What follows belongs to an exercise in optimizing a design on an open flow for small area, a short achievable clock period and few clock cycles per item; a production flow would make more cautious choices.
Where RTL was checked, it was by simulation tests only, not by an equivalence proof against the original.
The series may have gaps, and a smaller design here may also do less where the tests do not look.
The RTL of runs 4 to 15 was laid out without a check of its function.
Power figures rest on the tool's default switching activity, not on a simulated workload.

Fig. 1: run 1, gate families picked out
The bar under the picture is 20 um long.
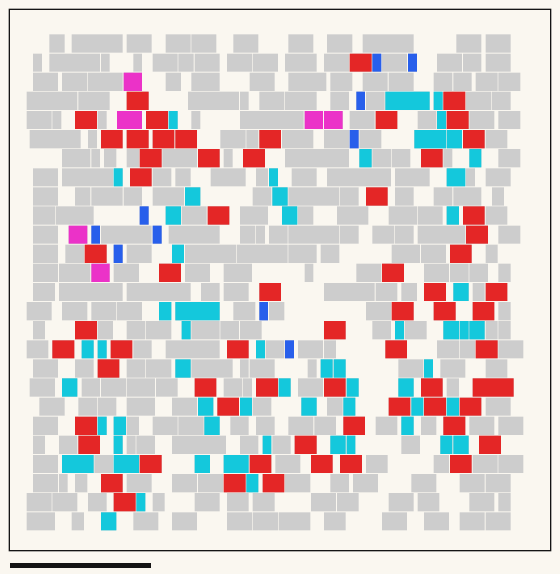
Fig. 2: run 1, routing congestion map
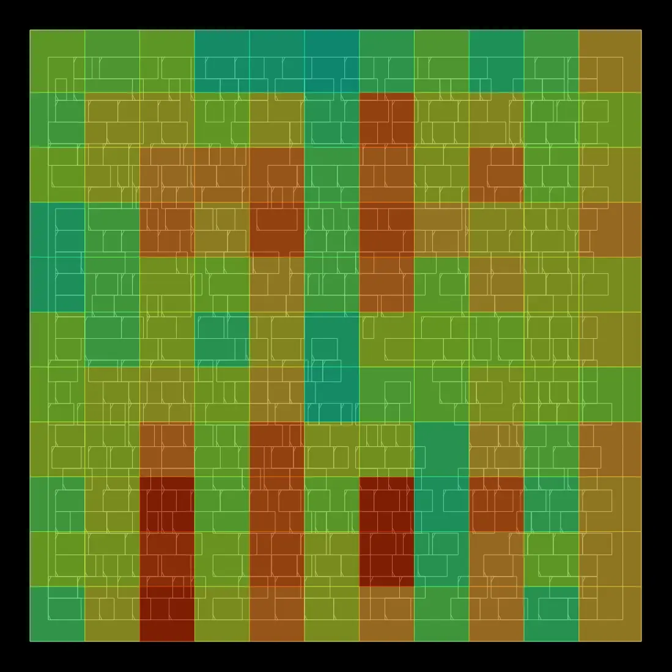
Fig. 3: run 1, cells coloured by class
The bar under the picture is 20 um long.
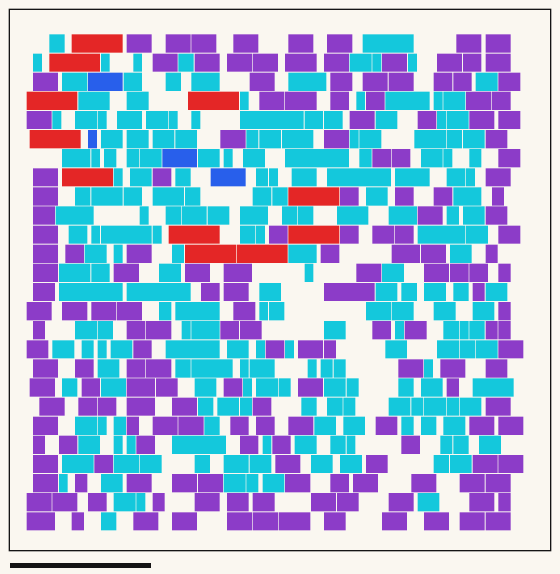
Fig. 4: run 1, wires at chosen ports, followed through buffers
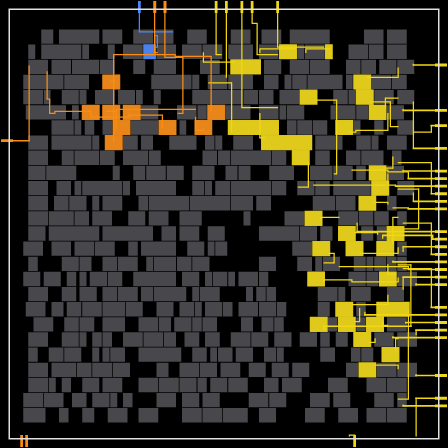
### design.v
module master_dma (
    input  wire        clk,
    input  wire        reset,
    input  wire        trigger,
    input  wire [4:0]  length,
    input  wire [31:0] source_address,
    input  wire [31:0] destination_address,
    output wire        done,
    output wire [31:0] ARADDR,
    output wire        ARVALID,
    input  wire        ARREADY,
    input  wire [31:0] RDATA,
    input  wire        RVALID,
    output wire        RREADY,
    output wire [31:0] AWADDR,
    output wire        AWVALID,
    input  wire        AWREADY,
    output wire [31:0] WDATA,
    output wire        WVALID,
    input  wire        WREADY,
    input  wire        BVALID,
    output wire        BREADY
);
wire [2:0] words = length[4:2];
reg       started;      
reg       done_r;       
reg [2:0] ar_count;     
reg [2:0] aw_count;     
reg [2:0] b_count;      
wire active = started ? ~done_r : trigger;
assign ARVALID = active & (ar_count != words);
assign AWVALID = active & (aw_count != words);
wire [3:0] ar_low = {1'b0, source_address[4:2]} + {1'b0, ar_count};
wire [3:0] aw_low = {1'b0, destination_address[4:2]} + {1'b0, aw_count};
assign ARADDR = {source_address[31:5] + {26'd0, ar_low[3]}, ar_low[2:0], source_address[1:0]};
assign AWADDR = {destination_address[31:5] + {26'd0, aw_low[3]}, aw_low[2:0], destination_address[1:0]};
assign WVALID = RVALID & started;
assign WDATA  = RDATA;
assign RREADY = WREADY;
assign BREADY = 1'b1;
wire b_last = BVALID & started & (b_count + 3'd1 == words);
assign done = done_r | b_last;
always @(posedge clk) begin
    if (reset) begin
        started  <= 1'b0;
        done_r   <= 1'b0;
        ar_count <= 3'd0;
        aw_count <= 3'd0;
        b_count  <= 3'd0;
    end else begin
        if (trigger)
            started <= 1'b1;
        if (b_last)
            done_r <= 1'b1;
        if (ARVALID && ARREADY)
            ar_count <= ar_count + 3'd1;
        if (AWVALID && AWREADY)
            aw_count <= aw_count + 3'd1;
        if (BVALID && started)
            b_count <= b_count + 3'd1;
    end
end
endmodule
module dma_top (
    input  wire        clk,
    input  wire        reset,
    input  wire        trigger,
    input  wire [4:0]  length,
    input  wire [31:0] source_address,
    input  wire [31:0] destination_address,
    output wire        done,
    output wire [31:0] ARADDR,
    output wire        ARVALID,
    input  wire        ARREADY,
    input  wire [31:0] RDATA,
    input  wire        RVALID,
    output wire        RREADY,
    output wire [31:0] AWADDR,
    output wire        AWVALID,
    input  wire        AWREADY,
    output wire [31:0] WDATA,
    output wire        WVALID,
    input  wire        WREADY,
    input  wire        BVALID,
    output wire        BREADY
);
master_dma u_dma (
    .clk(clk),
    .reset(reset),
    .trigger(trigger),
    .length(length),
    .source_address(source_address),
    .destination_address(destination_address),
    .done(done),
    .ARADDR(ARADDR),
    .ARVALID(ARVALID),
    .ARREADY(ARREADY),
    .RDATA(RDATA),
    .RVALID(RVALID),
    .RREADY(RREADY),
    .AWADDR(AWADDR),
    .AWVALID(AWVALID),
    .AWREADY(AWREADY),
    .WDATA(WDATA),
    .WVALID(WVALID),
    .WREADY(WREADY),
    .BVALID(BVALID),
    .BREADY(BREADY)
);
endmodule
### config.mk
export PLATFORM = sky130hd
export DESIGN_NAME = dma_top
export DESIGN_NICKNAME = dma_top
export VERILOG_FILES = /design/flow/design.v
export SDC_FILE = /design/flow/constraint.sdc
export NUM_CORES = 4
export LEC_CHECK = 0
export CAP_MARGIN = 20
export CORE_MARGIN = 2
export CORE_UTILIZATION = 40
export SLEW_MARGIN = 20
### run.sh
#!/bin/bash
# synth_recipe.tcl (not shown) runs the flow's synth.tcl, then flattens the netlist and writes it again
# the make line also repeats each setting of config.mk as NAME=value (left out here)
make -C /OpenROAD-flow-scripts/flow DESIGN_CONFIG=/design/flow/config.mk WORK_HOME=/design/flow/orfs CLKGATE_MAP_FILE= SYNTH_SCRIPT=/design/flow/synth_recipe.tcl finish
### constraint.sdc
create_clock -name core_clock -period 3.5 [get_ports {clk}]
set_input_delay 0.7000 -clock core_clock [delete_from_list [all_inputs] [get_ports {clk}]]
set_output_delay 0.7000 -clock core_clock [all_outputs]
set_load 0.01 [all_outputs]
==> run_results.csv, run 1 <==
group,metric,value,unit
synth,synth_nets,393,
cells_and_area,bufAreaShareNonClock,43.4,%
cells_and_area,inv_count,10,
synth,synth.distinct_cells,32,
grt,first_global_vias,2381,
synth,yosysTopAreaCell,"xnor2_1",
synth,synthArstFlopShare,0,%
power_and_ir_drop,powerClk,0.000127,W
power_and_ir_drop,max-vdd-ir-drop,0.246,mV
clocking,cts-root-buf,"clkbuf_8",
timing,setup_violations,0,
synth,synth.area.top_cells,"xnor2_1 (17%), buf_4 (13%), dfxtp_1 (10%)",
synth,yosysMostFrequentCell,"xnor2_1",
timing,layout_min_cycle_time,3.44,ns
synth,seq_area_frac_synth,10.4,%
floorplanning,die_w,76.9,um
clocking,cts.sinks,11,
power_and_ir_drop,power.total,0.000611,W
clocking,clock_path_buffers,2,
cells_and_area,multi_input_area,0.00171,mm^2
route,postRouteAntennaNets,0,
cells_and_area,final-seq-area,220,um^2
power_and_ir_drop,p_seq,0.000139,W
synth,synth.top_cell.area_share,17.3,%
status,outcome,"no timing/DRC/antenna violations",
job,max-cap-violations,0,
route,remaining_drc_errors,0,
cells_and_area,diodes,0,
cells_and_area,seq_cells,11,
power_and_ir_drop,power_switching,0.000198,W
timing,slew_violations,0,
cells_and_area,multi_input_area_share,46.1,%
floorplanning,dieArea,0.00591,mm^2
cells_and_area,fin_nets,536,
route,drt-initial-drc-count,35,
cells_and_area,layout.cells.non_filler,481,
power_and_ir_drop,sw_frac_of_total,32.5,%
power_and_ir_drop,sequentialPowerShare,22.7,%
route,routed_wl,6850,um
cells_and_area,final.fill_count,436,
timing,tns,0,ns
clocking,clk_latency,0.24,ns
cells_and_area,drive_gt1_share,23.8,%
cells_and_area,multi_input_gates,206,
clocking,cts_hold_buf,0,
cells_and_area,dominant_cells,"multi-input combinational cells",
route,vias,2352,
critical_path,end_kind,"output port",
synth,synth_edf_count,0,
power_and_ir_drop,p_leak,1.66,nW
placement,numPortBuffers,133,
grt,grt_max_degree,18,
timing,fin_worst_skew,0.00227,ns
grt,grt_use_total,22.7,%
power_and_ir_drop,p_comb_share,56.5,%
synth,yosys_most_used_dff,"dfxtp_1",
power_and_ir_drop,p_comb,0.000345,W
route,via_per_inst,4.89,
critical_path,cp.arrival,2.74,ns
cells_and_area,clkCellAreaFrac,1.21,%
grt,grt_pass1_wl,11100,um
timing,worst_slew_pin_slew,0.577,ns
Testbench counts for the RTL of run 1, summed over its fixed seeds: cycles 29,253, words 9,566.
Notes on Fig. 1 above:
blue -> inverters  # cells 10
cyan -> NAND gates  # cells 59
magenta -> AND-OR and OR-AND gates  # cells 6
red -> XOR/XNOR gates  # cells 64, where spread over the die

Notes on Fig. 2 above:
M1 GR Usage: 24.9%
Finished Core Util: 72.6%
gr busiest metal: met2

Notes on Fig. 3 above:
blue -> clock drivers and dummy loads  # cells 4
purple -> other buffers and delay cells  # cells 180
cyan -> all other logic  # cells 216
red -> flops  # cells 11

Notes on Fig. 4 above:
blue -> WVALID  # bits 1, direction output, edge north, end cells 1, buffers 1, wire 12.5 um
yellow -> AWADDR  # bits 32, direction output, edge 26 east, 5 north, 1 south, end cells 30, buffers 30, wire 544 um
orange -> length  # bits 5, direction input, edge 2 south, 2 north, 1 west, end cells 9, buffers 3, wire 147 um

==> run 1: registers in the layout (all words and copies together), names as in the netlist <==
signal / flops
u_dma.done_r: 1
u_dma.aw_count: 3
u_dma.ar_count: 3
u_dma.b_count: 3
u_dma.started: 1
==> run 1: critical path, stage by stage <==
cell,delay [ns]
dlygate4sd2_1,0.25
ha_1,0.28
a21o_1,0.10
a21o_1,0.15
ha_4,0.16
ha_4,0.14
nand3_4,0.10
buf_6,0.14
nor3b_4,0.24
and3_4,0.22
xor2_1,0.12
buf_2,0.15
==> run 1: placed cells by master, fill, tap and decap left out, drive strengths merged, types with 6 or more instances in the layout <==
cell	synthesis	layout
nand2	16	16
nand3	22	22
nor2b	6	6
buf	40	62
dlygate4sd2	0	22
dfxtp	11	11
ha	13	13
xor2	22	22
xnor2	42	42
and3	6	6
nor2	20	20
clkdlybuf4s15	0	11
nor3	6	6
inv	10	10
clkdlybuf4s50	0	81
nand4	16	16
and4	8	8
==> run 1: metrics by stage <==
stage	hold slack [ns]	setup slack [ns]
final	0.505	0.0604
after global routing	0.536	-0.0608
after CTS	0.513	-0.0219
after detailed placement	0.501	-0.639
after global placement	0.493	-0.583
after floorplan	0.465	0.366
==> run 1: timing repair <==
item / CTS / global route
setup endpoints to repair: 50 / 29
setup buffers: 10 / 3
pin swaps: 17 / 16
gates resized for setup: 130 / 13
==> run 1: routing by layer <==
metal	vias to the layer above	GRT usage (%)	wire [um]
met1	1056	24.9	2550
met5	-	0	0
li1	1168	-	-
met4	0	6.36	172
met2	106	40.9	3440
met3	22	8.12	680
==> run 1: cells by family (layout without fill, tap and decap cells) <==
| group | count (synthesis) | count (layout) | share of synthesized area [%] |
|---|---|---|---|
| xor+xnor | 64 | 64 | 26.4 |
| buf+inv | 52 | 194 | 16.0 |
| fa+ha+maj | 15 | 15 | 9.55 |
| mux | 7 | 7 | 3.54 |
| flops | 11 | 11 | 10.4 |
| other cells | 1 | 1 | 0.177 |
| simple gates | 113 | 113 | 31.7 |
| compound gates | 6 | 6 | 2.24 |
==> run 1: path summary, 6_finish.rpt <==
kind                                             start                end  slack, ns  depth (start not counted)
worst min-delay path                  u_dma.b_count[1]   u_dma.b_count[1]       0.51                          2
worst max register to register       u_dma.ar_count[1]  u_dma.ar_count[0]       1.84                          5
worst max-delay path            destination_address[3]         AWADDR[19]       0.06                         12
worst min register to register        u_dma.b_count[1]   u_dma.b_count[1]       0.51                          2
==> run 1 -> run 2 <==
--- a/config.mk
+++ b/config.mk
@@ -7,2 +7,3 @@
 export LEC_CHECK = 0
+export ABC_CLOCK_PERIOD_IN_PS = 600
 export CAP_MARGIN = 20
@@ -10,2 +11,3 @@
 export CORE_UTILIZATION = 40
+export SETUP_SLACK_MARGIN = 1.5
 export SLEW_MARGIN = 20
==> run 2 against run 1 <==
- critical path depth unchanged
- register-to-register slack got worse by 0.40 ns
- fmax rose by 2.1%
- hold slack improved by 0.11 ns
- via count is 26% higher
==> run_results.csv, run 2 <==
group,metric,value,unit
floorplanning,dieHeight,76.9,um
grt,top_usage_layer,"met2",
clocking,cts-root-buf,"clkbuf_8",
timing,slew_headroom,57.4,%
grt,grt_antenna_before_repair,0,
timing,layout_min_cycle_time,3.37,ns
route,avgRoutedWirePerCell,22.3,um
timing,hold_viol,0,
power_and_ir_drop,powerDensity,152,mW/mm^2
timing,fin_worst_skew,0.00335,ns
job,max-cap-violations,0,
placement,place_hpwl,6240,um
critical_path,cp_max_fo,5,
floorplanning,pin_count,211,
timing,slew_violations,0,
cells_and_area,final.fill_count,137,
cells_and_area,top_regs,"u_dma.ar_count: 3 flops, u_dma.aw_count: 3 flops, u_dma.b_count: 3 flops",
cells_and_area,mostFrequentLayoutCells,"buf_4 (65), buf_2 (55), clkdlybuf4s50_1 (53)",
synth,synth_nets,393,
critical_path,cp.arrival,2.67,ns
synth,synth_area_per_cell,7.89,um^2
synth,seq_area_frac_synth,10.4,%
critical_path,r2r_slack,1.44,ns
critical_path,r2r_end,"u_dma.ar_count[0]",
status,outcome,"no timing/DRC/antenna violations",
grt,use_met1,27.3,%
clocking,cts_buffers,3,
timing,fin_crit_sh,96.2,%
synth,synth.distinct_cells,32,
min_path,hold_path_depth,2,
synth,syn_inst,269,
critical_path,slowest_delay,0.25,ns
cells_and_area,final_common_cell,"buf_4",
route,drtPass1Iterations,4,
placement,numPortBuffers,133,
critical_path,reg2reg_from,"u_dma.started",
floorplanning,num_rows,26,
cells_and_area,final_util,94.0,%
cells_and_area,drive_gt1_share,65.9,%
grt,met3_usage,5.76,%
critical_path,crit_path_frequent_cell,"ha_4",
clocking,clk_pin_slew,0.05,ns
synth,yosysTopAreaCell,"xnor2_1",
synth,synth_edf_count,0,
clocking,cts_hold_buf,0,
grt,grt_pass1_wl,13900,um
clocking,clock_path_buffers,2,
min_path,holdCritStartpoint,"u_dma.started",
synth,yosys-top-cells-count,"xnor2_1 (42), buf_4 (38), xor2_1 (22)",
route,postRouteAntennaNets,0,
placement,place_congestion,0.811,
cells_and_area,multi_input_area,0.00247,mm^2
timing,hold_ws,0.612,ns
floorplanning,die_w,76.9,um
synth,synth.top_cell.area_share,17.3,%
timing,tns,0,ns
synth,yosysMostFrequentCell,"xnor2_1",
timing,rsz0062_at_grt,"true",
critical_path,end_kind,"output port",
floorplanning,core_region_area,0.00511,mm^2
clocking,clk_latency,0.25,ns
grt,grt_use_total,29.6,%
cells_and_area,layout.cells.non_filler,531,
critical_path,crit_chain,"buf_8, ha_4, a21o_1, a21o_1, ha_4, ha_4, nand4_1, nor3_2, buf_6, buf_6, xor2_1, buf_2",
critical_path,required,2.80,ns
cells_and_area,fin_nets,586,
synth,netlist_area,0.00212,mm^2
cells_and_area,final-seq-area,226,um^2
critical_path,critPathLaunchType,"primary input",
timing,max_freq,297,MHz
synth,synthArstFlopShare,0,%
route,via_per_inst,5.57,
route,routed_wl,11800,um
clocking,cts_tree,"yes",
grt,first_global_vias,2805,
critical_path,path_buf_inv,4,
power_and_ir_drop,p_leak,2.30,nW
synth,yosys_warnings,1,
grt,grt_overflow,0,
placement,dp.cells,483,
timing,worst_slew_pin_slew,0.636,ns
critical_path,critical_path_class,"primary input to output port",
cells_and_area,syn2layout_area_growth,126,%
min_path,hold_end,"u_dma.started",
route,remaining_drc_errors,0,
floorplanning,start_util,41.6,%
clocking,h-tree-depth,1,
floorplanning,dieArea,0.00591,mm^2
timing,setup_violations,0,
cells_and_area,diodes,0,
synth,ys_ff_latch,11,
route,drt-initial-drc-count,104,
critical_path,reg2reg_depth,9,
clocking,cts.sinks,11,
min_path,hp-class,"register to register",
critical_path,crit_family,"adder cells",
power_and_ir_drop,max-vdd-ir-drop,0.324,mV
route,vias,2959,
grt,grt_max_degree,18,
grt,met2_usage,57.0,%
synth,synth.area.top_cells,"xnor2_1 (17%), buf_4 (13%), dfxtp_1 (10%)",
synth,yosys_most_used_dff,"dfxtp_1",
critical_path,cpMaxStageDelayCell,"ha_4",
## run 2: changes by cell type in the layout (fill, tap and decap cells not counted), sizes merged
| cell | previous run | this run |
|---|---|---|
| buf | 62 | 169 |
| clkbuf | 5 | 4 |
| clkdlybuf4s15 | 11 | 2 |
| clkdlybuf4s50 | 81 | 53 |
| dlygate4sd2 | 22 | 5 |
| dlymetal6s2s | 3 | 1 |
## run 2: kinds of logic (layout without fill, tap and decap cells)
logic type	count (synthesis)	in the layout	synth area share [%]
buffers and inverters	52	244	16.0
adder cells (fa/ha/maj)	15	15	9.55
XOR/XNOR	64	64	26.4
AND/OR/NAND/NOR	113	113	31.7
flip-flops	11	11	10.4
other	1	1	0.177
AO/OA/AOI/OAI	6	6	2.24
multiplexers	7	7	3.54
## run 2: timing repair
item | CTS | global route
cloned | 0 | 0
endpoints found under the setup margin | 68 | 63
setup buffers | 27 | 17
endpoints found under the hold margin | 0 | 0
gates resized for setup | 393 | 40
pin swaps | 71 | 44
## run 2: worst min-delay path: cells and delay by family, from the launching register on
family / cells / cell delay, ns
simple gates: 2 / 0.19
flops: 1 / 0.37
## run 2: worst max path at each step
stage	slack [ns]	to	cells past startpoint	start
after CTS	0.30	AWADDR[16]	12	destination_address[3]
after global placement	-0.46	AWADDR[16]	11	destination_address[3]
after detailed placement	-0.49	AWADDR[16]	11	destination_address[3]
after global routing	0.07	ARADDR[17]	12	source_address[3]
after floorplan	0.55	ARADDR[19]	9	source_address[3]
final	0.13	ARADDR[17]	12	source_address[3]
## run 2: where the power goes
group / switching (W) / internal (W) / total, W
registers: 0.0000135 / 0.000132 / 0.000146
clock network: 0.0000555 / 0.0000806 / 0.000136
logic: 0.000207 / 0.000243 / 0.000450
## run 2: final cells by class
type	instances	share of cell area (%)
Clock buffer	4	0.938
Sequential cell	11	4.72
Multi-Input combinational cell	206	51.6
Tap cell	70	1.82
Timing Repair Buffer	230	40.2
Inverter	10	0.782
## run 2: through the flow
step                      power [W]  setup slack (ns)  cell area, um^2
final                      0.000732             0.132             4800
after global routing       0.000753            0.0695             4800
after CTS                  0.000673             0.296             4500
after detailed placement   0.000549            -0.491             4160
after global placement     0.000541            -0.464             4160
after floorplan            0.000333             0.545             2640
## run 2: routing by layer
layer,share of wire (%),vias to the layer above
met2,54,191
met5,0,-
li1,-,1262
met1,32,1419
met4,7.9,0
met3,6.6,87
Fig. 5: run 2, gate families picked out
The bar under the picture is 20 um long.
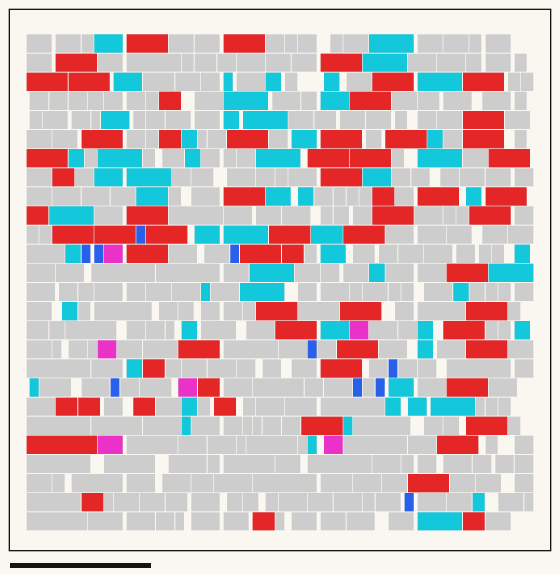
magenta -> AND-OR and OR-AND gates  # cells 6
red -> XOR/XNOR gates  # cells 64, where spread over the die
blue -> inverters  # cells 10
cyan -> NAND gates  # cells 59, where spread over the die

Fig. 6: run 2, routed metal, one colour a layer
The bar under the picture is 20 um long.
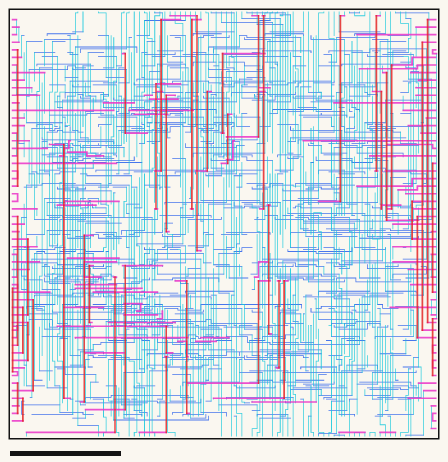
magenta -> met3  # wire length 788 um
red -> met4  # wire length 938 um
cyan -> met2  # wire length 6,350 um
blue -> met1  # wire length 3,770 um

Fig. 7: run 2, wires at chosen ports, followed through buffers
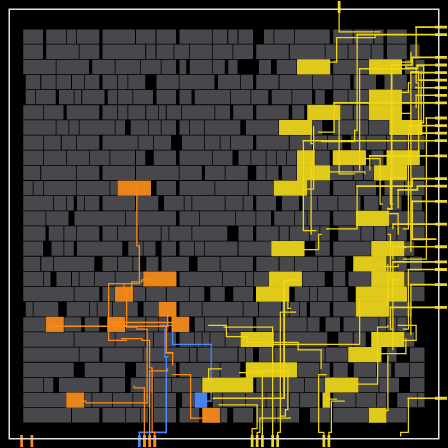
blue -> WVALID  # bits 1, direction output, edge south, end cells 1, buffers 1, wire 48.0 um
orange -> length  # bits 5, direction input, edge south, end cells 9, buffers 3, wire 194 um
yellow -> AWADDR  # bits 32, direction output, edge 24 east, 7 south, 1 north, end cells 30, buffers 30, wire 908 um

==> run 2 -> run 3 <==
--- a/config.mk
+++ b/config.mk
@@ -10,3 +10,3 @@
 export CORE_MARGIN = 2
-export CORE_UTILIZATION = 40
+export CORE_UTILIZATION = 60
 export SETUP_SLACK_MARGIN = 1.5
==> run 3 against run 2 <==
- the flow now stops in global placement (3_3_place_gp)
- synthesized cell count unchanged
- area after synthesis stayed put
==> run_results.csv, run 3 <==
group,metric,value,unit
synth,yosys-top-cells-count,"xnor2_1 (42), buf_4 (38), xor2_1 (22)",
synth,netlist_area,0.00212,mm^2
floorplanning,start_util,63.1,%
synth,synth_nets,393,
synth,synth_top_family_by_area,"simple AND/OR/NAND/NOR gates",
floorplanning,pin_count,211,
synth,synth.top_cell.area_share,17.3,%
status,outcome,"did not finish",
synth,yosysMostFrequentCell,"xnor2_1",
floorplanning,die_w,63.5,um
synth,synthSimpleGateAreaFrac,31.7,%
synth,synthArstFlopShare,0,%
synth,synthMuxAreaShare,3.54,%
synth,synth_compound_area_share,2.24,%
synth,synthAdderAreaFrac,9.55,%
status,stop_stage,"global placement (3_3_place_gp)",
synth,synthXorXnorAreaFrac,26.4,%
synth,seq_area_frac_synth,10.4,%
floorplanning,num_rows,21,
status,error,"[ERROR GPL-0301] Utilization 117.887 % exceeds 100%.",
synth,yosysTopAreaCell,"xnor2_1",
synth,yosys_most_used_dff,"dfxtp_1",
synth,synth_area_per_cell,7.89,um^2
placement,numPortBuffers,133,
synth,synth.area.top_cells,"xnor2_1 (17%), buf_4 (13%), dfxtp_1 (10%)",
synth,synth_edf_count,0,
synth,yosys_warnings,1,
synth,syn_inst,269,
synth,synth.distinct_cells,32,
floorplanning,dieHeight,63.5,um
synth,ys_ff_latch,11,
[run 3: kinds of logic after synthesis]
group | Yosys count
simple gates | 113
xor+xnor | 64
buf+inv | 52
fa+ha+maj | 15
flops | 11
mux | 7
compound gates | 6
other cells | 1
==> run 3 -> run 4 <==
--- a/design.v
+++ b/design.v
@@ -32,6 +32,4 @@
 assign AWVALID = active & (aw_count != words);
-wire [3:0] ar_low = {1'b0, source_address[4:2]} + {1'b0, ar_count};
-wire [3:0] aw_low = {1'b0, destination_address[4:2]} + {1'b0, aw_count};
-assign ARADDR = {source_address[31:5] + {26'd0, ar_low[3]}, ar_low[2:0], source_address[1:0]};
-assign AWADDR = {destination_address[31:5] + {26'd0, aw_low[3]}, aw_low[2:0], destination_address[1:0]};
+addr_offset u_araddr (.base(source_address), .count(ar_count), .addr(ARADDR));
+addr_offset u_awaddr (.base(destination_address), .count(aw_count), .addr(AWADDR));
 assign WVALID = RVALID & started;
@@ -62,2 +60,26 @@
 end
+endmodule
+module addr_offset (
+    input  wire [31:0] base,
+    input  wire [2:0]  count,
+    output wire [31:0] addr
+);
+wire [2:0] b = base[4:2];
+wire c0 = b[0] & count[0];
+wire c1 = (b[1] & count[1]) | ((b[1] ^ count[1]) & c0);
+wire c2 = (b[2] & count[2]) | ((b[2] ^ count[2]) & c1);
+assign addr[1:0] = base[1:0];
+assign addr[2] = b[0] ^ count[0];
+assign addr[3] = b[1] ^ count[1] ^ c0;
+assign addr[4] = b[2] ^ count[2] ^ c1;
+genvar k;
+generate
+    for (k = 5; k < 32; k = k + 1) begin : g_inc
+        if (k == 5) begin : g_first
+            assign addr[k] = base[k] ^ c2;
+        end else begin : g_rest
+            assign addr[k] = base[k] ^ (c2 & (&base[k-1:5]));
+        end
+    end
+endgenerate
 endmodule
--- a/config.mk
+++ b/config.mk
@@ -7,7 +7,5 @@
 export LEC_CHECK = 0
-export ABC_CLOCK_PERIOD_IN_PS = 600
 export CAP_MARGIN = 20
 export CORE_MARGIN = 2
-export CORE_UTILIZATION = 60
-export SETUP_SLACK_MARGIN = 1.5
+export CORE_UTILIZATION = 40
 export SLEW_MARGIN = 20
==> run 4 against run 3 <==
- now fails the layout checks on setup timing
- synthesized cell count decreased by 9.7%
- area after synthesis decreased by 9.6%
==> run_results.csv, run 4 <==
group,metric,value,unit
status,outcome,"failed layout checks",
status,violations,"setup timing",
synth,ys_ff_latch,11,
power_and_ir_drop,powerDensity,173,mW/mm^2
cells_and_area,drive_gt1_share,32.7,%
placement,placed_area,0.00325,mm^2
synth,netlist_area,0.00192,mm^2
clocking,cts_buffers,3,
clocking,cts_tree,"yes",
cells_and_area,final_area,0.00344,mm^2
cells_and_area,fin_nets,509,
synth,syn_inst,243,
placement,place_hpwl,4940,um
cells_and_area,mostFrequentLayoutCells,"clkdlybuf4s50_1 (82), xnor2_1 (48), buf_4 (41)",
cells_and_area,layout.cells.non_filler,442,
grt,grt_overflow,0,
critical_path,crit_start,"source_address[2]",
synth,synth.distinct_cells,28,
timing,max_freq,285,MHz
synth,yosysTopAreaCell,"xnor2_1",
route,drtPass1Iterations,4,
critical_path,cpMaxStageDelayCell,"fa_2",
synth,synth.top_cell.area_share,23.7,%
timing,worst_slack,-0.0133,ns
synth,yosysMostFrequentCell,"xnor2_1",
power_and_ir_drop,p_leak,1.58,nW
synth,synth.area.top_cells,"xnor2_1 (24%), buf_4 (16%), dfxtp_1 (11%)",
timing,setup_violations,1,
grt,grt_antenna_before_repair,0,
grt,first_global_vias,1963,
min_path,holdCritStartpoint,"u_dma.b_count[1]",
floorplanning,core_region_area,0.00466,mm^2
floorplanning,dieHeight,73.3,um
power_and_ir_drop,max-vdd-ir-drop,0.307,mV
floorplanning,dieArea,0.00537,mm^2
timing,slew_violations,0,
timing,hold_viol,0,
clocking,cts-root-buf,"clkbuf_8",
placement,numPortBuffers,133,
critical_path,required,2.80,ns
power_and_ir_drop,power.total,0.000597,W
synth,synth_edf_count,0,
route,drt-initial-drc-count,52,
grt,grt_pass1_wl,9080,um
route,remaining_drc_errors,0,
synth,synthArstFlopShare,0,%
clocking,cts.sinks,11,
route,via_per_inst,4.77,
floorplanning,start_util,41.2,%
synth,synth_area_per_cell,7.90,um^2
placement,place_congestion,0.835,
timing,hold_ws,0.469,ns
synth,seq_area_frac_synth,11.5,%
critical_path,cp_max_fo,8,
critical_path,reg2reg_from,"u_dma.aw_count[0]",
critical_path,slowest_delay,0.34,ns
cells_and_area,final_util,73.9,%
cells_and_area,final_common_cell,"clkdlybuf4s50_1",
==> run 4: worst reg2reg max path: stages (launching register included) <==
cell	delay [ns]
dfxtp_1	0.33
buf_4	0.16
xnor2_1	0.13
a311oi_2	0.39
nand3_1	0.15
xnor2_1	0.15
nor2_1	0.05
==> run 4: final cells by class <==
cell class                      instances  area [um^2]
Clock buffer                            4         45.0
Tap cell                               54         67.6
Multi-Input combinational cell        177         1490
Inverter                               13         48.8
Sequential cell                        11          220
Fill cell                             408         1220
Timing Repair Buffer                  183         1570
==> run 4: stage by stage <==
step,TNS (ns),setup WS (ns)
2_1_floorplan,0,0.134
3_5_place_dp,-33.46,-0.865
4_1_cts,0,0.000635
3_3_place_gp,-32.02,-0.825
5_1_grt,-1.25,-0.149
6_report,-0.0133,-0.0133
==> run 4: worst paths after layout <==
check	to	slack [ns]	cells past startpoint
worst min-delay path	u_dma.b_count[1]	0.47	2
worst max register to register	u_dma.aw_count[2]	2.01	6
worst min register to register	u_dma.b_count[1]	0.47	2
worst max-delay path	ARADDR[29]	-0.01	14
==> run 4: metal layers <==
layer	vias to the layer above	GRT usage [%]	routed length, um
met5	-	0	0
met3	10	4.25	362
met4	0	2.26	63
li1	1062	-	-
met2	75	42.2	3450
met1	962	23.1	2220
==> run 4: cell families after synthesis <==
| kind of cell | after synthesis | share of synthesized area [%] |
|---|---|---|
| and+or+nand+nor | 91 | 27.1 |
| DFF | 11 | 11.5 |
| AOI/OAI and AO/OA | 6 | 2.80 |
| other | 1 | 0.195 |
| adders and majority gates | 11 | 8.74 |
| buffers and inverters | 55 | 18.6 |
| xor gates and xnor gates | 68 | 31.0 |
==> run 4: power breakdown <==
group          internal, W  switching [W]
Combinational     0.000196       0.000136
Clock            0.0000798      0.0000452
Sequential        0.000133     0.00000732
Total             0.000408       0.000188
==> run 4: repair_timing <==
item                                    CTS  global route
endpoints found under the setup margin   56            41
buffers inserted                         14             7
gates cloned                              1             0
resized for setup                       147            59
hold buffers                              0             0
pin swaps                                15            32
Fig. 8: run 4, routing congestion map
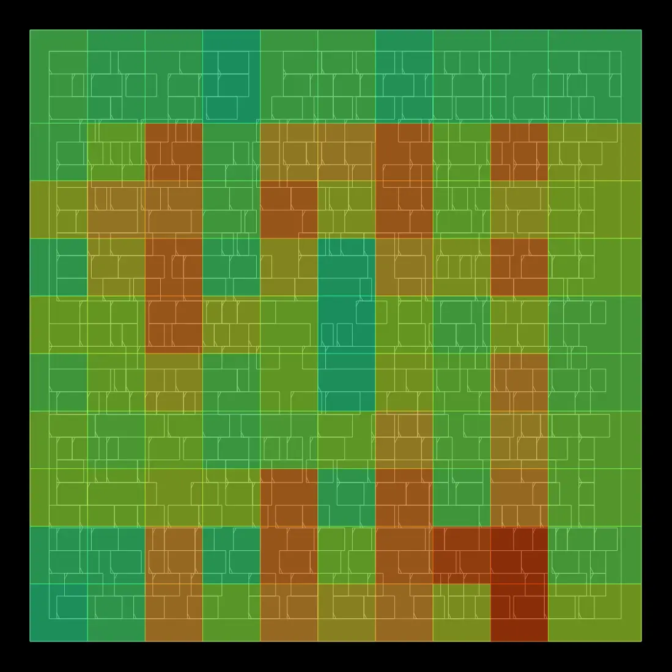
met2 Use GR: 42.2%
Wirelength per Cell: 13.8 um
Total GRT Usage: 21.1%
M1 GR Usage: 23.1%

Fig. 9: run 4, routed metal, one colour a layer
The bar under the picture is 20 um long.
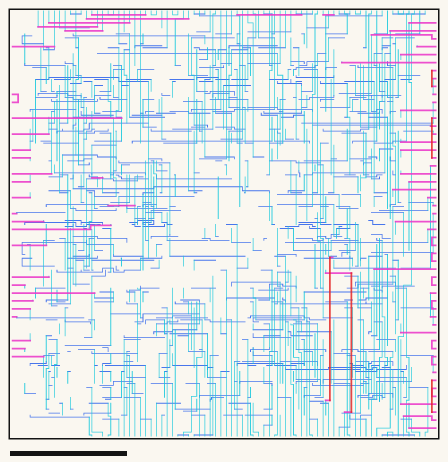
red -> met4  # wire length 63.2 um
cyan -> met2  # wire length 3,450 um
magenta -> met3  # wire length 363 um
blue -> met1  # wire length 2,220 um

Fig. 10: run 4, gate families picked out
The bar under the picture is 20 um long.
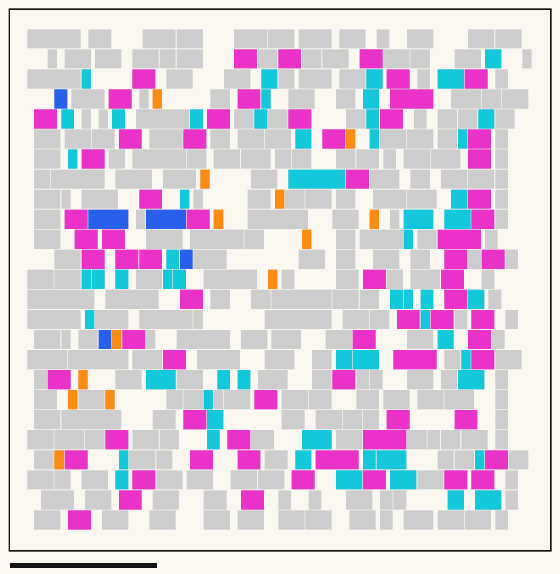
cyan -> NAND gates  # cells 57, where spread over the die
blue -> inverting AOI/OAI gates  # cells 5
orange -> inverters  # cells 13
magenta -> XOR/XNOR gates  # cells 68, where spread over the die

==> run 4 -> run 5 <==
==> flow/run.sh (new file) <==
#!/bin/bash
# Standard ORFS layout, with the port buffers made from the smallest buffer cell.
set -euo pipefail
bash standard.sh 'BUFFER_PORTS_ARGS=-buffer_cell sky130_fd_sc_hd__buf_1' finish > orfs_make.log 2>&1
==> standard.sh (new file) <==
#!/bin/bash
# synth_recipe.tcl (not shown) runs the flow's synth.tcl, then flattens the netlist and writes it again
# the make line also repeats each setting of config.mk as NAME=value (left out here)
make -C /OpenROAD-flow-scripts/flow DESIGN_CONFIG=/design/flow/config.mk WORK_HOME=/design/flow/orfs CLKGATE_MAP_FILE= SYNTH_SCRIPT=/design/flow/synth_recipe.tcl "${@:-finish}"
removed: run.sh
==> run 5 against run 4 <==
- utilization down 18 points
- synthesized cell count is the same
- count of clock-buffer cells in the layout is the same
- cell area shrank 25%
- largest cell class is now multi-input combinational cells
- global-route usage fell by 3.9 points
- still fails the layout checks on setup timing
- fmax shrank 0.98%
- wire length is 16% lower
==> run_results.csv, run 5 <==
group,metric,value,unit
clocking,cts_tree,"yes",
synth,syn_inst,243,
timing,hold_viol,0,
critical_path,required,2.80,ns
status,violations,"setup timing",
route,avgRoutedWirePerCell,12.6,um
cells_and_area,final-seq-area,220,um^2
power_and_ir_drop,sequentialPowerShare,28.7,%
floorplanning,dieHeight,73.3,um
route,remaining_drc_errors,0,
floorplanning,num_rows,25,
grt,grt_antenna_before_repair,0,
timing,setup_violations,4,
critical_path,crit_start,"destination_address[2]",
floorplanning,start_util,41.2,%
synth,synth.distinct_cells,28,
power_and_ir_drop,p_clk_share,26.2,%
synth,yosysMostFrequentCell,"xnor2_1",
clocking,cts_hold_buf,0,
critical_path,reg2reg_from,"u_dma.aw_count[0]",
power_and_ir_drop,power.total,0.000489,W
timing,worst_slew_pin_slew,0.627,ns
clocking,cts-root-buf,"clkbuf_8",
status,outcome,"failed layout checks",
power_and_ir_drop,p_comb_share,45.0,%
grt,grt_max_degree,16,
synth,synth_nets,363,
critical_path,crit_chain,"buf_1, ha_2, fa_2, inv_2, fa_2, and4b_2, nand4_1, nor3_4, buf_4, xor2_1, buf_2",
job,max-cap-violations,0,
power_and_ir_drop,power_switching,0.000182,W
route,vias,1927,
route,via_per_inst,4.75,
cells_and_area,final_area,0.00259,mm^2
cells_and_area,diodes,0,
synth,synth.area.top_cells,"xnor2_1 (24%), buf_4 (16%), dfxtp_1 (11%)",
synth,synth_edf_count,0,
synth,synthArstFlopShare,0,%
synth,yosysTopAreaCell,"xnor2_1",
cells_and_area,drive_gt1_share,26.4,%
critical_path,slowest_delay,0.35,ns
placement,place_congestion,0.788,
clocking,h-tree-depth,1,
timing,worst_slack,-0.0480,ns
cells_and_area,final.fill_count,494,
power_and_ir_drop,max-vdd-ir-drop,0.219,mV
synth,yosys-top-cells-count,"xnor2_1 (52), buf_4 (40), nand3_1 (23)",
==> run 5: per-layer routing <==
layer	share of wire, %	global-route usage (%)
met5	0	0
met4	0.88	3.91
met3	6.9	4.39
met2	53	30.3
met1	39	20.9
==> run 5: worst paths after layout <==
kind	to	slack, ns	cells past startpoint
worst min-delay path	u_dma.b_count[1]	0.47	2
worst max-delay path	AWADDR[17]	-0.05	11
worst min register to register	u_dma.b_count[1]	0.47	2
worst max register to register	u_dma.aw_count[2]	2.05	6
==> run 5: cells by family after synthesis <==
family | after synthesis | share of synthesized area (%)
adders and majority gates | 11 | 8.74
DFF | 11 | 11.5
other | 1 | 0.195
and+or+nand+nor | 91 | 27.1
AOI/OAI and AO/OA | 6 | 2.80
buffers and inverters | 55 | 18.6
xor gates and xnor gates | 68 | 31.0
==> run 5: cell type report <==
class / count / share of cell area (%)
multi-input cells: 177 / 58.6
flip-flops and latches: 11 / 8.51
well taps: 54 / 2.61
inverters: 13 / 1.89
clock buffers: 4 / 1.74
repair buffers: 147 / 26.7
==> run 5: stage by stage <==
| step | hold WS [ns] | cells | utilization, % | setup TNS (ns) |
|---|---|---|---|---|
| 2_1_floorplan | 0.440 | 243 | - | 0 |
| 3_3_place_gp | 0.448 | 398 | 48.6 | -0.777 |
| 3_5_place_dp | 0.465 | 398 | 48.6 | -1.09 |
| 4_1_cts | 0.474 | 403 | 49.9 | -0.0526 |
| 5_1_grt | 0.490 | 406 | 55.5 | -2.94 |
| 6_report | 0.472 | 406 | 55.5 | -0.106 |
==> run 5: what timing repair did <==
action / 4_1_cts / 5_1_grt
gates cloned: 0 / 1
buffers inserted: 1 / 3
resized for setup: 7 / 104
pin swaps: 3 / 30
endpoints found under the setup margin: 17 / 36
==> run 5: tightest hold or removal path, cell delays in order (launching register included) <==
cell and delay (ns):
dfxtp_1 0.31, nand2_1 0.06, a21oi_1 0.05
==> run 5: power by group through the flow <==
stage,Clock [W],Sequential (W),Combinational [W]
detailed placement,0,0.000143,0.000207
global placement,0,0.000143,0.000205
floorplan,0,0.000142,0.000157
finish,0.000128,0.000140,0.000220
global route,0.000138,0.000141,0.000246
CTS,0.000133,0.000140,0.000209
Fig. 11: run 5, gate families picked out
The bar under the picture is 20 um long.
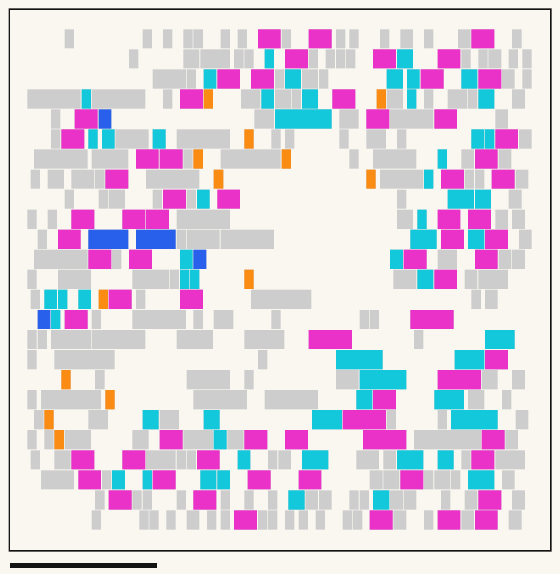
orange -> inverters  # cells 13
magenta -> XOR/XNOR gates  # cells 68, where spread over the die
cyan -> NAND gates  # cells 57, where spread over the die
blue -> inverting AOI/OAI gates  # cells 5, where west

Fig. 12: run 5, routing congestion map
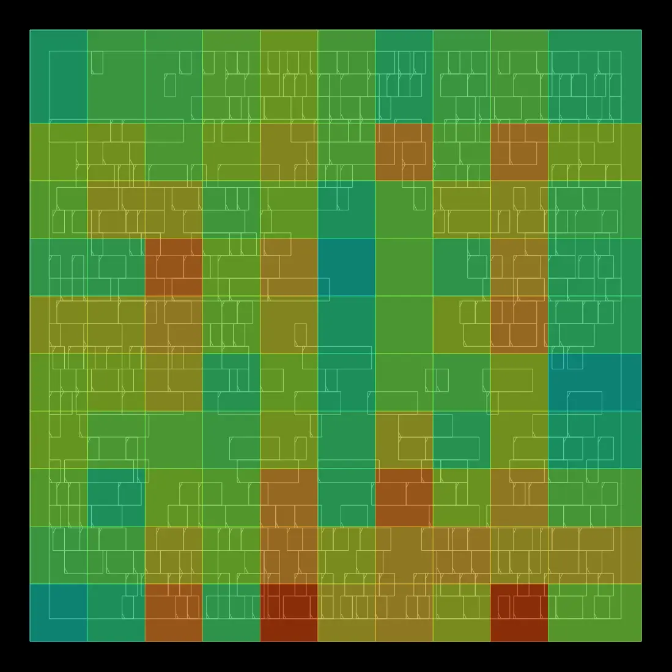
met2 Use GR: 30.3%
Finished Core Util: 55.5%

Fig. 13: run 5, routed metal, one colour a layer
The bar under the picture is 20 um long.
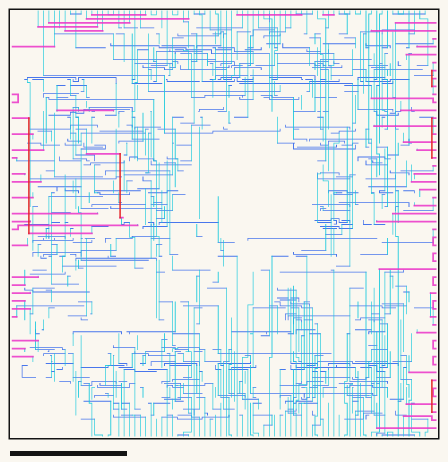
blue -> met1  # wire length 2,010 um
magenta -> met3  # wire length 354 um
red -> met4  # wire length 45.6 um
cyan -> met2  # wire length 2,720 um

==> run 5 -> run 6 <==
==> flow/run.sh (replaced) <==
#!/bin/bash
# Standard ORFS layout, with the port buffers made from the smallest buffer
# cell and the adders left to ABC (no full/half-adder cell extraction).
set -euo pipefail
bash standard.sh 'BUFFER_PORTS_ARGS=-buffer_cell sky130_fd_sc_hd__buf_1' 'ADDER_MAP_FILE=' finish > orfs_make.log 2>&1
==> run 6 against run 5 <==
- the run now finishes clean
- wire length is 4.8% lower
- area after synthesis rose by 3.7%
- sequential power up 4%
- critical endpoint is now ARADDR[21]
- largest cell class unchanged
- largest power group unchanged
==> run_results.csv, run 6 <==
group,metric,value,unit
synth,yosysMostFrequentCell,"xnor2_1",
critical_path,crit_chain,"buf_1, nand3_1, or3b_4, nor2_2, nand3_1, xnor2_1, buf_1",
synth,synthArstFlopShare,0,%
synth,synthSimpleGateAreaFrac,30.7,%
power_and_ir_drop,p_clk_share,26.3,%
placement,numPortBuffers,133,
timing,tns,0,ns
critical_path,path_buf_inv,2,
cells_and_area,layout.cells.non_filler,423,
critical_path,cpMaxStageDelayCell,"or3b_4",
power_and_ir_drop,power.total,0.000481,W
grt,first_global_vias,1770,
critical_path,cp_max_fo,13,
route,drtPass1Iterations,4,
min_path,hp-class,"register to register",
cells_and_area,mostFrequentLayoutCells,"buf_1 (133), xnor2_1 (54), xor2_1 (28)",
synth,synthAdderAreaFrac,0,%
route,via_per_inst,4.79,
power_and_ir_drop,sequentialPowerShare,30.3,%
critical_path,critPathLaunchType,"primary input",
synth,synth.top_cell.area_share,23.8,%
synth,yosysTopAreaCell,"xnor2_1",
power_and_ir_drop,power.internal,0.000298,W
cells_and_area,top_regs,"u_dma.ar_count: 3 flops, u_dma.aw_count: 3 flops, u_dma.b_count: 3 flops",
floorplanning,core_region_area,0.00475,mm^2
clocking,cts_tree,"yes",
timing,slew_violations,0,
grt,grt_overflow,0,
critical_path,critical_path_class,"primary input to output port",
timing,setup_violations,0,
synth,synth.area.top_cells,"xnor2_1 (24%), buf_4 (15%), xor2_1 (12%)",
route,remaining_drc_errors,0,
cells_and_area,final_area,0.00228,mm^2
power_and_ir_drop,p_leak,0.750,nW
clocking,cts_buffers,3,
clocking,clk_pin_slew,0.05,ns
status,outcome,"no timing/DRC/antenna violations",
timing,hold_viol,0,
critical_path,required,2.80,ns
placement,dp.cells,419,
floorplanning,dieHeight,74.5,um
synth,synth_compound_area_share,5.09,%
synth,synth_top_family_by_area,"XOR/XNOR gates",
route,vias,2026,
floorplanning,num_rows,25,
synth,synth_edf_count,0,
synth,synthXorXnorAreaFrac,36.1,%
placement,place_hpwl,4330,um
grt,grt_max_degree,14,
floorplanning,pin_count,211,
critical_path,slowest_delay,0.41,ns
clocking,cts.sinks,11,
clocking,clock_path_buffers,2,
timing,layout_min_cycle_time,2.96,ns
cells_and_area,drive_gt1_share,3.65,%
critical_path,crit_family,"simple AND/OR/NAND/NOR gates",
synth,synthMuxAreaShare,0,%
timing,max_freq,338,MHz
clocking,cts_resized,0,
synth,ys_ff_latch,11,
critical_path,end_kind,"output port",
cells_and_area,final_common_cell,"buf_1",
synth,synth.distinct_cells,34,
synth,yosys_most_used_dff,"dfxtp_1",
cells_and_area,fin_nets,466,
cells_and_area,syn2layout_area_growth,14.8,%
synth,yosys-top-cells-count,"xnor2_1 (54), buf_4 (41), xor2_1 (28)",
placement,placed_area,0.00224,mm^2
clocking,cts_setup_buffers,0,
floorplanning,start_util,41.8,%
synth,yosys_warnings,1,
cells_and_area,diodes,0,
timing,worst_slew_pin_slew,0.538,ns
power_and_ir_drop,power_switching,0.000183,W
clocking,clk_latency,0.24,ns
clocking,h-tree-depth,1,
grt,grt_pass1_wl,7250,um
power_and_ir_drop,max-vdd-ir-drop,0.196,mV
[run 6: changes by cell type after synthesis, moves of 3 or more]
cell     delta
ha_1        -7
nor2_1      +7
xor2_1     +12
and4_1      +5
nand2_1     +6
inv_1      -13
nor3_1      +3
fa_1        -4
[run 6: final timing paths]
kind	startpoint	end	slack (ns)	cells after the start
setup / recovery	source_address[5]	ARADDR[21]	0.54	7
hold / removal	u_dma.b_count[2]	u_dma.b_count[2]	0.54	2
setup reg to reg	u_dma.aw_count[0]	u_dma.aw_count[2]	1.85	5
hold reg to reg	u_dma.b_count[2]	u_dma.b_count[2]	0.54	2
[run 6: cells by family after synthesis]
kind of cell | Yosys count
AO/OA/AOI/OAI | 11
XOR/XNOR | 82
buffers and inverters | 47
flip-flops | 11
other | 1
AND/OR/NAND/NOR | 114
[run 6: routing by layer]
layer | global-route usage [%] | wire, um | vias to the layer above
li1 | - | - | 1038
met1 | 18.2 | 1980 | 892
met2 | 28.8 | 2330 | 92
met3 | 7.18 | 541 | 4
met4 | 3.37 | 23 | 0
met5 | 0 | 0 | -
[run 6: area by class of cell]
| type | count | area, um^2 |
|---|---|---|
| repair buffers | 133 | 499 |
| flip-flops and latches | 11 | 220 |
| well taps | 67 | 83.8 |
| clock inverters | 1 | 5.00 |
| fillers | 549 | 2470 |
| clock buffers | 3 | 41.3 |
| multi-input cells | 208 | 1430 |
[run 6: worst min-delay path, cell delays in order (launching register included)]
cell and delay [ns]:
dfxtp_1 0.35, xor2_1 0.08, nor2_1 0.07
[run 6: metrics by stage]
| stage | worst slack, ns | hold slack (ns) |
|---|---|---|
| floorplan | 0.907 | 0.500 |
| global placement | 0.513 | 0.515 |
| detailed placement | 0.508 | 0.528 |
| CTS | 0.509 | 0.543 |
| global route | 0.271 | 0.609 |
| finish | 0.541 | 0.537 |
[run 6: power by group through the flow]
stage	sequential [W]	clock (W)	combinational (W)
after global routing	0.000147	0.000139	0.000234
after global placement	0.000148	0	0.000209
after CTS	0.000145	0.000133	0.000212
after floorplan	0.000138	0	0.000171
final	0.000146	0.000127	0.000209
after detailed placement	0.000148	0	0.000211
Fig. 14: run 6, wires at chosen ports, followed through buffers
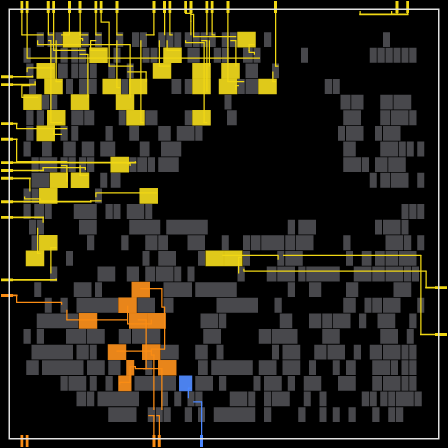
orange -> length  # bits 5, direction input, edge 4 south, 1 west, end cells 10, buffers 3, wire 101 um
blue -> WVALID  # bits 1, direction output, edge south, end cells 1, buffers 1, wire 9.50 um
yellow -> AWADDR  # bits 32, direction output, edge 20 north, 10 west, 2 east, end cells 30, buffers 30, wire 575 um

Fig. 15: run 6, gate families picked out
The bar under the picture is 20 um long.
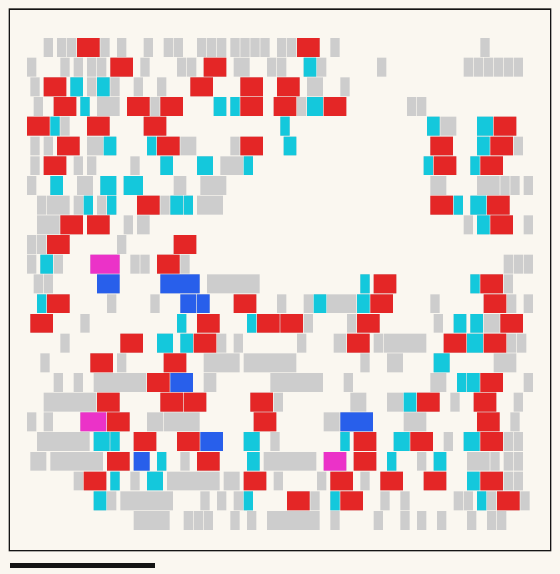
magenta -> AND-OR and OR-AND gates  # cells 3
blue -> inverting AOI/OAI gates  # cells 8
cyan -> NAND gates  # cells 64, where spread over the die
red -> XOR/XNOR gates  # cells 82, where spread over the die

Fig. 16: run 6, routing congestion map
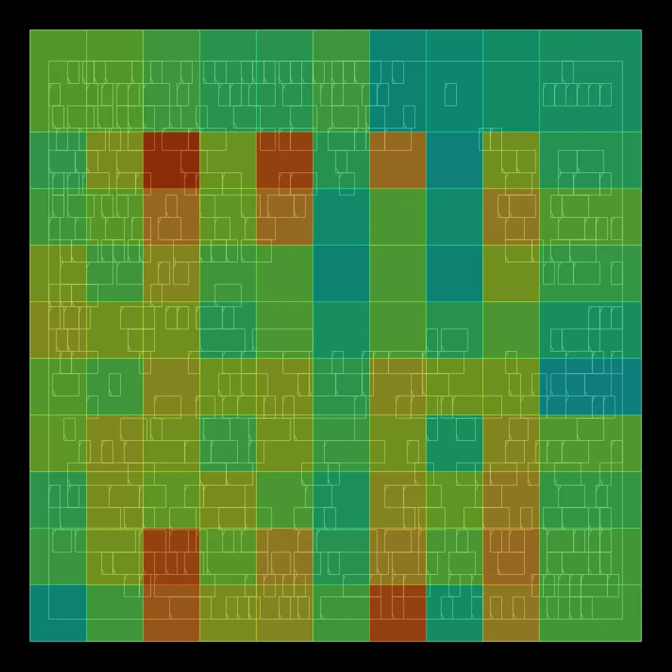
Wirelength per Cell: 11.5 um
Finished Core Util: 48.0%
met2 Use GR: 28.8%
Total GRT Usage: 16.3%

==> run 6 -> run 7 <==
--- a/config.mk
+++ b/config.mk
@@ -7,2 +7,3 @@
 export LEC_CHECK = 0
+export ABC_CLOCK_PERIOD_IN_PS = 700
 export CAP_MARGIN = 20
==> run 7 against run 6 <==
- die area unchanged
- still clean
- sequential power is essentially flat
- via count unchanged
- fmax unchanged
==> run_results.csv, run 7 <==
group,metric,value,unit
timing,hold_viol,0,
cells_and_area,drive_gt1_share,3.65,%
power_and_ir_drop,p_leak,0.750,nW
critical_path,crit_chain,"buf_1, nand3_1, or3b_4, nor2_2, nand3_1, xnor2_1, buf_1",
status,outcome,"no timing/DRC/antenna violations",
cells_and_area,fin_nets,466,
timing,slew_violations,0,
grt,first_global_vias,1770,
critical_path,slowest_delay,0.41,ns
route,avgRoutedWirePerCell,11.5,um
route,drt-initial-drc-count,41,
synth,yosysMostFrequentCell,"xnor2_1",
clocking,cts-root-buf,"clkbuf_8",
grt,grt_overflow,0,
grt,grt_use_total,16.3,%
placement,numPortBuffers,133,
synth,synth.area.top_cells,"xnor2_1 (24%), buf_4 (15%), xor2_1 (12%)",
floorplanning,num_rows,25,
min_path,hold_end,"u_dma.b_count[2]",
route,remaining_drc_errors,0,
clocking,cts_resized,0,
synth,synth_nets,375,
placement,place_hpwl,4330,um
clocking,cts_setup_buffers,0,
floorplanning,pin_count,211,
cells_and_area,mostFrequentLayoutCells,"buf_1 (133), xnor2_1 (54), xor2_1 (28)",
cells_and_area,syn2layout_area_growth,14.8,%
cells_and_area,final.fill_count,549,
min_path,hp-class,"register to register",
critical_path,reg2reg_from,"u_dma.aw_count[0]",
critical_path,path_buf_inv,2,
synth,netlist_area,0.00199,mm^2
clocking,cts_hold_buf,0,
route,vias,2026,
timing,setup_violations,0,
timing,fin_worst_skew,0.00390,ns
timing,rsz0062_at_grt,"false",
synth,yosys_most_used_dff,"dfxtp_1",
grt,grt_max_degree,14,
floorplanning,core_region_area,0.00475,mm^2
power_and_ir_drop,powerDensity,211,mW/mm^2
timing,slew_headroom,63.9,%
clocking,cts_tree,"yes",
grt,grt_pass1_wl,7250,um
critical_path,r2r_end,"u_dma.aw_count[2]",
synth,synthArstFlopShare,0,%
cells_and_area,layout.cells.non_filler,423,
job,max-cap-violations,0,
synth,synth.top_cell.area_share,23.8,%
synth,yosysTopAreaCell,"xnor2_1",
critical_path,r2r_slack,1.85,ns
critical_path,end_kind,"output port",
timing,worst_slew_pin_slew,0.538,ns
synth,seq_area_frac_synth,11.1,%
floorplanning,die_w,74.5,um
critical_path,cp.arrival,2.26,ns
critical_path,critPathLaunchType,"primary input",
timing,layout_min_cycle_time,2.96,ns
critical_path,critical_path_class,"primary input to output port",
clocking,cts.sinks,11,
clocking,clk_latency,0.24,ns
route,routed_wl,4880,um
synth,yosys_warnings,1,
critical_path,crit_family,"simple AND/OR/NAND/NOR gates",
clocking,clock_path_buffers,2,
synth,synth.distinct_cells,34,
synth,syn_inst,266,
route,postRouteAntennaNets,0,
cells_and_area,top_regs,"u_dma.ar_count: 3 flops, u_dma.aw_count: 3 flops, u_dma.b_count: 3 flops",
placement,place_congestion,0.757,
route,via_per_inst,4.79,
min_path,holdCritStartpoint,"u_dma.b_count[2]",
critical_path,cpMaxStageDelayCell,"or3b_4",
floorplanning,start_util,41.8,%
cells_and_area,final_common_cell,"buf_1",
critical_path,required,2.80,ns
floorplanning,dieArea,0.00555,mm^2
synth,ys_ff_latch,11,
grt,grt_antenna_before_repair,0,
critical_path,reg2reg_depth,5,
synth,yosys-top-cells-count,"xnor2_1 (54), buf_4 (41), xor2_1 (28)",
placement,dp.cells,419,
timing,fin_crit_sh,84.5,%
min_path,hold_path_depth,2,
synth,synth_edf_count,0,
synth,synth_area_per_cell,7.48,um^2
clocking,cts_buffers,3,
timing,tns,0,ns
critical_path,cp_max_fo,13,
[run 7: cell counts after synthesis]
Identical to the previous run, type by type.
[run 7: worst max-delay path by stage]
stage,from,end,slack [ns],depth (start not counted)
after floorplan,source_address[7],ARADDR[31],0.91,5
after global placement,destination_address[13],AWADDR[31],0.51,7
after detailed placement,destination_address[13],AWADDR[31],0.51,7
after CTS,source_address[5],ARADDR[15],0.51,7
after global routing,destination_address[13],AWADDR[31],0.27,7
final,source_address[5],ARADDR[21],0.54,7
[run 7: stage by stage]
stage / hold slack [ns] / util (%) / total power (W) / area (um^2) / setup WS [ns]
after global routing: 0.609 / 48.0 / 0.000521 / 2280 / 0.271
after floorplan: 0.500 / - / 0.000309 / 1990 / 0.907
after detailed placement: 0.528 / 47.1 / 0.000359 / 2240 / 0.508
final: 0.537 / 48.0 / 0.000481 / 2280 / 0.541
after CTS: 0.543 / 48.0 / 0.000490 / 2280 / 0.509
after global placement: 0.515 / 47.1 / 0.000357 / 2240 / 0.513
[run 7: report_power, final]
part           leakage [nW]  switching, W  internal, W
Clock                0.0255     0.0000484    0.0000782
Combinational         0.635      0.000121    0.0000875
Sequential           0.0897     0.0000132     0.000132
Total                 0.750      0.000183     0.000298
[run 7: worst reg2reg max path, stage by stage (launching register included)]
cell and delay, ns:
dfxtp_1 0.49, xnor2_1 0.12, a311oi_1 0.52, nand4_1 0.18, xor2_1 0.16, nor2_1 0.05
[run 7: area by class of cell]
class                           instances  area [um^2]  share of cell area, %
Clock inverter                          1         5.00                  0.219
Tap cell                               67         83.8                   3.67
Clock buffer                            3         41.3                   1.81
Sequential cell                        11          220                   9.64
Timing Repair Buffer                  133          499                   21.9
Multi-Input combinational cell        208         1430                   62.8
[run 7: logic make-up (layout without fill, tap and decap cells)]
logic type | Yosys count | after routing | synth area share, %
and+or+nand+nor | 114 | 114 | 30.7
xor gates and xnor gates | 82 | 82 | 36.1
buffers and inverters | 47 | 137 | 16.9
AOI/OAI and AO/OA | 11 | 11 | 5.09
DFF | 11 | 11 | 11.1
other | 1 | 1 | 0.188
[run 7: layer usage]
metal  vias up  track usage, %  wire length [um]
met2        92            28.8              2330
li1       1038               -                 -
met5         -               0                 0
met4         0            3.37                23
met1       892            18.2              1980
met3         4            7.18               541
Fig. 17: run 7, routed metal, one colour a layer
The bar under the picture is 20 um long.
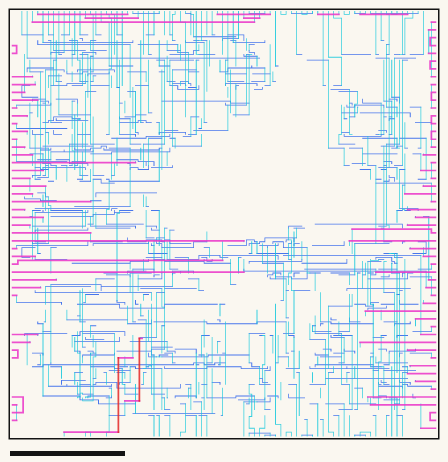
blue -> met1  # wire length 1,980 um
magenta -> met3  # wire length 542 um
red -> met4  # wire length 23.8 um
cyan -> met2  # wire length 2,330 um

Fig. 18: run 7, cells coloured by class
The bar under the picture is 20 um long.
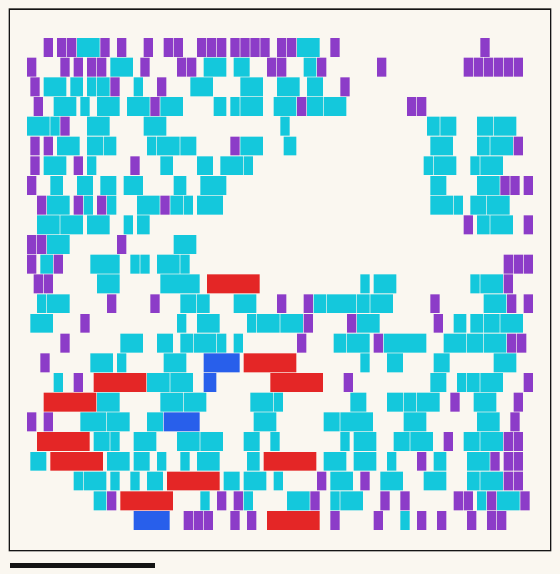
purple -> other buffers and delay cells  # cells 133
cyan -> all other logic  # cells 208
red -> flops  # cells 11
blue -> clock drivers and dummy loads  # cells 4

==> run 7 -> run 8 <==
--- a/config.mk
+++ b/config.mk
@@ -10,3 +10,4 @@
 export CORE_MARGIN = 2
-export CORE_UTILIZATION = 40
+export CORE_UTILIZATION = 60
+export SETUP_SLACK_MARGIN = 0.3
 export SLEW_MARGIN = 20
==> run 8 against run 7 <==
- critical path depth is the same
- die area shrank 32%
- largest power group unchanged
- non-clock buffer count is the same
- fmax shrank 1.2%
- combinational power is essentially flat
- still clean on timing, DRC and antenna
- utilization grew 24 points
- register-to-register slack gained 0.02 ns
- sequential cell count is the same
- via count grew 2.2%
- clock skew grew 0.0034 ns
- critical endpoint is now ARADDR[25]
- count of clock-buffer cells in the layout grew 1
==> run_results.csv, run 8 <==
group,metric,value,unit
timing,rsz0062_at_grt,"false",
timing,worst_slew_pin_slew,0.548,ns
placement,place_congestion,0.878,
route,postRouteAntennaNets,0,
route,remaining_drc_errors,0,
cells_and_area,diodes,0,
floorplanning,dieArea,0.00379,mm^2
clocking,cts.sinks,11,
min_path,hp-class,"register to register",
cells_and_area,mostFrequentLayoutCells,"buf_1 (133), xnor2_1 (54), xor2_1 (28)",
floorplanning,core_region_area,0.00310,mm^2
timing,slew_violations,0,
synth,yosysTopAreaCell,"xnor2_1",
grt,first_global_vias,1740,
critical_path,crit_path_frequent_cell,"buf_1",
critical_path,critPathLaunchType,"primary input",
critical_path,slowest_delay,0.42,ns
critical_path,cpMaxStageDelayCell,"or3b_4",
floorplanning,pin_count,211,
cells_and_area,drive_gt1_share,3.37,%
synth,synth_edf_count,0,
grt,grt_max_degree,14,
synth,synth.distinct_cells,34,
synth,seq_area_frac_synth,11.1,%
critical_path,critical_path_class,"primary input to output port",
synth,netlist_area,0.00199,mm^2
critical_path,r2r_end,"u_dma.aw_count[2]",
critical_path,endpoint,"ARADDR[25]",
critical_path,end_kind,"output port",
job,max-cap-violations,0,
cells_and_area,final_common_cell,"buf_1",
placement,placed_area,0.00221,mm^2
grt,grt_pass1_wl,7500,um
cells_and_area,top_regs,"u_dma.ar_count: 3 flops, u_dma.aw_count: 3 flops, u_dma.b_count: 3 flops",
status,outcome,"no timing/DRC/antenna violations",
route,routed_wl,5180,um
synth,syn_inst,266,
critical_path,reg2reg_depth,5,
cells_and_area,fin_nets,466,
power_and_ir_drop,powerDensity,199,mW/mm^2
timing,fin_crit_sh,85.6,%
synth,yosys_warnings,1,
power_and_ir_drop,max-vdd-ir-drop,0.187,mV
synth,ys_ff_latch,11,
clocking,clock_path_buffers,2,
critical_path,required,2.80,ns
route,vias,2070,
critical_path,r2r_slack,1.87,ns
timing,fin_worst_skew,0.00731,ns
clocking,cts_hold_buf,0,
-- run 8: changes by cell type in the layout (fill, tap and decap cells not counted), sizes merged --
| cell | change |
|---|---|
| clkbuf | +1 |
| clkinv | -1 |
-- run 8: layout make-up --
class	instances	area, um^2
clock buffers	4	26.3
well taps	44	55.1
multi-input cells	208	1440
flip-flops and latches	11	220
fillers	287	863
repair buffers	133	499
-- run 8: how the worst min path moves through the flow --
stage / from / endpoint / cells after the start
global route: u_dma.b_count[2] / u_dma.b_count[2] / 2
finish: u_dma.b_count[2] / u_dma.b_count[2] / 2
CTS: u_dma.b_count[2] / u_dma.b_count[2] / 2
global placement: u_dma.b_count[2] / u_dma.b_count[2] / 2
detailed placement: u_dma.b_count[2] / u_dma.b_count[2] / 2
floorplan: u_dma.b_count[2] / u_dma.b_count[2] / 2
-- run 8: where the power goes --
part | total, W | internal, W | leakage, nW | switching (W)
Sequential | 0.000146 | 0.000132 | 0.0897 | 0.0000137
Clock | 0.0000897 | 0.0000442 | 0.0150 | 0.0000455
Combinational | 0.000210 | 0.0000875 | 0.635 | 0.000122
Total | 0.000445 | 0.000264 | 0.739 | 0.000181
-- run 8: routing by layer --
layer,track usage [%],part of all wire [%]
met1,29.9,38
met2,46.0,50
met3,5.88,8.2
met4,13.1,3.9
met5,0,0
-- run 8: timing repair --
item	4_1_cts	5_1_grt
resized for setup	0	1
endpoints found under the setup margin	0	1
hold endpoints to repair	0	0
-- run 8: through the flow --
step / power, W / utilization (%) / cells / setup slack, ns / hold WS [ns]
floorplan: 0.000309 / - / 266 / 0.907 / 0.500
global placement: 0.000354 / 71.2 / 396 / 0.511 / 0.517
detailed placement: 0.000357 / 71.2 / 396 / 0.494 / 0.527
CTS: 0.000444 / 72.0 / 400 / 0.492 / 0.546
global route: 0.000479 / 72.2 / 400 / 0.333 / 0.593
finish: 0.000445 / 72.2 / 400 / 0.505 / 0.542
-- run 8: kinds of logic after synthesis --
kind of cell	synth area share, %
other	0.188
buffers and inverters	16.9
AO/OA/AOI/OAI	5.09
flip-flops	11.1
AND/OR/NAND/NOR	30.7
XOR/XNOR	36.1
-- run 8: critical path, delay by kind of cell --
family / cells / cell delay (ns)
xor gates and xnor gates: 1 / 0.18
buffers and inverters: 2 / 0.34
and+or+nand+nor: 4 / 1.08
Fig. 19: run 8, routed metal, one colour a layer
The bar under the picture is 20 um long.
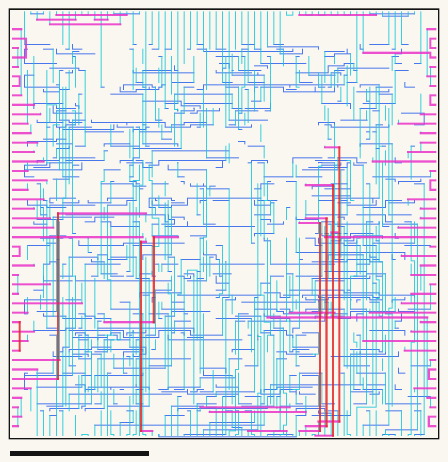
cyan -> met2  # wire length 2,570 um
red -> met4  # wire length 203 um
blue -> met1  # wire length 1,980 um
magenta -> met3  # wire length 425 um

Fig. 20: run 8, routing congestion map
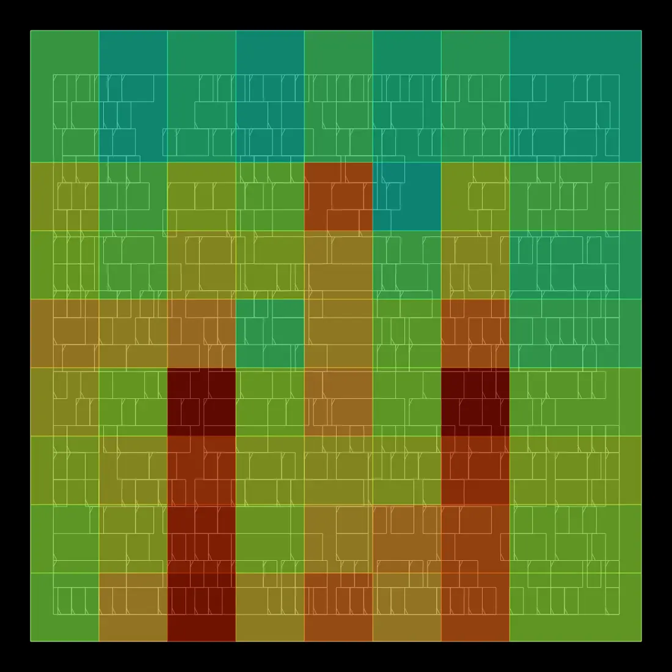
Wirelength per Cell: 12.9 um
Finished Core Util: 72.2%

Fig. 21: run 8, wires at chosen ports, followed through buffers
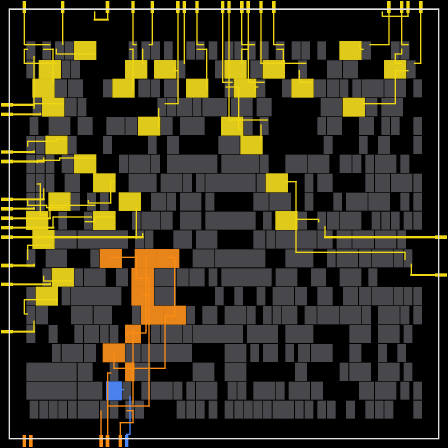
blue -> WVALID  # bits 1, direction output, edge south, end cells 1, buffers 1, wire 6.50 um
orange -> length  # bits 5, direction input, edge south, end cells 10, buffers 3, wire 106 um
yellow -> AWADDR  # bits 32, direction output, edge 18 north, 12 west, 2 east, end cells 30, buffers 30, wire 442 um

==> run 8 -> run 9 <==
--- a/config.mk
+++ b/config.mk
@@ -7,3 +7,3 @@
 export LEC_CHECK = 0
-export ABC_CLOCK_PERIOD_IN_PS = 700
+export ABC_CLOCK_PERIOD_IN_PS = 1000
 export CAP_MARGIN = 20
@@ -11,3 +11,3 @@
 export CORE_UTILIZATION = 60
-export SETUP_SLACK_MARGIN = 0.3
+export SETUP_SLACK_MARGIN = 1.0
 export SLEW_MARGIN = 20
==> run 9 against run 8 <==
- area after synthesis did not move
- the flow now stops in global routing (5_1_grt)
- synthesized cell count unchanged
==> run_results.csv, run 9 <==
group,metric,value,unit
placement,numPortBuffers,133,
timing,endpoint_type,"top-level output",
clocking,cts_hold_buf,0,
placement,place_congestion,0.782,
grt,grt_max_degree,12,
synth,synth_edf_count,0,
placement,placed_area,0.00233,mm^2
status,stop_stage,"global routing (5_1_grt)",
clocking,cts.sinks,11,
clocking,cts_buffers,3,
timing,crit_endpoint,"ARADDR[19]",
placement,place_ws,0.452,ns
synth,synth.distinct_cells,34,
synth,yosys-top-cells-count,"xnor2_1 (54), buf_4 (41), xor2_1 (28)",
floorplanning,num_rows,20,
floorplanning,dieHeight,61.6,um
synth,yosysTopAreaCell,"xnor2_1",
synth,synth.top_cell.area_share,23.8,%
synth,synth_area_per_cell,7.48,um^2
floorplanning,die_w,61.6,um
synth,seq_area_frac_synth,11.1,%
synth,yosys_warnings,1,
synth,yosys_most_used_dff,"dfxtp_1",
clocking,clock_path_buffers,2,
synth,yosysMostFrequentCell,"xnor2_1",
synth,synth_nets,375,
synth,ys_ff_latch,11,
status,error,"[ERROR DPL-0038] Utilization greater than 100%, impossible to legalize",
synth,synthArstFlopShare,0,%
synth,netlist_area,0.00199,mm^2
status,outcome,"did not finish",
clocking,cts-root-buf,"clkbuf_4",
synth,syn_inst,266,
clocking,h-tree-depth,1,
synth,synth.area.top_cells,"xnor2_1 (24%), buf_4 (15%), xor2_1 (12%)",
placement,place_hpwl,4710,um
floorplanning,pin_count,211,
floorplanning,start_util,64.1,%
run 9: cell counts after synthesis:
Identical to the previous run, type by type.
run 9: power groups by stage:
| stage | combinational (W) | sequential [W] | clock, W |
|---|---|---|---|
| after CTS | 0.000274 | 0.000148 | 0.0000886 |
| after global placement | 0.000215 | 0.000148 | 0 |
| after floorplan | 0.000177 | 0.000138 | 0 |
| after detailed placement | 0.000219 | 0.000148 | 0 |
run 9: cells by family after synthesis:
group,Yosys count,share of synthesized area [%]
DFF,11,11.1
and+or+nand+nor,114,30.7
buffers and inverters,47,16.9
xor gates and xnor gates,82,36.1
AOI/OAI and AO/OA,11,5.09
other,1,0.188
run 9: worst max-delay path by stage:
stage / from / to / slack [ns] / cells after the start
4_1_cts: source_address[5] / ARADDR[23] / 0.71 / 9
2_1_floorplan: source_address[12] / ARADDR[31] / 0.91 / 6
3_5_place_dp: source_address[10] / ARADDR[25] / 0.45 / 7
3_3_place_gp: source_address[10] / ARADDR[25] / 0.47 / 7
run 9: per-stage QoR:
stage	utilization (%)	hold WS (ns)	cells	total power, W
3_3_place_gp	75.0	0.527	396	0.000363
3_5_place_dp	75.0	0.537	396	0.000367
4_1_cts	94.4	0.558	422	0.000510
2_1_floorplan	-	0.500	266	0.000315
run 9: timing repair:
item                                    CTS
gates resized for setup                 134
setup buffers                            20
cloned                                    2
pin swaps                                34
endpoints found under the setup margin   54
==> run 9 -> run 10 <==
--- a/config.mk
+++ b/config.mk
@@ -7,7 +7,6 @@
 export LEC_CHECK = 0
-export ABC_CLOCK_PERIOD_IN_PS = 1000
 export CAP_MARGIN = 20
 export CORE_MARGIN = 2
-export CORE_UTILIZATION = 60
-export SETUP_SLACK_MARGIN = 1.0
+export CORE_UTILIZATION = 45
+export SETUP_SLACK_MARGIN = 0.5
 export SLEW_MARGIN = 20
==> run 10 against run 9 <==
- now clean on timing, DRC and antenna
- area after synthesis did not move
- synthesized cell count did not move
==> run_results.csv, run 10 <==
group,metric,value,unit
synth,seq_area_frac_synth,11.1,%
critical_path,required,2.80,ns
synth,syn_inst,266,
floorplanning,pin_count,211,
placement,place_hpwl,4380,um
critical_path,end_kind,"output port",
placement,dp.cells,404,
floorplanning,start_util,46.3,%
job,max-cap-violations,0,
cells_and_area,mostFrequentLayoutCells,"buf_1 (133), xnor2_1 (54), xor2_1 (28)",
route,via_per_inst,5.05,
timing,worst_slew_pin_slew,0.549,ns
clocking,cts-root-buf,"clkbuf_8",
synth,synth_nets,375,
critical_path,critPathLaunchType,"primary input",
min_path,hp-class,"register to register",
power_and_ir_drop,powerDensity,208,mW/mm^2
route,vias,2076,
synth,yosysTopAreaCell,"xnor2_1",
status,outcome,"no timing/DRC/antenna violations",
floorplanning,dieArea,0.00497,mm^2
timing,slew_headroom,63.1,%
synth,netlist_area,0.00199,mm^2
clocking,cts_buffers,3,
timing,fin_worst_skew,0.00290,ns
cells_and_area,final_common_cell,"buf_1",
cells_and_area,drive_gt1_share,5.01,%
synth,ys_ff_latch,11,
timing,tns,0,ns
timing,fin_crit_sh,81.9,%
grt,grt_pass1_wl,8110,um
timing,max_freq,349,MHz
synth,synth.distinct_cells,34,
clocking,h-tree-depth,1,
grt,grt_max_degree,14,
clocking,clk_latency,0.23,ns
cells_and_area,final.fill_count,482,
grt,first_global_vias,1826,
cells_and_area,layout.cells.non_filler,411,
cells_and_area,top_regs,"u_dma.ar_count: 3 flops, u_dma.aw_count: 3 flops, u_dma.b_count: 3 flops",
critical_path,cp_max_fo,7,
synth,yosys_warnings,1,
critical_path,cp.arrival,2.17,ns
placement,numPortBuffers,133,
cells_and_area,diodes,0,
route,remaining_drc_errors,0,
floorplanning,dieHeight,70.5,um
-- run 10: cell counts after synthesis --
Identical to the previous run, type by type.
-- run 10: final timing paths --
path / endpoint / cells after the start / from / slack (ns)
setup / recovery: AWADDR[11] / 7 / destination_address[2] / 0.63
hold / removal: u_dma.b_count[2] / 2 / u_dma.b_count[2] / 0.54
hold reg to reg: u_dma.b_count[2] / 2 / u_dma.b_count[2] / 0.54
setup reg to reg: u_dma.aw_count[2] / 5 / u_dma.aw_count[2] / 1.82
-- run 10: report_power, final --
| part | internal, W | switching (W) |
|---|---|---|
| registers | 0.000132 | 0.0000137 |
| clock network | 0.0000799 | 0.0000461 |
| logic | 0.0000895 | 0.000125 |
-- run 10: logic make-up after synthesis --
group,after synthesis,synth area share (%)
XOR/XNOR,82,36.1
flip-flops,11,11.1
other,1,0.188
AO/OA/AOI/OAI,11,5.09
buffers and inverters,47,16.9
AND/OR/NAND/NOR,114,30.7
-- run 10: area by class of cell --
cell class,instances,area (um^2),share of cell area (%)
multi-input combinational,208,1470,63.0
timing repair buffer,136,534,22.9
sequential,11,220,9.42
tap,52,65.1,2.78
clock buffer,4,45.0,1.93
-- run 10: per-stage QoR --
stage | instance area, um^2 | hold slack (ns)
global route | 2340 | 0.618
CTS | 2290 | 0.540
detailed placement | 2220 | 0.526
global placement | 2220 | 0.515
floorplan | 1990 | 0.500
finish | 2340 | 0.536
-- run 10: layer usage --
layer	global-route usage, %	share of wire (%)	vias up
li1	-	-	1041
met1	22.7	39	927
met2	34.9	50	88
met3	4.91	8.2	20
met4	5.56	2.1	0
met5	0	0	-
-- run 10: worst max-delay path: stages --
cell	delay (ns)
buf_1	0.12
a31oi_1	0.34
a2bb2oi_4	0.32
nor2_2	0.14
and4_1	0.23
xor2_1	0.13
buf_1	0.18
-- run 10: repair_timing --
action                     in CTS  in global routing
pin swaps                       1                  2
setup buffers                   1                  2
hold buffers                    0                  0
setup endpoints to repair       5                 15
cloned                          0                  0
gates resized for setup         1                  7
Fig. 22: run 10, routed metal, one colour a layer
The bar under the picture is 20 um long.
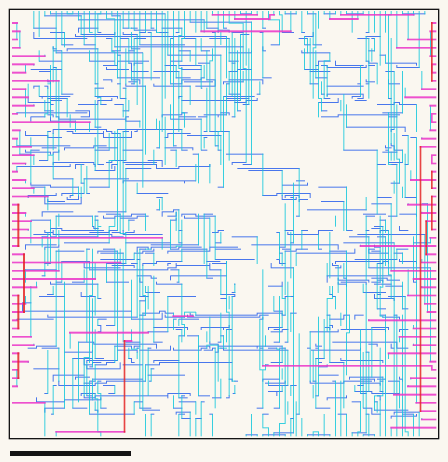
magenta -> met3  # wire length 423 um
blue -> met1  # wire length 2,030 um
red -> met4  # wire length 107 um
cyan -> met2  # wire length 2,600 um

Fig. 23: run 10, gate families picked out
The bar under the picture is 20 um long.
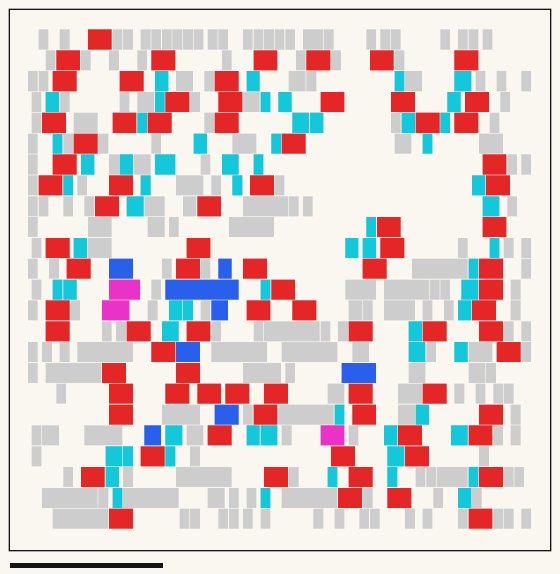
cyan -> NAND gates  # cells 64, where spread over the die
magenta -> AND-OR and OR-AND gates  # cells 3
blue -> inverting AOI/OAI gates  # cells 8
red -> XOR/XNOR gates  # cells 82, where spread over the die

Fig. 24: run 10, cells coloured by class
The bar under the picture is 20 um long.
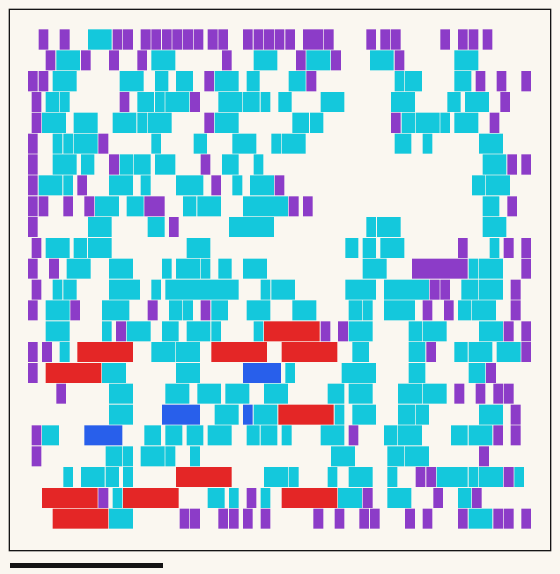
red -> flops  # cells 11
cyan -> all other logic  # cells 208
blue -> clock drivers and dummy loads  # cells 4
purple -> other buffers and delay cells  # cells 136

==> run 10 -> run 11 <==
--- a/config.mk
+++ b/config.mk
@@ -10,3 +10,3 @@
 export CORE_UTILIZATION = 45
-export SETUP_SLACK_MARGIN = 0.5
+export SETUP_SLACK_MARGIN = 0.8
 export SLEW_MARGIN = 20
==> run 11 against run 10 <==
- global-route usage rose by 1.8 points
- sequential power about the same
- utilization up 15 points
- largest power group unchanged
- sequential share of layout area is 1.9 points lower
- clock power about the same
- count of clock-buffer cells in the layout unchanged
- synthesized cell count unchanged
- first-iteration DRC count up 32%
- cell count increased by 5.8%
- wire length up 14%
- critical path depth increased by 2
- fmax grew 2.9%
==> run_results.csv, run 11 <==
group,metric,value,unit
synth,netlist_area,0.00199,mm^2
clocking,clk_latency,0.23,ns
timing,hold_ws,0.547,ns
power_and_ir_drop,sequentialPowerShare,27.3,%
cells_and_area,final.fill_count,365,
critical_path,end_kind,"output port",
cells_and_area,top_regs,"u_dma.ar_count: 3 flops, u_dma.aw_count: 3 flops, u_dma.b_count: 3 flops",
cells_and_area,drive_gt1_share,37.3,%
cells_and_area,final-seq-area,224,um^2
synth,yosysMostFrequentCell,"xnor2_1",
route,dr.max_layer_used,"met4",
timing,worst_slew_pin_slew,0.558,ns
timing,slew_violations,0,
synth,syn_inst,266,
cells_and_area,mostFrequentLayoutCells,"buf_1 (68), xnor2_1 (47), buf_2 (42)",
clocking,cts_tree,"yes",
synth,yosysTopAreaCell,"xnor2_1",
grt,grt_max_degree,12,
critical_path,cp.arrival,2.09,ns
placement,numPortBuffers,133,
timing,worst_slack,0.712,ns
timing,layout_min_cycle_time,2.79,ns
power_and_ir_drop,power_switching,0.000199,W
route,routed_wl,5870,um
power_and_ir_drop,p_leak,1.25,nW
clocking,cts-root-buf,"clkbuf_8",
floorplanning,core_region_area,0.00429,mm^2
power_and_ir_drop,max-vdd-ir-drop,0.278,mV
route,wl_met3,431,um
timing,max_freq,359,MHz
floorplanning,num_rows,24,
timing,rsz0062_at_grt,"true",
critical_path,required,2.80,ns
route,remaining_drc_errors,0,
status,outcome,"no timing/DRC/antenna violations",
synth,ys_ff_latch,11,
grt,grt_overflow,0,
floorplanning,die_w,70.5,um
clocking,h-tree-depth,1,
critical_path,critPathLaunchType,"primary input",
clocking,cts_buffers,3,
grt,first_global_vias,1982,
synth,yosys_warnings,1,
timing,fin_crit_sh,79.7,%
power_and_ir_drop,powerDensity,182,mW/mm^2
synth,synthMuxAreaShare,0,%
cells_and_area,syn2layout_area_growth,50.0,%
synth,synth.distinct_cells,34,
clocking,cts.sinks,11,
placement,dp.cells,404,
clocking,clock_path_buffers,2,
synth,synth_edf_count,0,
route,postRouteAntennaNets,0,
synth,synth_compound_area_share,5.09,%
route,drtPass1Iterations,4,
grt,grt_antenna_before_repair,0,
synth,synthXorXnorAreaFrac,36.1,%
route,vias,2218,
clocking,cts_hold_buf,0,
floorplanning,dieArea,0.00497,mm^2
grt,grt_use_total,21.2,%
synth,synth_top_family_by_area,"XOR/XNOR gates",
placement,place_hpwl,4380,um
power_and_ir_drop,p_comb_share,49.4,%
floorplanning,pin_count,211,
power_and_ir_drop,power.internal,0.000345,W
grt,grt_pass1_wl,8840,um
cells_and_area,fin_nets,493,
synth,synth.area.top_cells,"xnor2_1 (24%), buf_4 (15%), xor2_1 (12%)",
timing,setup_violations,0,
clocking,clk_pin_slew,0.05,ns
floorplanning,start_util,46.3,%
cells_and_area,multi_input_area,0.00167,mm^2
synth,yosys-top-cells-count,"xnor2_1 (54), buf_4 (41), xor2_1 (28)",
synth,yosys_most_used_dff,"dfxtp_1",
min_path,hp-class,"register to register",
route,wl_met2,3120,um
synth,seq_area_frac_synth,11.1,%
synth,synth.top_cell.area_share,23.8,%
route,met1_length,2210,um
floorplanning,dieHeight,70.5,um
route,drt-initial-drc-count,33,
route,via_per_inst,5.10,
placement,place_congestion,0.808,
power_and_ir_drop,power.total,0.000544,W
placement,place_ws,0.476,ns
critical_path,critical_path_class,"primary input to output port",
synth,synthSimpleGateAreaFrac,30.7,%
cells_and_area,final_common_cell,"buf_1",
synth,synthArstFlopShare,0,%
timing,fin_worst_skew,0.000219,ns
timing,slew_headroom,62.5,%
synth,synth_nets,375,
power_and_ir_drop,sw_frac_of_total,36.6,%
cells_and_area,layout.cells.non_filler,435,
-- run 11: cell count changes in the layout (fill, tap and decap cells not counted), moves of 10 or more --
| cell | previous run | this run |
|---|---|---|
| buf_1 | 133 | 68 |
| buf_2 | 0 | 42 |
| buf_6 | 0 | 22 |
| buf_4 | 2 | 18 |
| nand3_1 | 24 | 12 |
| nand3_2 | 0 | 10 |
-- run 11: worst paths after layout --
path                           from                 to  slack, ns  cells past startpoint
setup / recovery  source_address[7]         ARADDR[30]       0.71                      9
hold / removal     u_dma.b_count[2]   u_dma.b_count[2]       0.55                      2
setup reg to reg  u_dma.aw_count[0]  u_dma.aw_count[2]       1.87                      5
hold reg to reg    u_dma.b_count[2]   u_dma.b_count[2]       0.55                      2
-- run 11: power groups by stage --
stage / clock (W) / combinational (W) / sequential, W
floorplan: 0 / 0.000171 / 0.000138
global placement: 0 / 0.000209 / 0.000148
detailed placement: 0 / 0.000211 / 0.000148
CTS: 0.000128 / 0.000245 / 0.000148
global route: 0.000141 / 0.000292 / 0.000151
finish: 0.000127 / 0.000269 / 0.000149
-- run 11: what timing repair did --
action,CTS,global route
pin swaps,26,45
endpoints found under the setup margin,44,40
buffers inserted,18,8
cloned,1,0
gates resized for setup,104,65
-- run 11: cells by family after synthesis --
logic type                count (synthesis)
AOI/OAI and AO/OA                        11
xor gates and xnor gates                 82
buffers and inverters                    47
DFF                                      11
other                                     1
and+or+nand+nor                         114
-- run 11: metal layers --
layer / vias up / GRT usage (%)
li1: 1095 / -
met1: 1011 / 24.2
met2: 92 / 39.8
met3: 20 / 4.62
met4: 0 / 4.91
met5: - / 0
-- run 11: critical path, stage by stage --
cell     delay (ns)
buf_6          0.07
nand3_2        0.07
or3b_4         0.40
nor3_4         0.24
buf_6          0.15
buf_16         0.11
nand3_2        0.07
xnor2_1        0.13
buf_2          0.14
-- run 11: per-stage QoR --
| stage | utilization [%] | cell area (um^2) |
|---|---|---|
| 2_1_floorplan | - | 1990 |
| 3_3_place_gp | 51.7 | 2220 |
| 3_5_place_dp | 51.7 | 2220 |
| 4_1_cts | 62.8 | 2700 |
| 5_1_grt | 69.5 | 2980 |
| 6_report | 69.5 | 2980 |
-- run 11: final cells by class --
type	instances	area share [%]
Clock buffer	4	1.51
Timing Repair Buffer	160	32.7
Multi-Input combinational cell	208	56.1
Tap cell	52	2.18
Sequential cell	11	7.51
Fig. 25: run 11, cells coloured by class
The bar under the picture is 20 um long.
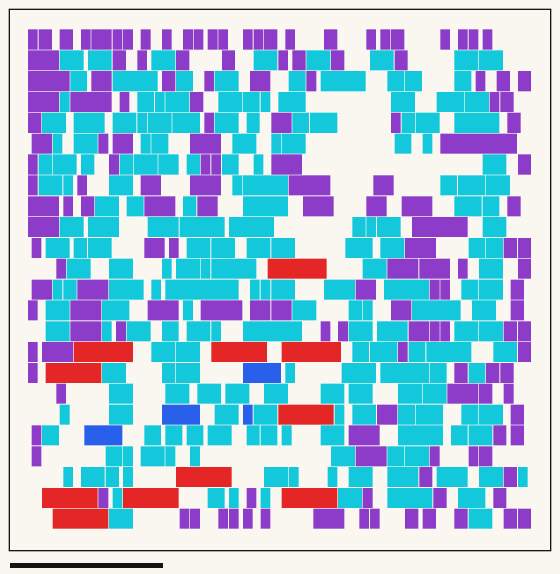
cyan -> all other logic  # cells 208
red -> flops  # cells 11
purple -> other buffers and delay cells  # cells 160
blue -> clock drivers and dummy loads  # cells 4

Fig. 26: run 11, routing congestion map
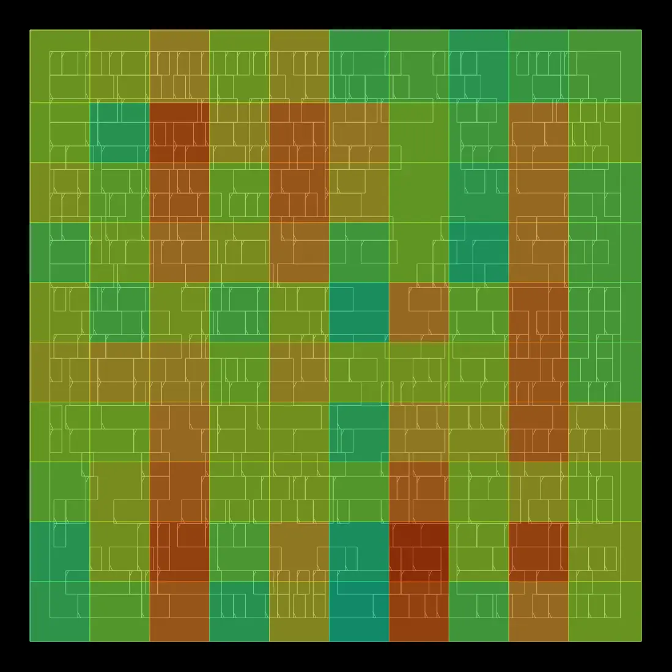
Wirelength per Cell: 13.5 um
grt met3 use: 4.62%
Finished Core Util: 69.5%

Fig. 27: run 11, gate families picked out
The bar under the picture is 20 um long.
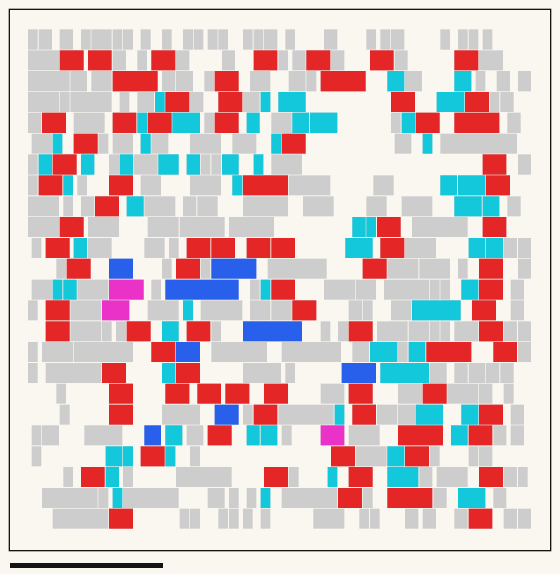
magenta -> AND-OR and OR-AND gates  # cells 3
cyan -> NAND gates  # cells 64, where spread over the die
blue -> inverting AOI/OAI gates  # cells 8
red -> XOR/XNOR gates  # cells 82, where spread over the die

==> run 11 -> run 12 <==
--- a/design.v
+++ b/design.v
@@ -32,4 +32,6 @@
 assign AWVALID = active & (aw_count != words);
-addr_offset u_araddr (.base(source_address), .count(ar_count), .addr(ARADDR));
-addr_offset u_awaddr (.base(destination_address), .count(aw_count), .addr(AWADDR));
+addr_offset u_araddr (.clk(clk), .reset(reset), .base(source_address), .count(ar_count),
+                      .accept(ARVALID & ARREADY), .addr(ARADDR));
+addr_offset u_awaddr (.clk(clk), .reset(reset), .base(destination_address), .count(aw_count),
+                      .accept(AWVALID & AWREADY), .addr(AWADDR));
 assign WVALID = RVALID & started;
@@ -62,14 +64,12 @@
 module addr_offset (
+    input  wire        clk,
+    input  wire        reset,
     input  wire [31:0] base,
     input  wire [2:0]  count,
+    input  wire        accept,
     output wire [31:0] addr
 );
-wire [2:0] b = base[4:2];
-wire c0 = b[0] & count[0];
-wire c1 = (b[1] & count[1]) | ((b[1] ^ count[1]) & c0);
-wire c2 = (b[2] & count[2]) | ((b[2] ^ count[2]) & c1);
+reg carry;
 assign addr[1:0] = base[1:0];
-assign addr[2] = b[0] ^ count[0];
-assign addr[3] = b[1] ^ count[1] ^ c0;
-assign addr[4] = b[2] ^ count[2] ^ c1;
+assign addr[4:2] = base[4:2] + count;
 genvar k;
@@ -78,5 +78,5 @@
         if (k == 5) begin : g_first
-            assign addr[k] = base[k] ^ c2;
+            assign addr[k] = base[k] ^ carry;
         end else begin : g_rest
-            assign addr[k] = base[k] ^ (c2 & (&base[k-1:5]));
+            assign addr[k] = base[k] ^ (carry & (&base[k-1:5]));
         end
@@ -84,2 +84,8 @@
 endgenerate
+always @(posedge clk) begin
+    if (reset)
+        carry <= 1'b0;
+    else if (accept && (&addr[4:2]))
+        carry <= 1'b1;
+end
 endmodule
--- a/config.mk
+++ b/config.mk
@@ -10,3 +10,3 @@
 export CORE_UTILIZATION = 45
-export SETUP_SLACK_MARGIN = 0.8
+export SETUP_SLACK_MARGIN = 0.5
 export SLEW_MARGIN = 20
==> run 12 against run 11 <==
- still clean
- via count is 5.5% lower
- fmax is 5.5% lower
- critical path depth is 1 lower
- first-iteration DRC count is 52% lower
- hold slack better by 0.00087 ns
- wire length is 6.6% lower
- die area is 0.48% lower
- area after synthesis is 0.50% lower
- clock power is 7% higher
- utilization is 11 points lower
- combinational power is 16% lower
- critical endpoint is now ARADDR[27]
- largest cell class unchanged
- largest power group unchanged
- highest routed layer is now met5
==> run_results.csv, run 12 <==
group,metric,value,unit
grt,top_usage_layer,"met2",
grt,grt_pass1_wl,8270,um
synth,synth.area.top_cells,"xnor2_1 (22%), xor2_1 (15%), buf_4 (14%)",
route,drt-initial-drc-count,16,
synth,synthArstFlopShare,0,%
power_and_ir_drop,powerDensity,212,mW/mm^2
floorplanning,core_region_area,0.00429,mm^2
timing,max_freq,339,MHz
clocking,cts-root-buf,"clkbuf_8",
cells_and_area,drive_gt1_share,11.7,%
synth,yosysMostFrequentCell,"xnor2_1",
timing,hold_viol,0,
critical_path,cp.arrival,2.25,ns
clocking,cts_tree,"yes",
critical_path,required,2.80,ns
synth,synth_edf_count,0,
clocking,clk_latency,0.24,ns
cells_and_area,fin_nets,478,
floorplanning,die_w,70.3,um
timing,tns,0,ns
floorplanning,pin_count,211,
power_and_ir_drop,p_leak,0.924,nW
grt,met2_usage,31.4,%
synth,yosysTopAreaCell,"xnor2_1",
placement,place_congestion,0.879,
timing,fin_worst_skew,0.00456,ns
timing,slew_violations,0,
placement,numPortBuffers,133,
route,routed_wl,5490,um
status,outcome,"no timing/DRC/antenna violations",
route,drtPass1Iterations,4,
timing,setup_violations,0,
critical_path,cpMaxStageDelayCell,"or4_4",
synth,synth_area_per_cell,7.50,um^2
clocking,h-tree-depth,1,
cells_and_area,top_regs,"u_dma.ar_count: 3 flops, u_dma.aw_count: 3 flops, u_dma.b_count: 3 flops",
timing,rsz0062_at_grt,"true",
critical_path,end_kind,"output port",
clocking,clk_pin_slew,0.06,ns
placement,place_hpwl,4640,um
grt,grt_antenna_before_repair,3,
floorplanning,dieHeight,70.3,um
power_and_ir_drop,p_clk_share,25.6,%
critical_path,cp_max_fo,4,
critical_path,reg2reg_from,"u_dma.aw_count[0]",
synth,yosys_warnings,2,
synth,yosys-top-cells-count,"xnor2_1 (49), buf_4 (38), xor2_1 (33)",
critical_path,slowest_delay,0.56,ns
synth,ys_ff_latch,13,
placement,placed_area,0.00225,mm^2
power_and_ir_drop,max-vdd-ir-drop,0.168,mV
cells_and_area,mostFrequentLayoutCells,"buf_1 (119), xnor2_1 (49), xor2_1 (33)",
cells_and_area,final_common_cell,"buf_1",
cells_and_area,layout.cells.non_filler,421,
min_path,hp-class,"register to register",
synth,yosys_most_used_dff,"dfxtp_1",
clocking,clock_path_buffers,2,
power_and_ir_drop,p_comb_share,42.3,%
synth,synth_nets,373,
cells_and_area,final_area,0.00252,mm^2
route,avgRoutedWirePerCell,13.0,um
grt,first_global_vias,1807,
timing,worst_slew_pin_slew,0.567,ns
critical_path,critPathLaunchType,"primary input",
synth,netlist_area,0.00198,mm^2
grt,grt_max_degree,14,
synth,synth.top_cell.area_share,21.7,%
cells_and_area,syn2layout_area_growth,27.2,%
route,vias,2096,
power_and_ir_drop,power_switching,0.000203,W
clocking,cts_buffers,3,
critical_path,crit_family,"simple AND/OR/NAND/NOR gates",
critical_path,crit_chain,"buf_8, nand3_4, or4_4, buf_6, nor3_4, nand4_1, xnor2_1, buf_2",
timing,layout_min_cycle_time,2.95,ns
route,postRouteAntennaNets,0,
-- run 12: through the flow --
stage | hold slack (ns) | utilization (%) | power, W | worst slack [ns]
after floorplan | 0.500 | - | 0.000330 | 0.650
after global placement | 0.518 | 52.5 | 0.000383 | 0.262
after detailed placement | 0.527 | 52.5 | 0.000385 | 0.222
after CTS | 0.544 | 54.0 | 0.000526 | 0.527
after global routing | 0.571 | 58.6 | 0.000570 | 0.470
final | 0.548 | 58.7 | 0.000534 | 0.550
-- run 12: what timing repair did --
item,4_1_cts,5_1_grt
endpoints found under the setup margin,8,11
gates resized for setup,5,53
gates cloned,0,0
hold buffers,0,0
pin swaps,3,12
buffers inserted,1,7
-- run 12: power groups by stage --
stage               Clock (W)  Sequential [W]  Combinational (W)
finish               0.000136        0.000171           0.000226
global route         0.000147        0.000173           0.000249
CTS                  0.000142        0.000171           0.000212
detailed placement          0        0.000174           0.000210
global placement            0        0.000174           0.000209
floorplan                   0        0.000164           0.000166
-- run 12: metal layers --
metal,vias up,part of all wire [%]
li1,1056,-
met1,926,39
met2,96,45
met3,14,14
met4,4,1.2
met5,-,0.49
-- run 12: cell families (layout without fill, tap and decap cells) --
family,after synthesis,count (layout),share of synthesized area (%)
xor+xnor,82,82,36.3
compound gates,8,8,3.10
fa+ha+maj,1,1,0.506
buf+inv,51,155,16.9
other cells,1,2,0.189
flops,13,13,13.1
simple gates,108,108,29.9
-- run 12: final cells by class --
cell class	instances	area, um^2
Multi-Input combinational cell	200	1460
Clock buffer	3	41.3
Clock inverter	1	5.00
Antenna cell	1	2.50
Inverter	8	30.0
Fill cell	431	1780
Timing Repair Buffer	143	651
Tap cell	52	65.1
Sequential cell	13	260
-- run 12: worst register-to-register path: cells and delay by family, from the launching register on --
kind | cells | cell delay (ns)
compound gates | 1 | 0.53
flops | 1 | 0.51
xor+xnor | 2 | 0.24
simple gates | 2 | 0.29
-- run 12: path summary, 6_finish.rpt --
path                          endpoint  depth (start not counted)
setup reg to reg     u_dma.aw_count[0]                          5
hold reg to reg   u_dma.u_araddr.carry                          2
setup / recovery            ARADDR[27]                          8
hold / removal    u_dma.u_araddr.carry                          2
Fig. 28: run 12, routing congestion map
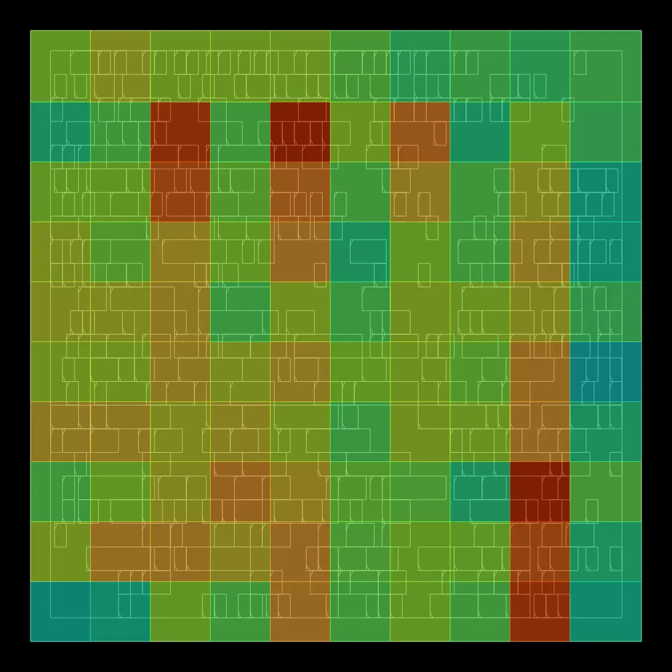
Finished Core Util: 58.7%
Total GRT Usage: 20.6%
M1 GR Usage: 24.3%

Fig. 29: run 12, cells coloured by class
The bar under the picture is 20 um long.
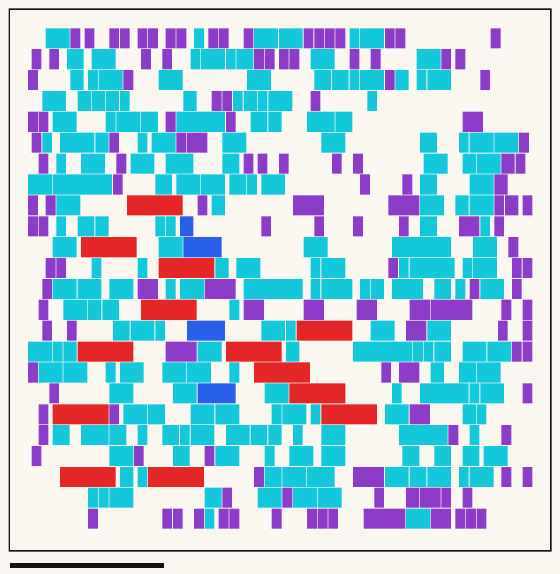
cyan -> all other logic  # cells 208
red -> flops  # cells 13
blue -> clock drivers and dummy loads  # cells 4
purple -> other buffers and delay cells  # cells 143

Fig. 30: run 12, gate families picked out
The bar under the picture is 20 um long.
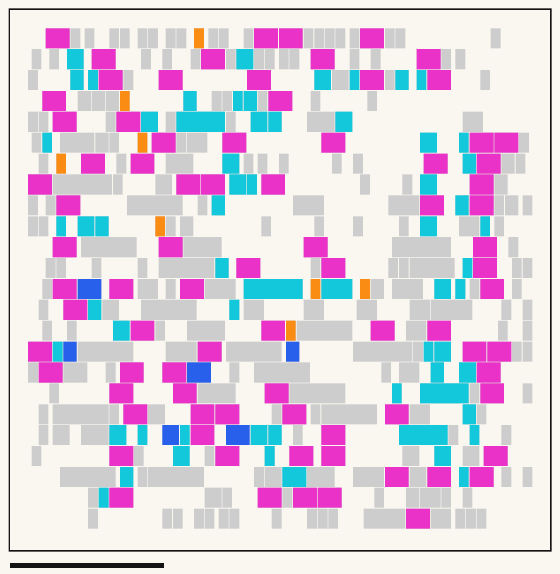
orange -> inverters  # cells 8
blue -> inverting AOI/OAI gates  # cells 6
magenta -> XOR/XNOR gates  # cells 82, where spread over the die
cyan -> NAND gates  # cells 62, where spread over the die

==> run 12 -> run 13 <==
--- a/config.mk
+++ b/config.mk
@@ -10,3 +10,2 @@
 export CORE_UTILIZATION = 45
-export SETUP_SLACK_MARGIN = 0.5
 export SLEW_MARGIN = 20
==> run 13 against run 12 <==
- still clean
- wire length down 3.6%
- sequential share of layout area up 0.97 points
- synthesized cell count unchanged
- critical path depth down 1
- hold slack worse by 0.0043 ns
- sequential power about the same
- clock power about the same
- non-clock buffer count down 8
- die area unchanged
==> run_results.csv, run 13 <==
group,metric,value,unit
status,outcome,"no timing/DRC/antenna violations",
min_path,hp-class,"register to register",
placement,place_hpwl,4640,um
cells_and_area,top_regs,"u_dma.ar_count: 3 flops, u_dma.aw_count: 3 flops, u_dma.b_count: 3 flops",
route,postRouteAntennaNets,0,
grt,grt_pass1_wl,8200,um
cells_and_area,final.fill_count,453,
placement,numPortBuffers,133,
route,drt-initial-drc-count,29,
floorplanning,pin_count,211,
critical_path,critPathLaunchType,"primary input",
power_and_ir_drop,powerDensity,224,mW/mm^2
cells_and_area,final_area,0.00230,mm^2
synth,synthArstFlopShare,0,%
synth,netlist_area,0.00198,mm^2
clocking,cts.sinks,13,
timing,hold_viol,0,
critical_path,r2r_end,"u_dma.aw_count[0]",
route,avgRoutedWirePerCell,12.8,um
synth,synthAdderAreaFrac,0.506,%
cells_and_area,mostFrequentLayoutCells,"buf_1 (133), xnor2_1 (49), xor2_1 (33)",
synth,synth_top_family_by_area,"XOR/XNOR gates",
synth,ys_ff_latch,13,
grt,first_global_vias,1786,
clocking,cts_buffers,3,
synth,yosys_most_used_dff,"dfxtp_1",
placement,dp.cells,408,
synth,seq_area_frac_synth,13.1,%
floorplanning,core_region_area,0.00429,mm^2
synth,synthXorXnorAreaFrac,36.3,%
synth,synth_area_per_cell,7.50,um^2
timing,layout_min_cycle_time,3.26,ns
clocking,clock_path_buffers,2,
synth,synth.distinct_cells,31,
cells_and_area,syn2layout_area_growth,16.4,%
placement,placed_area,0.00225,mm^2
synth,synth.top_cell.area_share,21.7,%
route,via_per_inst,4.97,
cells_and_area,final_common_cell,"buf_1",
timing,max_freq,307,MHz
timing,tns,0,ns
critical_path,end_kind,"output port",
floorplanning,dieArea,0.00494,mm^2
clocking,cts_tree,"yes",
job,max-cap-violations,0,
clocking,h-tree-depth,1,
power_and_ir_drop,max-vdd-ir-drop,0.168,mV
min_path,holdCritStartpoint,"u_dma.u_araddr.carry",
synth,synth.area.top_cells,"xnor2_1 (22%), xor2_1 (15%), buf_4 (14%)",
route,drtPass1Iterations,6,
timing,fin_crit_sh,93.2,%
synth,synth_nets,373,
synth,yosys-top-cells-count,"xnor2_1 (49), buf_4 (38), xor2_1 (33)",
critical_path,cp_max_fo,6,
synth,synth_edf_count,0,
floorplanning,start_util,46.1,%
timing,worst_slew_pin_slew,0.576,ns
critical_path,required,2.80,ns
route,remaining_drc_errors,0,
cells_and_area,layout.cells.non_filler,413,
critical_path,critical_path_class,"primary input to output port",
critical_path,r2r_slack,1.79,ns
synth,synthMuxAreaShare,0,%
min_path,hold_end,"u_dma.u_araddr.carry",
floorplanning,die_w,70.3,um
timing,slew_headroom,61.6,%
synth,synthSimpleGateAreaFrac,29.9,%
clocking,cts_hold_buf,0,
synth,synth_compound_area_share,3.10,%
floorplanning,num_rows,24,
route,routed_wl,5290,um
route,vias,2051,
timing,setup_violations,0,
critical_path,reg2reg_depth,5,
cells_and_area,drive_gt1_share,3.33,%
synth,syn_inst,264,
timing,worst_slack,0.238,ns
floorplanning,dieHeight,70.3,um
clocking,clk_pin_slew,0.06,ns
run 13: kinds of logic (layout without fill, tap and decap cells):
logic type | count (synthesis) | count (layout)
buf+inv | 51 | 147
flops | 13 | 13
fa+ha+maj | 1 | 1
other cells | 1 | 2
compound gates | 8 | 8
simple gates | 108 | 108
xor+xnor | 82 | 82
run 13: area by class of cell:
cell class	count	area, um^2	share of cell area (%)
antenna	1	2.50	0.109
clock buffer	3	41.3	1.79
clock inverter	1	5.00	0.217
inverter	8	30.0	1.30
multi-input combinational	200	1390	60.1
sequential	13	260	11.3
tap	52	65.1	2.82
timing repair buffer	135	514	22.3
run 13: critical path: stages:
cell and delay [ns]:
buf_1 0.22, nand4_4 0.20, or4_4 0.60, nor4_4 0.36
nand4_1 0.15, xnor2_1 0.16, buf_1 0.17
run 13: where the power goes:
part	switching, W	internal, W	total, W	leakage (nW)
logic	0.000125	0.0000851	0.000210	0.661
registers	0.0000154	0.000156	0.000171	0.106
clock network	0.0000574	0.0000786	0.000136	0.0255
total	0.000197	0.000320	0.000517	0.792
run 13: how the worst max path moves through the flow:
| stage | startpoint | endpoint | cells after the start | slack (ns) |
|---|---|---|---|---|
| floorplan | source_address[7] | ARADDR[31] | 5 | 0.65 |
| global placement | source_address[5] | ARADDR[31] | 7 | 0.26 |
| detailed placement | source_address[5] | ARADDR[31] | 7 | 0.22 |
| CTS | source_address[5] | ARADDR[31] | 7 | 0.22 |
| global route | source_address[5] | ARADDR[31] | 7 | 0.12 |
| finish | source_address[5] | ARADDR[31] | 7 | 0.24 |
run 13: stage by stage:
step                hold WS, ns  utilization (%)
CTS                       0.544             53.6
finish                    0.543             53.6
detailed placement        0.527             52.5
floorplan                 0.500                -
global route              0.571             53.6
global placement          0.518             52.5
run 13: per-layer routing:
layer | vias up | wire length (um) | global-route usage [%]
met3 | 16 | 753 | 12.1
met1 | 889 | 2130 | 24.2
met2 | 98 | 2310 | 30.8
li1 | 1044 | - | -
met5 | - | 27 | 0
met4 | 4 | 68 | 6.41
Fig. 31: run 13, cells coloured by class
The bar under the picture is 20 um long.
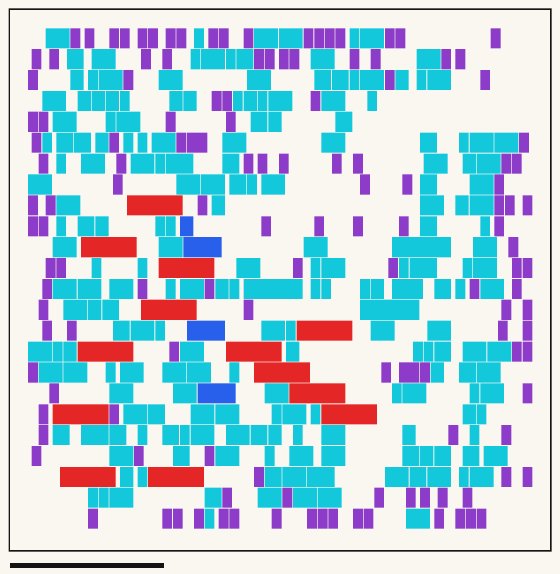
red -> flops  # cells 13
cyan -> all other logic  # cells 208
purple -> other buffers and delay cells  # cells 135
blue -> clock drivers and dummy loads  # cells 4

Fig. 32: run 13, routing congestion map
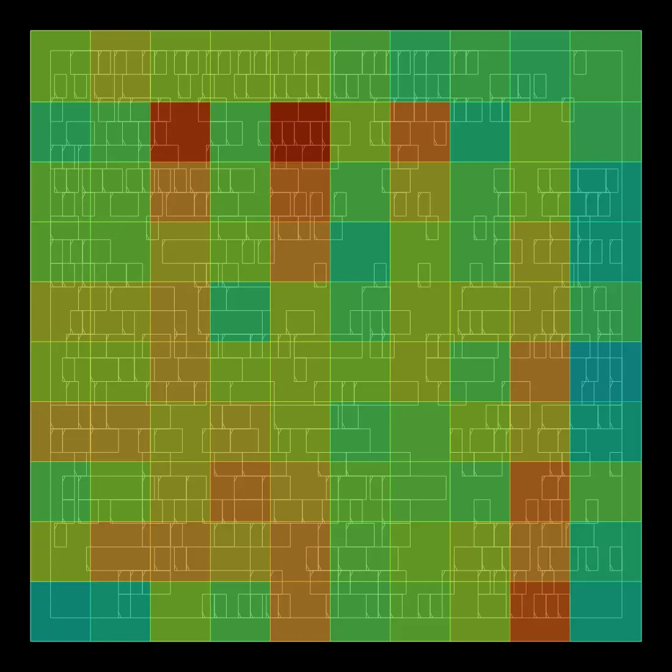
M1 GR Usage: 24.2%
Total GRT Usage: 20.5%

Fig. 33: run 13, wires at chosen ports, followed through buffers
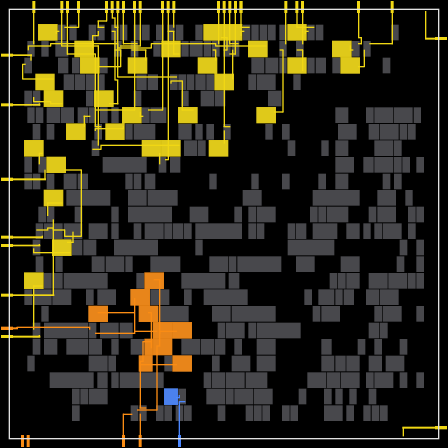
blue -> WVALID  # bits 1, direction output, edge south, end cells 1, buffers 1, wire 7.30 um
orange -> length  # bits 5, direction input, edge 4 south, 1 west, end cells 10, buffers 3, wire 98.9 um
yellow -> AWADDR  # bits 32, direction output, edge 23 north, 7 west, 2 east, end cells 30, buffers 30, wire 520 um

==> run 13 -> run 14 <==
--- a/design.v
+++ b/design.v
@@ -71,12 +71,29 @@
 );
-reg carry;
+localparam GROUP = 9;                   
+localparam NG = (27 + GROUP - 1) / GROUP;
+reg  [NG-1:0] gcarry;                   
+wire          carry_next = gcarry[0] | (accept & (&addr[4:2]));
 assign addr[1:0] = base[1:0];
 assign addr[4:2] = base[4:2] + count;
-genvar k;
+genvar k, g;
 generate
     for (k = 5; k < 32; k = k + 1) begin : g_inc
-        if (k == 5) begin : g_first
-            assign addr[k] = base[k] ^ carry;
+        if ((k - 5) % GROUP == 0) begin : g_first
+            assign addr[k] = base[k] ^ gcarry[(k - 5) / GROUP];
         end else begin : g_rest
-            assign addr[k] = base[k] ^ (carry & (&base[k-1:5]));
+            assign addr[k] = base[k] ^ (gcarry[(k - 5) / GROUP] & (&base[k-1:5 + GROUP * ((k - 5) / GROUP)]));
+        end
+    end
+    for (g = 0; g < NG; g = g + 1) begin : g_carry
+        wire next;
+        if (g == 0) begin : g_low
+            assign next = carry_next;
+        end else begin : g_high
+            assign next = carry_next & (&base[5 + GROUP * g - 1:5]);
+        end
+        always @(posedge clk) begin
+            if (reset)
+                gcarry[g] <= 1'b0;
+            else
+                gcarry[g] <= next;
         end
@@ -84,8 +101,2 @@
 endgenerate
-always @(posedge clk) begin
-    if (reset)
-        carry <= 1'b0;
-    else if (accept && (&addr[4:2]))
-        carry <= 1'b1;
-end
 endmodule
--- a/config.mk
+++ b/config.mk
@@ -10,2 +10,3 @@
 export CORE_UTILIZATION = 45
+export SETUP_SLACK_MARGIN = 0.6
 export SLEW_MARGIN = 20
==> run 14 against run 13 <==
- setup slack better by 0.48 ns
- sequential power up 27%
- wire length up 17%
- die area up 2.4%
- fmax up 17%
- non-clock buffer count down 2
- global-route usage up 2.7 points
==> run_results.csv, run 14 <==
group,metric,value,unit
critical_path,critical_path_class,"primary input to output port",
floorplanning,start_util,46.6,%
clocking,cts_hold_buf,0,
timing,rsz0062_at_grt,"false",
synth,synth.area.top_cells,"xnor2_1 (24%), dfxtp_1 (17%), buf_4 (14%)",
grt,grt_pass1_wl,9050,um
synth,synth.distinct_cells,31,
timing,slew_violations,0,
synth,yosysTopAreaCell,"xnor2_1",
synth,yosys_most_used_dff,"dfxtp_1",
cells_and_area,final.fill_count,450,
power_and_ir_drop,sw_frac_of_total,36.5,%
power_and_ir_drop,powerDensity,250,mW/mm^2
timing,max_freq,360,MHz
timing,fin_worst_skew,0.00376,ns
clocking,clk_pin_slew,0.07,ns
synth,synth_nets,374,
route,remaining_drc_errors,0,
synth,syn_inst,265,
timing,fin_crit_sh,79.4,%
placement,numPortBuffers,133,
route,via_per_inst,4.85,
synth,yosys_warnings,2,
cells_and_area,final_util,53.4,%
floorplanning,num_rows,24,
cells_and_area,mostFrequentLayoutCells,"buf_1 (133), xnor2_1 (56), nand2_1 (29)",
floorplanning,pin_count,211,
synth,synth.top_cell.area_share,24.2,%
synth,synth_area_per_cell,7.66,um^2
timing,worst_slew_pin_slew,0.665,ns
cells_and_area,syn2layout_area_growth,14.5,%
clocking,cts_setup_buffers,0,
status,outcome,"no timing/DRC/antenna violations",
placement,place_hpwl,5560,um
clocking,cts_buffers,3,
synth,synth_edf_count,0,
critical_path,required,2.80,ns
grt,grt_antenna_before_repair,0,
grt,grt_use_total,23.1,%
grt,first_global_vias,1718,
floorplanning,dieArea,0.00507,mm^2
critical_path,cp.arrival,2.08,ns
synth,synthArstFlopShare,0,%
power_and_ir_drop,sequentialPowerShare,37.4,%
run 14: power groups by stage:
stage / Combinational [W] / Sequential [W] / Clock (W)
2_1_floorplan: 0.000178 / 0.000209 / 0
3_3_place_gp: 0.000214 / 0.000221 / 0
3_5_place_dp: 0.000217 / 0.000221 / 0
4_1_cts: 0.000217 / 0.000217 / 0.000153
5_1_grt: 0.000238 / 0.000219 / 0.000163
6_report: 0.000215 / 0.000217 / 0.000149
run 14: path summary, 6_finish.rpt:
check | startpoint | end | slack [ns] | cells after the start
setup / recovery | destination_address[23] | AWADDR[31] | 0.72 | 7
hold / removal | u_dma.b_count[2] | u_dma.b_count[2] | 0.55 | 2
setup reg to reg | u_dma.started | u_dma.u_awaddr.gcarry[2] | 1.91 | 5
hold reg to reg | u_dma.b_count[2] | u_dma.b_count[2] | 0.55 | 2
run 14: kinds of logic after synthesis:
family	after synthesis	synth area share (%)
other	1	0.185
DFF	17	16.8
buffers and inverters	49	16.3
and+or+nand+nor	108	27.3
xor gates and xnor gates	82	35.4
AOI/OAI and AO/OA	8	4.07
run 14: area by class of cell:
class | instances | area (um^2) | area share, %
clock buffers | 3 | 41.3 | 1.78
clock inverters | 1 | 5.00 | 0.215
inverters | 4 | 15.0 | 0.646
multi-input cells | 199 | 1360 | 58.4
flip-flops and latches | 17 | 340 | 14.6
well taps | 52 | 65.1 | 2.80
repair buffers | 133 | 499 | 21.5
run 14: worst max-delay path: stages:
cell     delay (ns)
buf_1          0.16
nand4_1        0.16
nor2_1         0.28
nand4_1        0.18
or2_2          0.31
xnor2_1        0.13
buf_1          0.16
run 14: stage by stage:
stage | std cells | instance area [um^2] | hold slack (ns) | power [W]
2_1_floorplan | 265 | 2030 | 0.500 | 0.000387
3_3_place_gp | 405 | 2280 | 0.516 | 0.000436
3_5_place_dp | 405 | 2280 | 0.532 | 0.000438
4_1_cts | 409 | 2320 | 0.548 | 0.000588
5_1_grt | 409 | 2320 | 0.586 | 0.000620
6_report | 409 | 2320 | 0.549 | 0.000581
run 14: routing by layer:
layer	GRT usage, %	vias to the layer above	share of wire [%]
li1	-	1015	-
met1	28.9	864	39
met2	34.3	96	45
met3	13.8	6	14
met4	3.77	2	0.52
met5	6.06	-	0.68
Fig. 34: run 14, routing congestion map
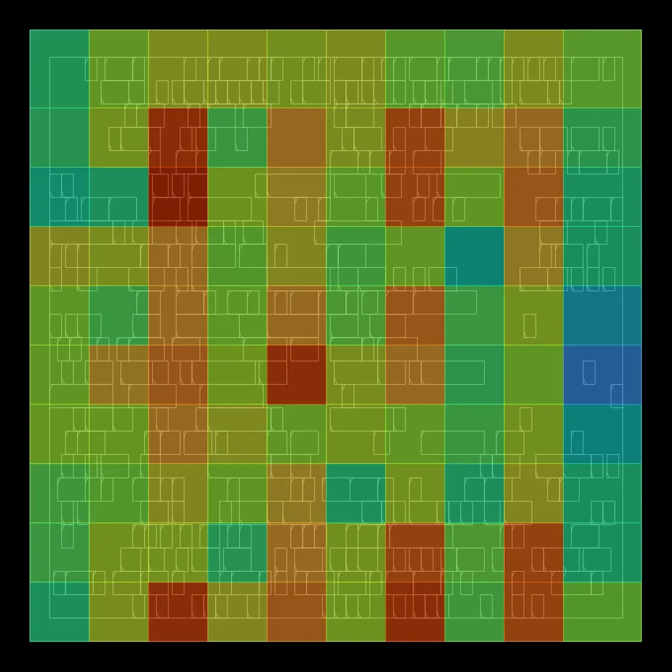
Wirelength per Cell: 15.1 um
met2 Use GR: 34.3%

Fig. 35: run 14, wires at chosen ports, followed through buffers
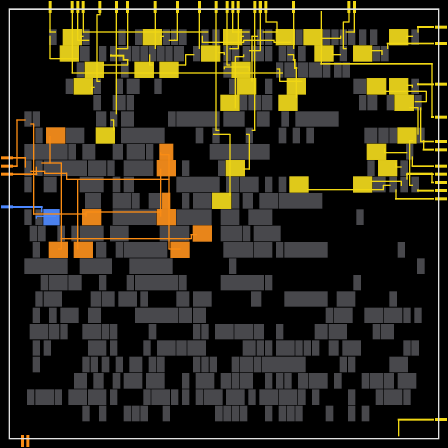
yellow -> AWADDR  # bits 32, direction output, edge 20 north, 12 east, end cells 30, buffers 30, wire 499 um
orange -> length  # bits 5, direction input, edge 3 west, 2 south, end cells 10, buffers 3, wire 164 um
blue -> WVALID  # bits 1, direction output, edge west, end cells 1, buffers 1, wire 9.20 um

Fig. 36: run 14, cells coloured by class
The bar under the picture is 20 um long.
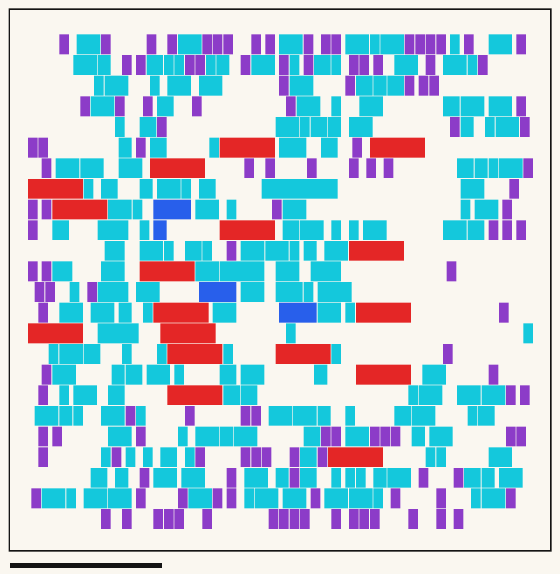
red -> flops  # cells 17
blue -> clock drivers and dummy loads  # cells 4
cyan -> all other logic  # cells 203
purple -> other buffers and delay cells  # cells 133

==> run 14 -> run 15 <==
--- a/config.mk
+++ b/config.mk
@@ -10,3 +10,2 @@
 export CORE_UTILIZATION = 45
-export SETUP_SLACK_MARGIN = 0.6
 export SLEW_MARGIN = 20
==> run 15 against run 14 <==
- via count unchanged
- utilization unchanged
- critical path depth is the same
- non-clock buffer count unchanged
- combinational power about the same
- sequential share of layout area did not move
- largest cell class unchanged
==> run_results.csv, run 15 <==
group,metric,value,unit
critical_path,crit_chain,"buf_1, nand4_1, nor2_1, nand4_1, or2_2, xnor2_1, buf_1",
floorplanning,dieArea,0.00507,mm^2
floorplanning,num_rows,24,
timing,setup_violations,0,
cells_and_area,drive_gt1_share,4.76,%
placement,place_congestion,0.835,
grt,grt_antenna_before_repair,0,
power_and_ir_drop,power.internal,0.000369,W
cells_and_area,syn2layout_area_growth,14.5,%
timing,worst_slew_pin_slew,0.665,ns
critical_path,required,2.80,ns
status,outcome,"no timing/DRC/antenna violations",
clocking,clk_latency,0.25,ns
critical_path,slowest_delay,0.31,ns
power_and_ir_drop,sw_frac_of_total,36.5,%
timing,slew_violations,0,
timing,rsz0062_at_grt,"false",
synth,yosysTopAreaCell,"xnor2_1",
route,avgRoutedWirePerCell,15.1,um
synth,synth.top_cell.area_share,24.2,%
critical_path,cpMaxStageDelayCell,"or2_2",
placement,place_hpwl,5560,um
clocking,cts_buffers,3,
clocking,cts_hold_buf,0,
power_and_ir_drop,max-vdd-ir-drop,0.218,mV
route,via_per_inst,4.85,
power_and_ir_drop,power.total,0.000581,W
floorplanning,start_util,46.6,%
placement,placed_area,0.00228,mm^2
route,vias,1983,
cells_and_area,multi_input_area,0.00136,mm^2
route,remaining_drc_errors,0,
cells_and_area,fin_nets,467,
synth,synth.area.top_cells,"xnor2_1 (24%), dfxtp_1 (17%), buf_4 (14%)",
critical_path,cp.arrival,2.08,ns
clocking,clock_path_buffers,2,
power_and_ir_drop,power_switching,0.000212,W
route,routed_wl,6190,um
cells_and_area,final.fill_count,450,
critical_path,path_buf_inv,2,
grt,grt_pass1_wl,9050,um
synth,ys_ff_latch,17,
floorplanning,core_region_area,0.00435,mm^2
synth,synth_nets,374,
min_path,hold_path_depth,2,
cells_and_area,final_common_cell,"buf_1",
timing,slew_headroom,55.7,%
clocking,cts_tree,"yes",
critical_path,crit_family,"simple AND/OR/NAND/NOR gates",
route,postRouteAntennaNets,0,
synth,netlist_area,0.00203,mm^2
floorplanning,pin_count,211,
synth,synth_edf_count,0,
timing,tns,0,ns
clocking,cts.sinks,17,
critical_path,critical_path_class,"primary input to output port",
route,drt-initial-drc-count,66,
grt,grt_overflow,0,
critical_path,reg2reg_from,"u_dma.started",
synth,syn_inst,265,
power_and_ir_drop,p_comb_share,37.0,%
grt,grt_use_total,23.1,%
synth,yosys_warnings,2,
floorplanning,die_w,71.2,um
critical_path,end_kind,"output port",
cells_and_area,final_area,0.00232,mm^2
critical_path,r2r_slack,1.91,ns
grt,grt_max_degree,16,
timing,layout_min_cycle_time,2.78,ns
clocking,cts_resized,0,
clocking,clk_pin_slew,0.07,ns
power_and_ir_drop,sequentialPowerShare,37.4,%
timing,hold_viol,0,
cells_and_area,diodes,0,
synth,yosys-top-cells-count,"xnor2_1 (56), buf_4 (38), nand2_1 (29)",
min_path,hp-class,"register to register",
critical_path,critPathLaunchType,"primary input",
synth,yosysMostFrequentCell,"xnor2_1",
job,max-cap-violations,0,
synth,synthArstFlopShare,0,%
timing,max_freq,360,MHz
route,drtPass1Iterations,4,
critical_path,r2r_end,"u_dma.u_awaddr.gcarry[2]",
synth,synth_area_per_cell,7.66,um^2
placement,numPortBuffers,133,
timing,fin_crit_sh,79.4,%
synth,yosys_most_used_dff,"dfxtp_1",
cells_and_area,final-seq-area,340,um^2
clocking,h-tree-depth,1,
power_and_ir_drop,p_clk_share,25.6,%
clocking,cts-root-buf,"clkbuf_8",
floorplanning,dieHeight,71.2,um
synth,seq_area_frac_synth,16.8,%
grt,first_global_vias,1718,
power_and_ir_drop,powerDensity,250,mW/mm^2
cells_and_area,mostFrequentLayoutCells,"buf_1 (133), xnor2_1 (56), nand2_1 (29)",
timing,fin_worst_skew,0.00376,ns
min_path,hold_end,"u_dma.b_count[2]",
min_path,holdCritStartpoint,"u_dma.b_count[2]",
power_and_ir_drop,p_leak,0.767,nW
clocking,cts_setup_buffers,0,
synth,synth.distinct_cells,31,
critical_path,cp_max_fo,4,
critical_path,reg2reg_depth,5,
run 15: cells by family after synthesis:
| logic type | count (synthesis) | share of synthesized area, % |
|---|---|---|
| other cells | 1 | 0.185 |
| flops | 17 | 16.8 |
| simple gates | 108 | 27.3 |
| compound gates | 8 | 4.07 |
| xor+xnor | 82 | 35.4 |
| buf+inv | 49 | 16.3 |
run 15: worst max path at each step:
| stage | cells past startpoint | start | endpoint |
|---|---|---|---|
| floorplan | 5 | source_address[25] | ARADDR[31] |
| global route | 7 | destination_address[23] | AWADDR[31] |
| CTS | 7 | destination_address[23] | AWADDR[31] |
| detailed placement | 7 | destination_address[23] | AWADDR[31] |
| global placement | 7 | destination_address[23] | AWADDR[31] |
| finish | 7 | destination_address[23] | AWADDR[31] |
run 15: power groups by stage:
stage	logic [W]	clock network, W	registers, W
2_1_floorplan	0.000178	0	0.000209
3_3_place_gp	0.000214	0	0.000221
3_5_place_dp	0.000217	0	0.000221
4_1_cts	0.000217	0.000153	0.000217
5_1_grt	0.000238	0.000163	0.000219
6_report	0.000215	0.000149	0.000217
run 15: worst min-delay path, cell delays in order (launching register included):
cell,delay (ns)
dfxtp_1,0.36
xor2_1,0.08
nor2_1,0.08
run 15: layout make-up:
type / count / share of cell area [%]
multi-input cells: 199 / 58.4
repair buffers: 133 / 21.5
flip-flops and latches: 17 / 14.6
well taps: 52 / 2.80
clock buffers: 3 / 1.78
inverters: 4 / 0.646
clock inverters: 1 / 0.215
run 15: routing by layer:
layer / part of all wire (%) / track usage, % / vias up
met1: 39 / 28.9 / 864
met2: 45 / 34.3 / 96
li1: - / - / 1015
met3: 14 / 13.8 / 6
met5: 0.68 / 6.06 / -
met4: 0.52 / 3.77 / 2
run 15: per-stage QoR:
step / setup WS [ns] / util [%] / std cells / hold slack, ns
after floorplan: 1.08 / - / 265 / 0.500
after global placement: 0.749 / 52.3 / 405 / 0.516
after detailed placement: 0.721 / 52.3 / 405 / 0.532
after CTS: 0.722 / 53.4 / 409 / 0.548
after global routing: 0.607 / 53.4 / 409 / 0.586
final: 0.721 / 53.4 / 409 / 0.549
Fig. 37: run 15, gate families picked out
The bar under the picture is 20 um long.
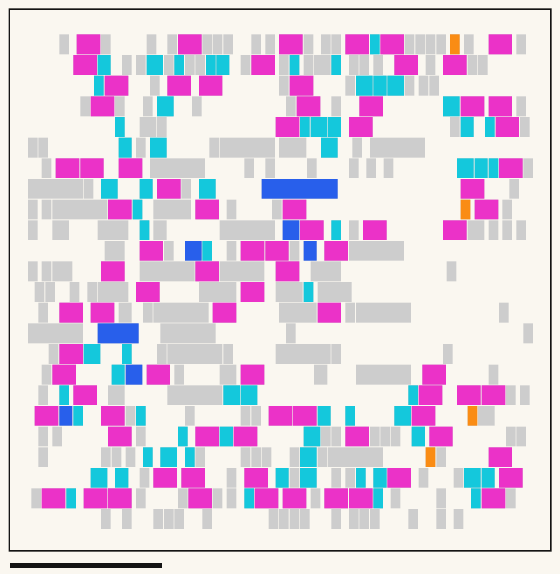
magenta -> XOR/XNOR gates  # cells 82, where spread over the die
cyan -> NAND gates  # cells 66, where spread over the die
orange -> inverters  # cells 4
blue -> inverting AOI/OAI gates  # cells 7

Fig. 38: run 15, routed metal, one colour a layer
The bar under the picture is 20 um long.
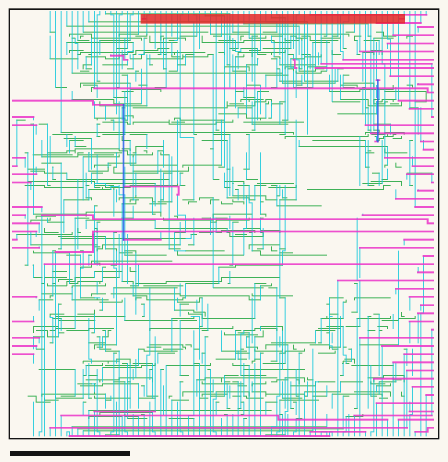
cyan -> met2  # wire length 2,810 um
blue -> met4  # wire length 32.6 um
green -> met1  # wire length 2,430 um
magenta -> met3  # wire length 866 um
red -> met5  # wire length 42.3 um

## what the ideal ports hide
Ports are ideal in the flow. The routed layouts listed here were re-timed in OpenROAD.
Step 1 sets driving cells, clkbuf_16 on the clock port and buf_2 on the other inputs (assumed; they add their load-dependent delay and slew).
Step 2 also shifts input and output timing later by t, the mid clock arrival at the registers, as if the neighbouring blocks saw the same clock.
Three values: ideal ports, drivers, drivers and shift; two values: the first two.
run	t, ns	setup slack, ns	latest minus earliest clock arrival (ns)
run 1	0.257	0.060 / 0.038 / 0.038	0.002 / 0.002
run 2	0.271	0.132 / 0.092 / 0.092	0.004 / 0.004
run 4	0.253	-0.013 / -0.062 / -0.062	0.003 / 0.003
run 5	0.259	-0.048 / -0.088 / -0.088	0.002 / 0.002
run 6	0.256	0.541 / 0.491 / 0.491	0.003 / 0.004
run 7	0.256	0.541 / 0.491 / 0.491	0.003 / 0.004
run 8	0.294	0.505 / 0.482 / 0.482	0.008 / 0.007
run 10	0.255	0.632 / 0.596 / 0.596	0.003 / 0.003
run 11	0.255	0.712 / 0.649 / 0.649	0.000 / 0.000
run 12	0.265	0.550 / 0.491 / 0.491	0.005 / 0.005
run 13	0.265	0.238 / 0.199 / 0.199	0.005 / 0.004
run 14	0.276	0.721 / 0.687 / 0.687	0.004 / 0.004
run 15	0.276	0.721 / 0.687 / 0.687	0.004 / 0.004
For run 11, which loses most, drivers alone change the setup slack by -0.063 ns; drivers and shift together by -0.063 ns.
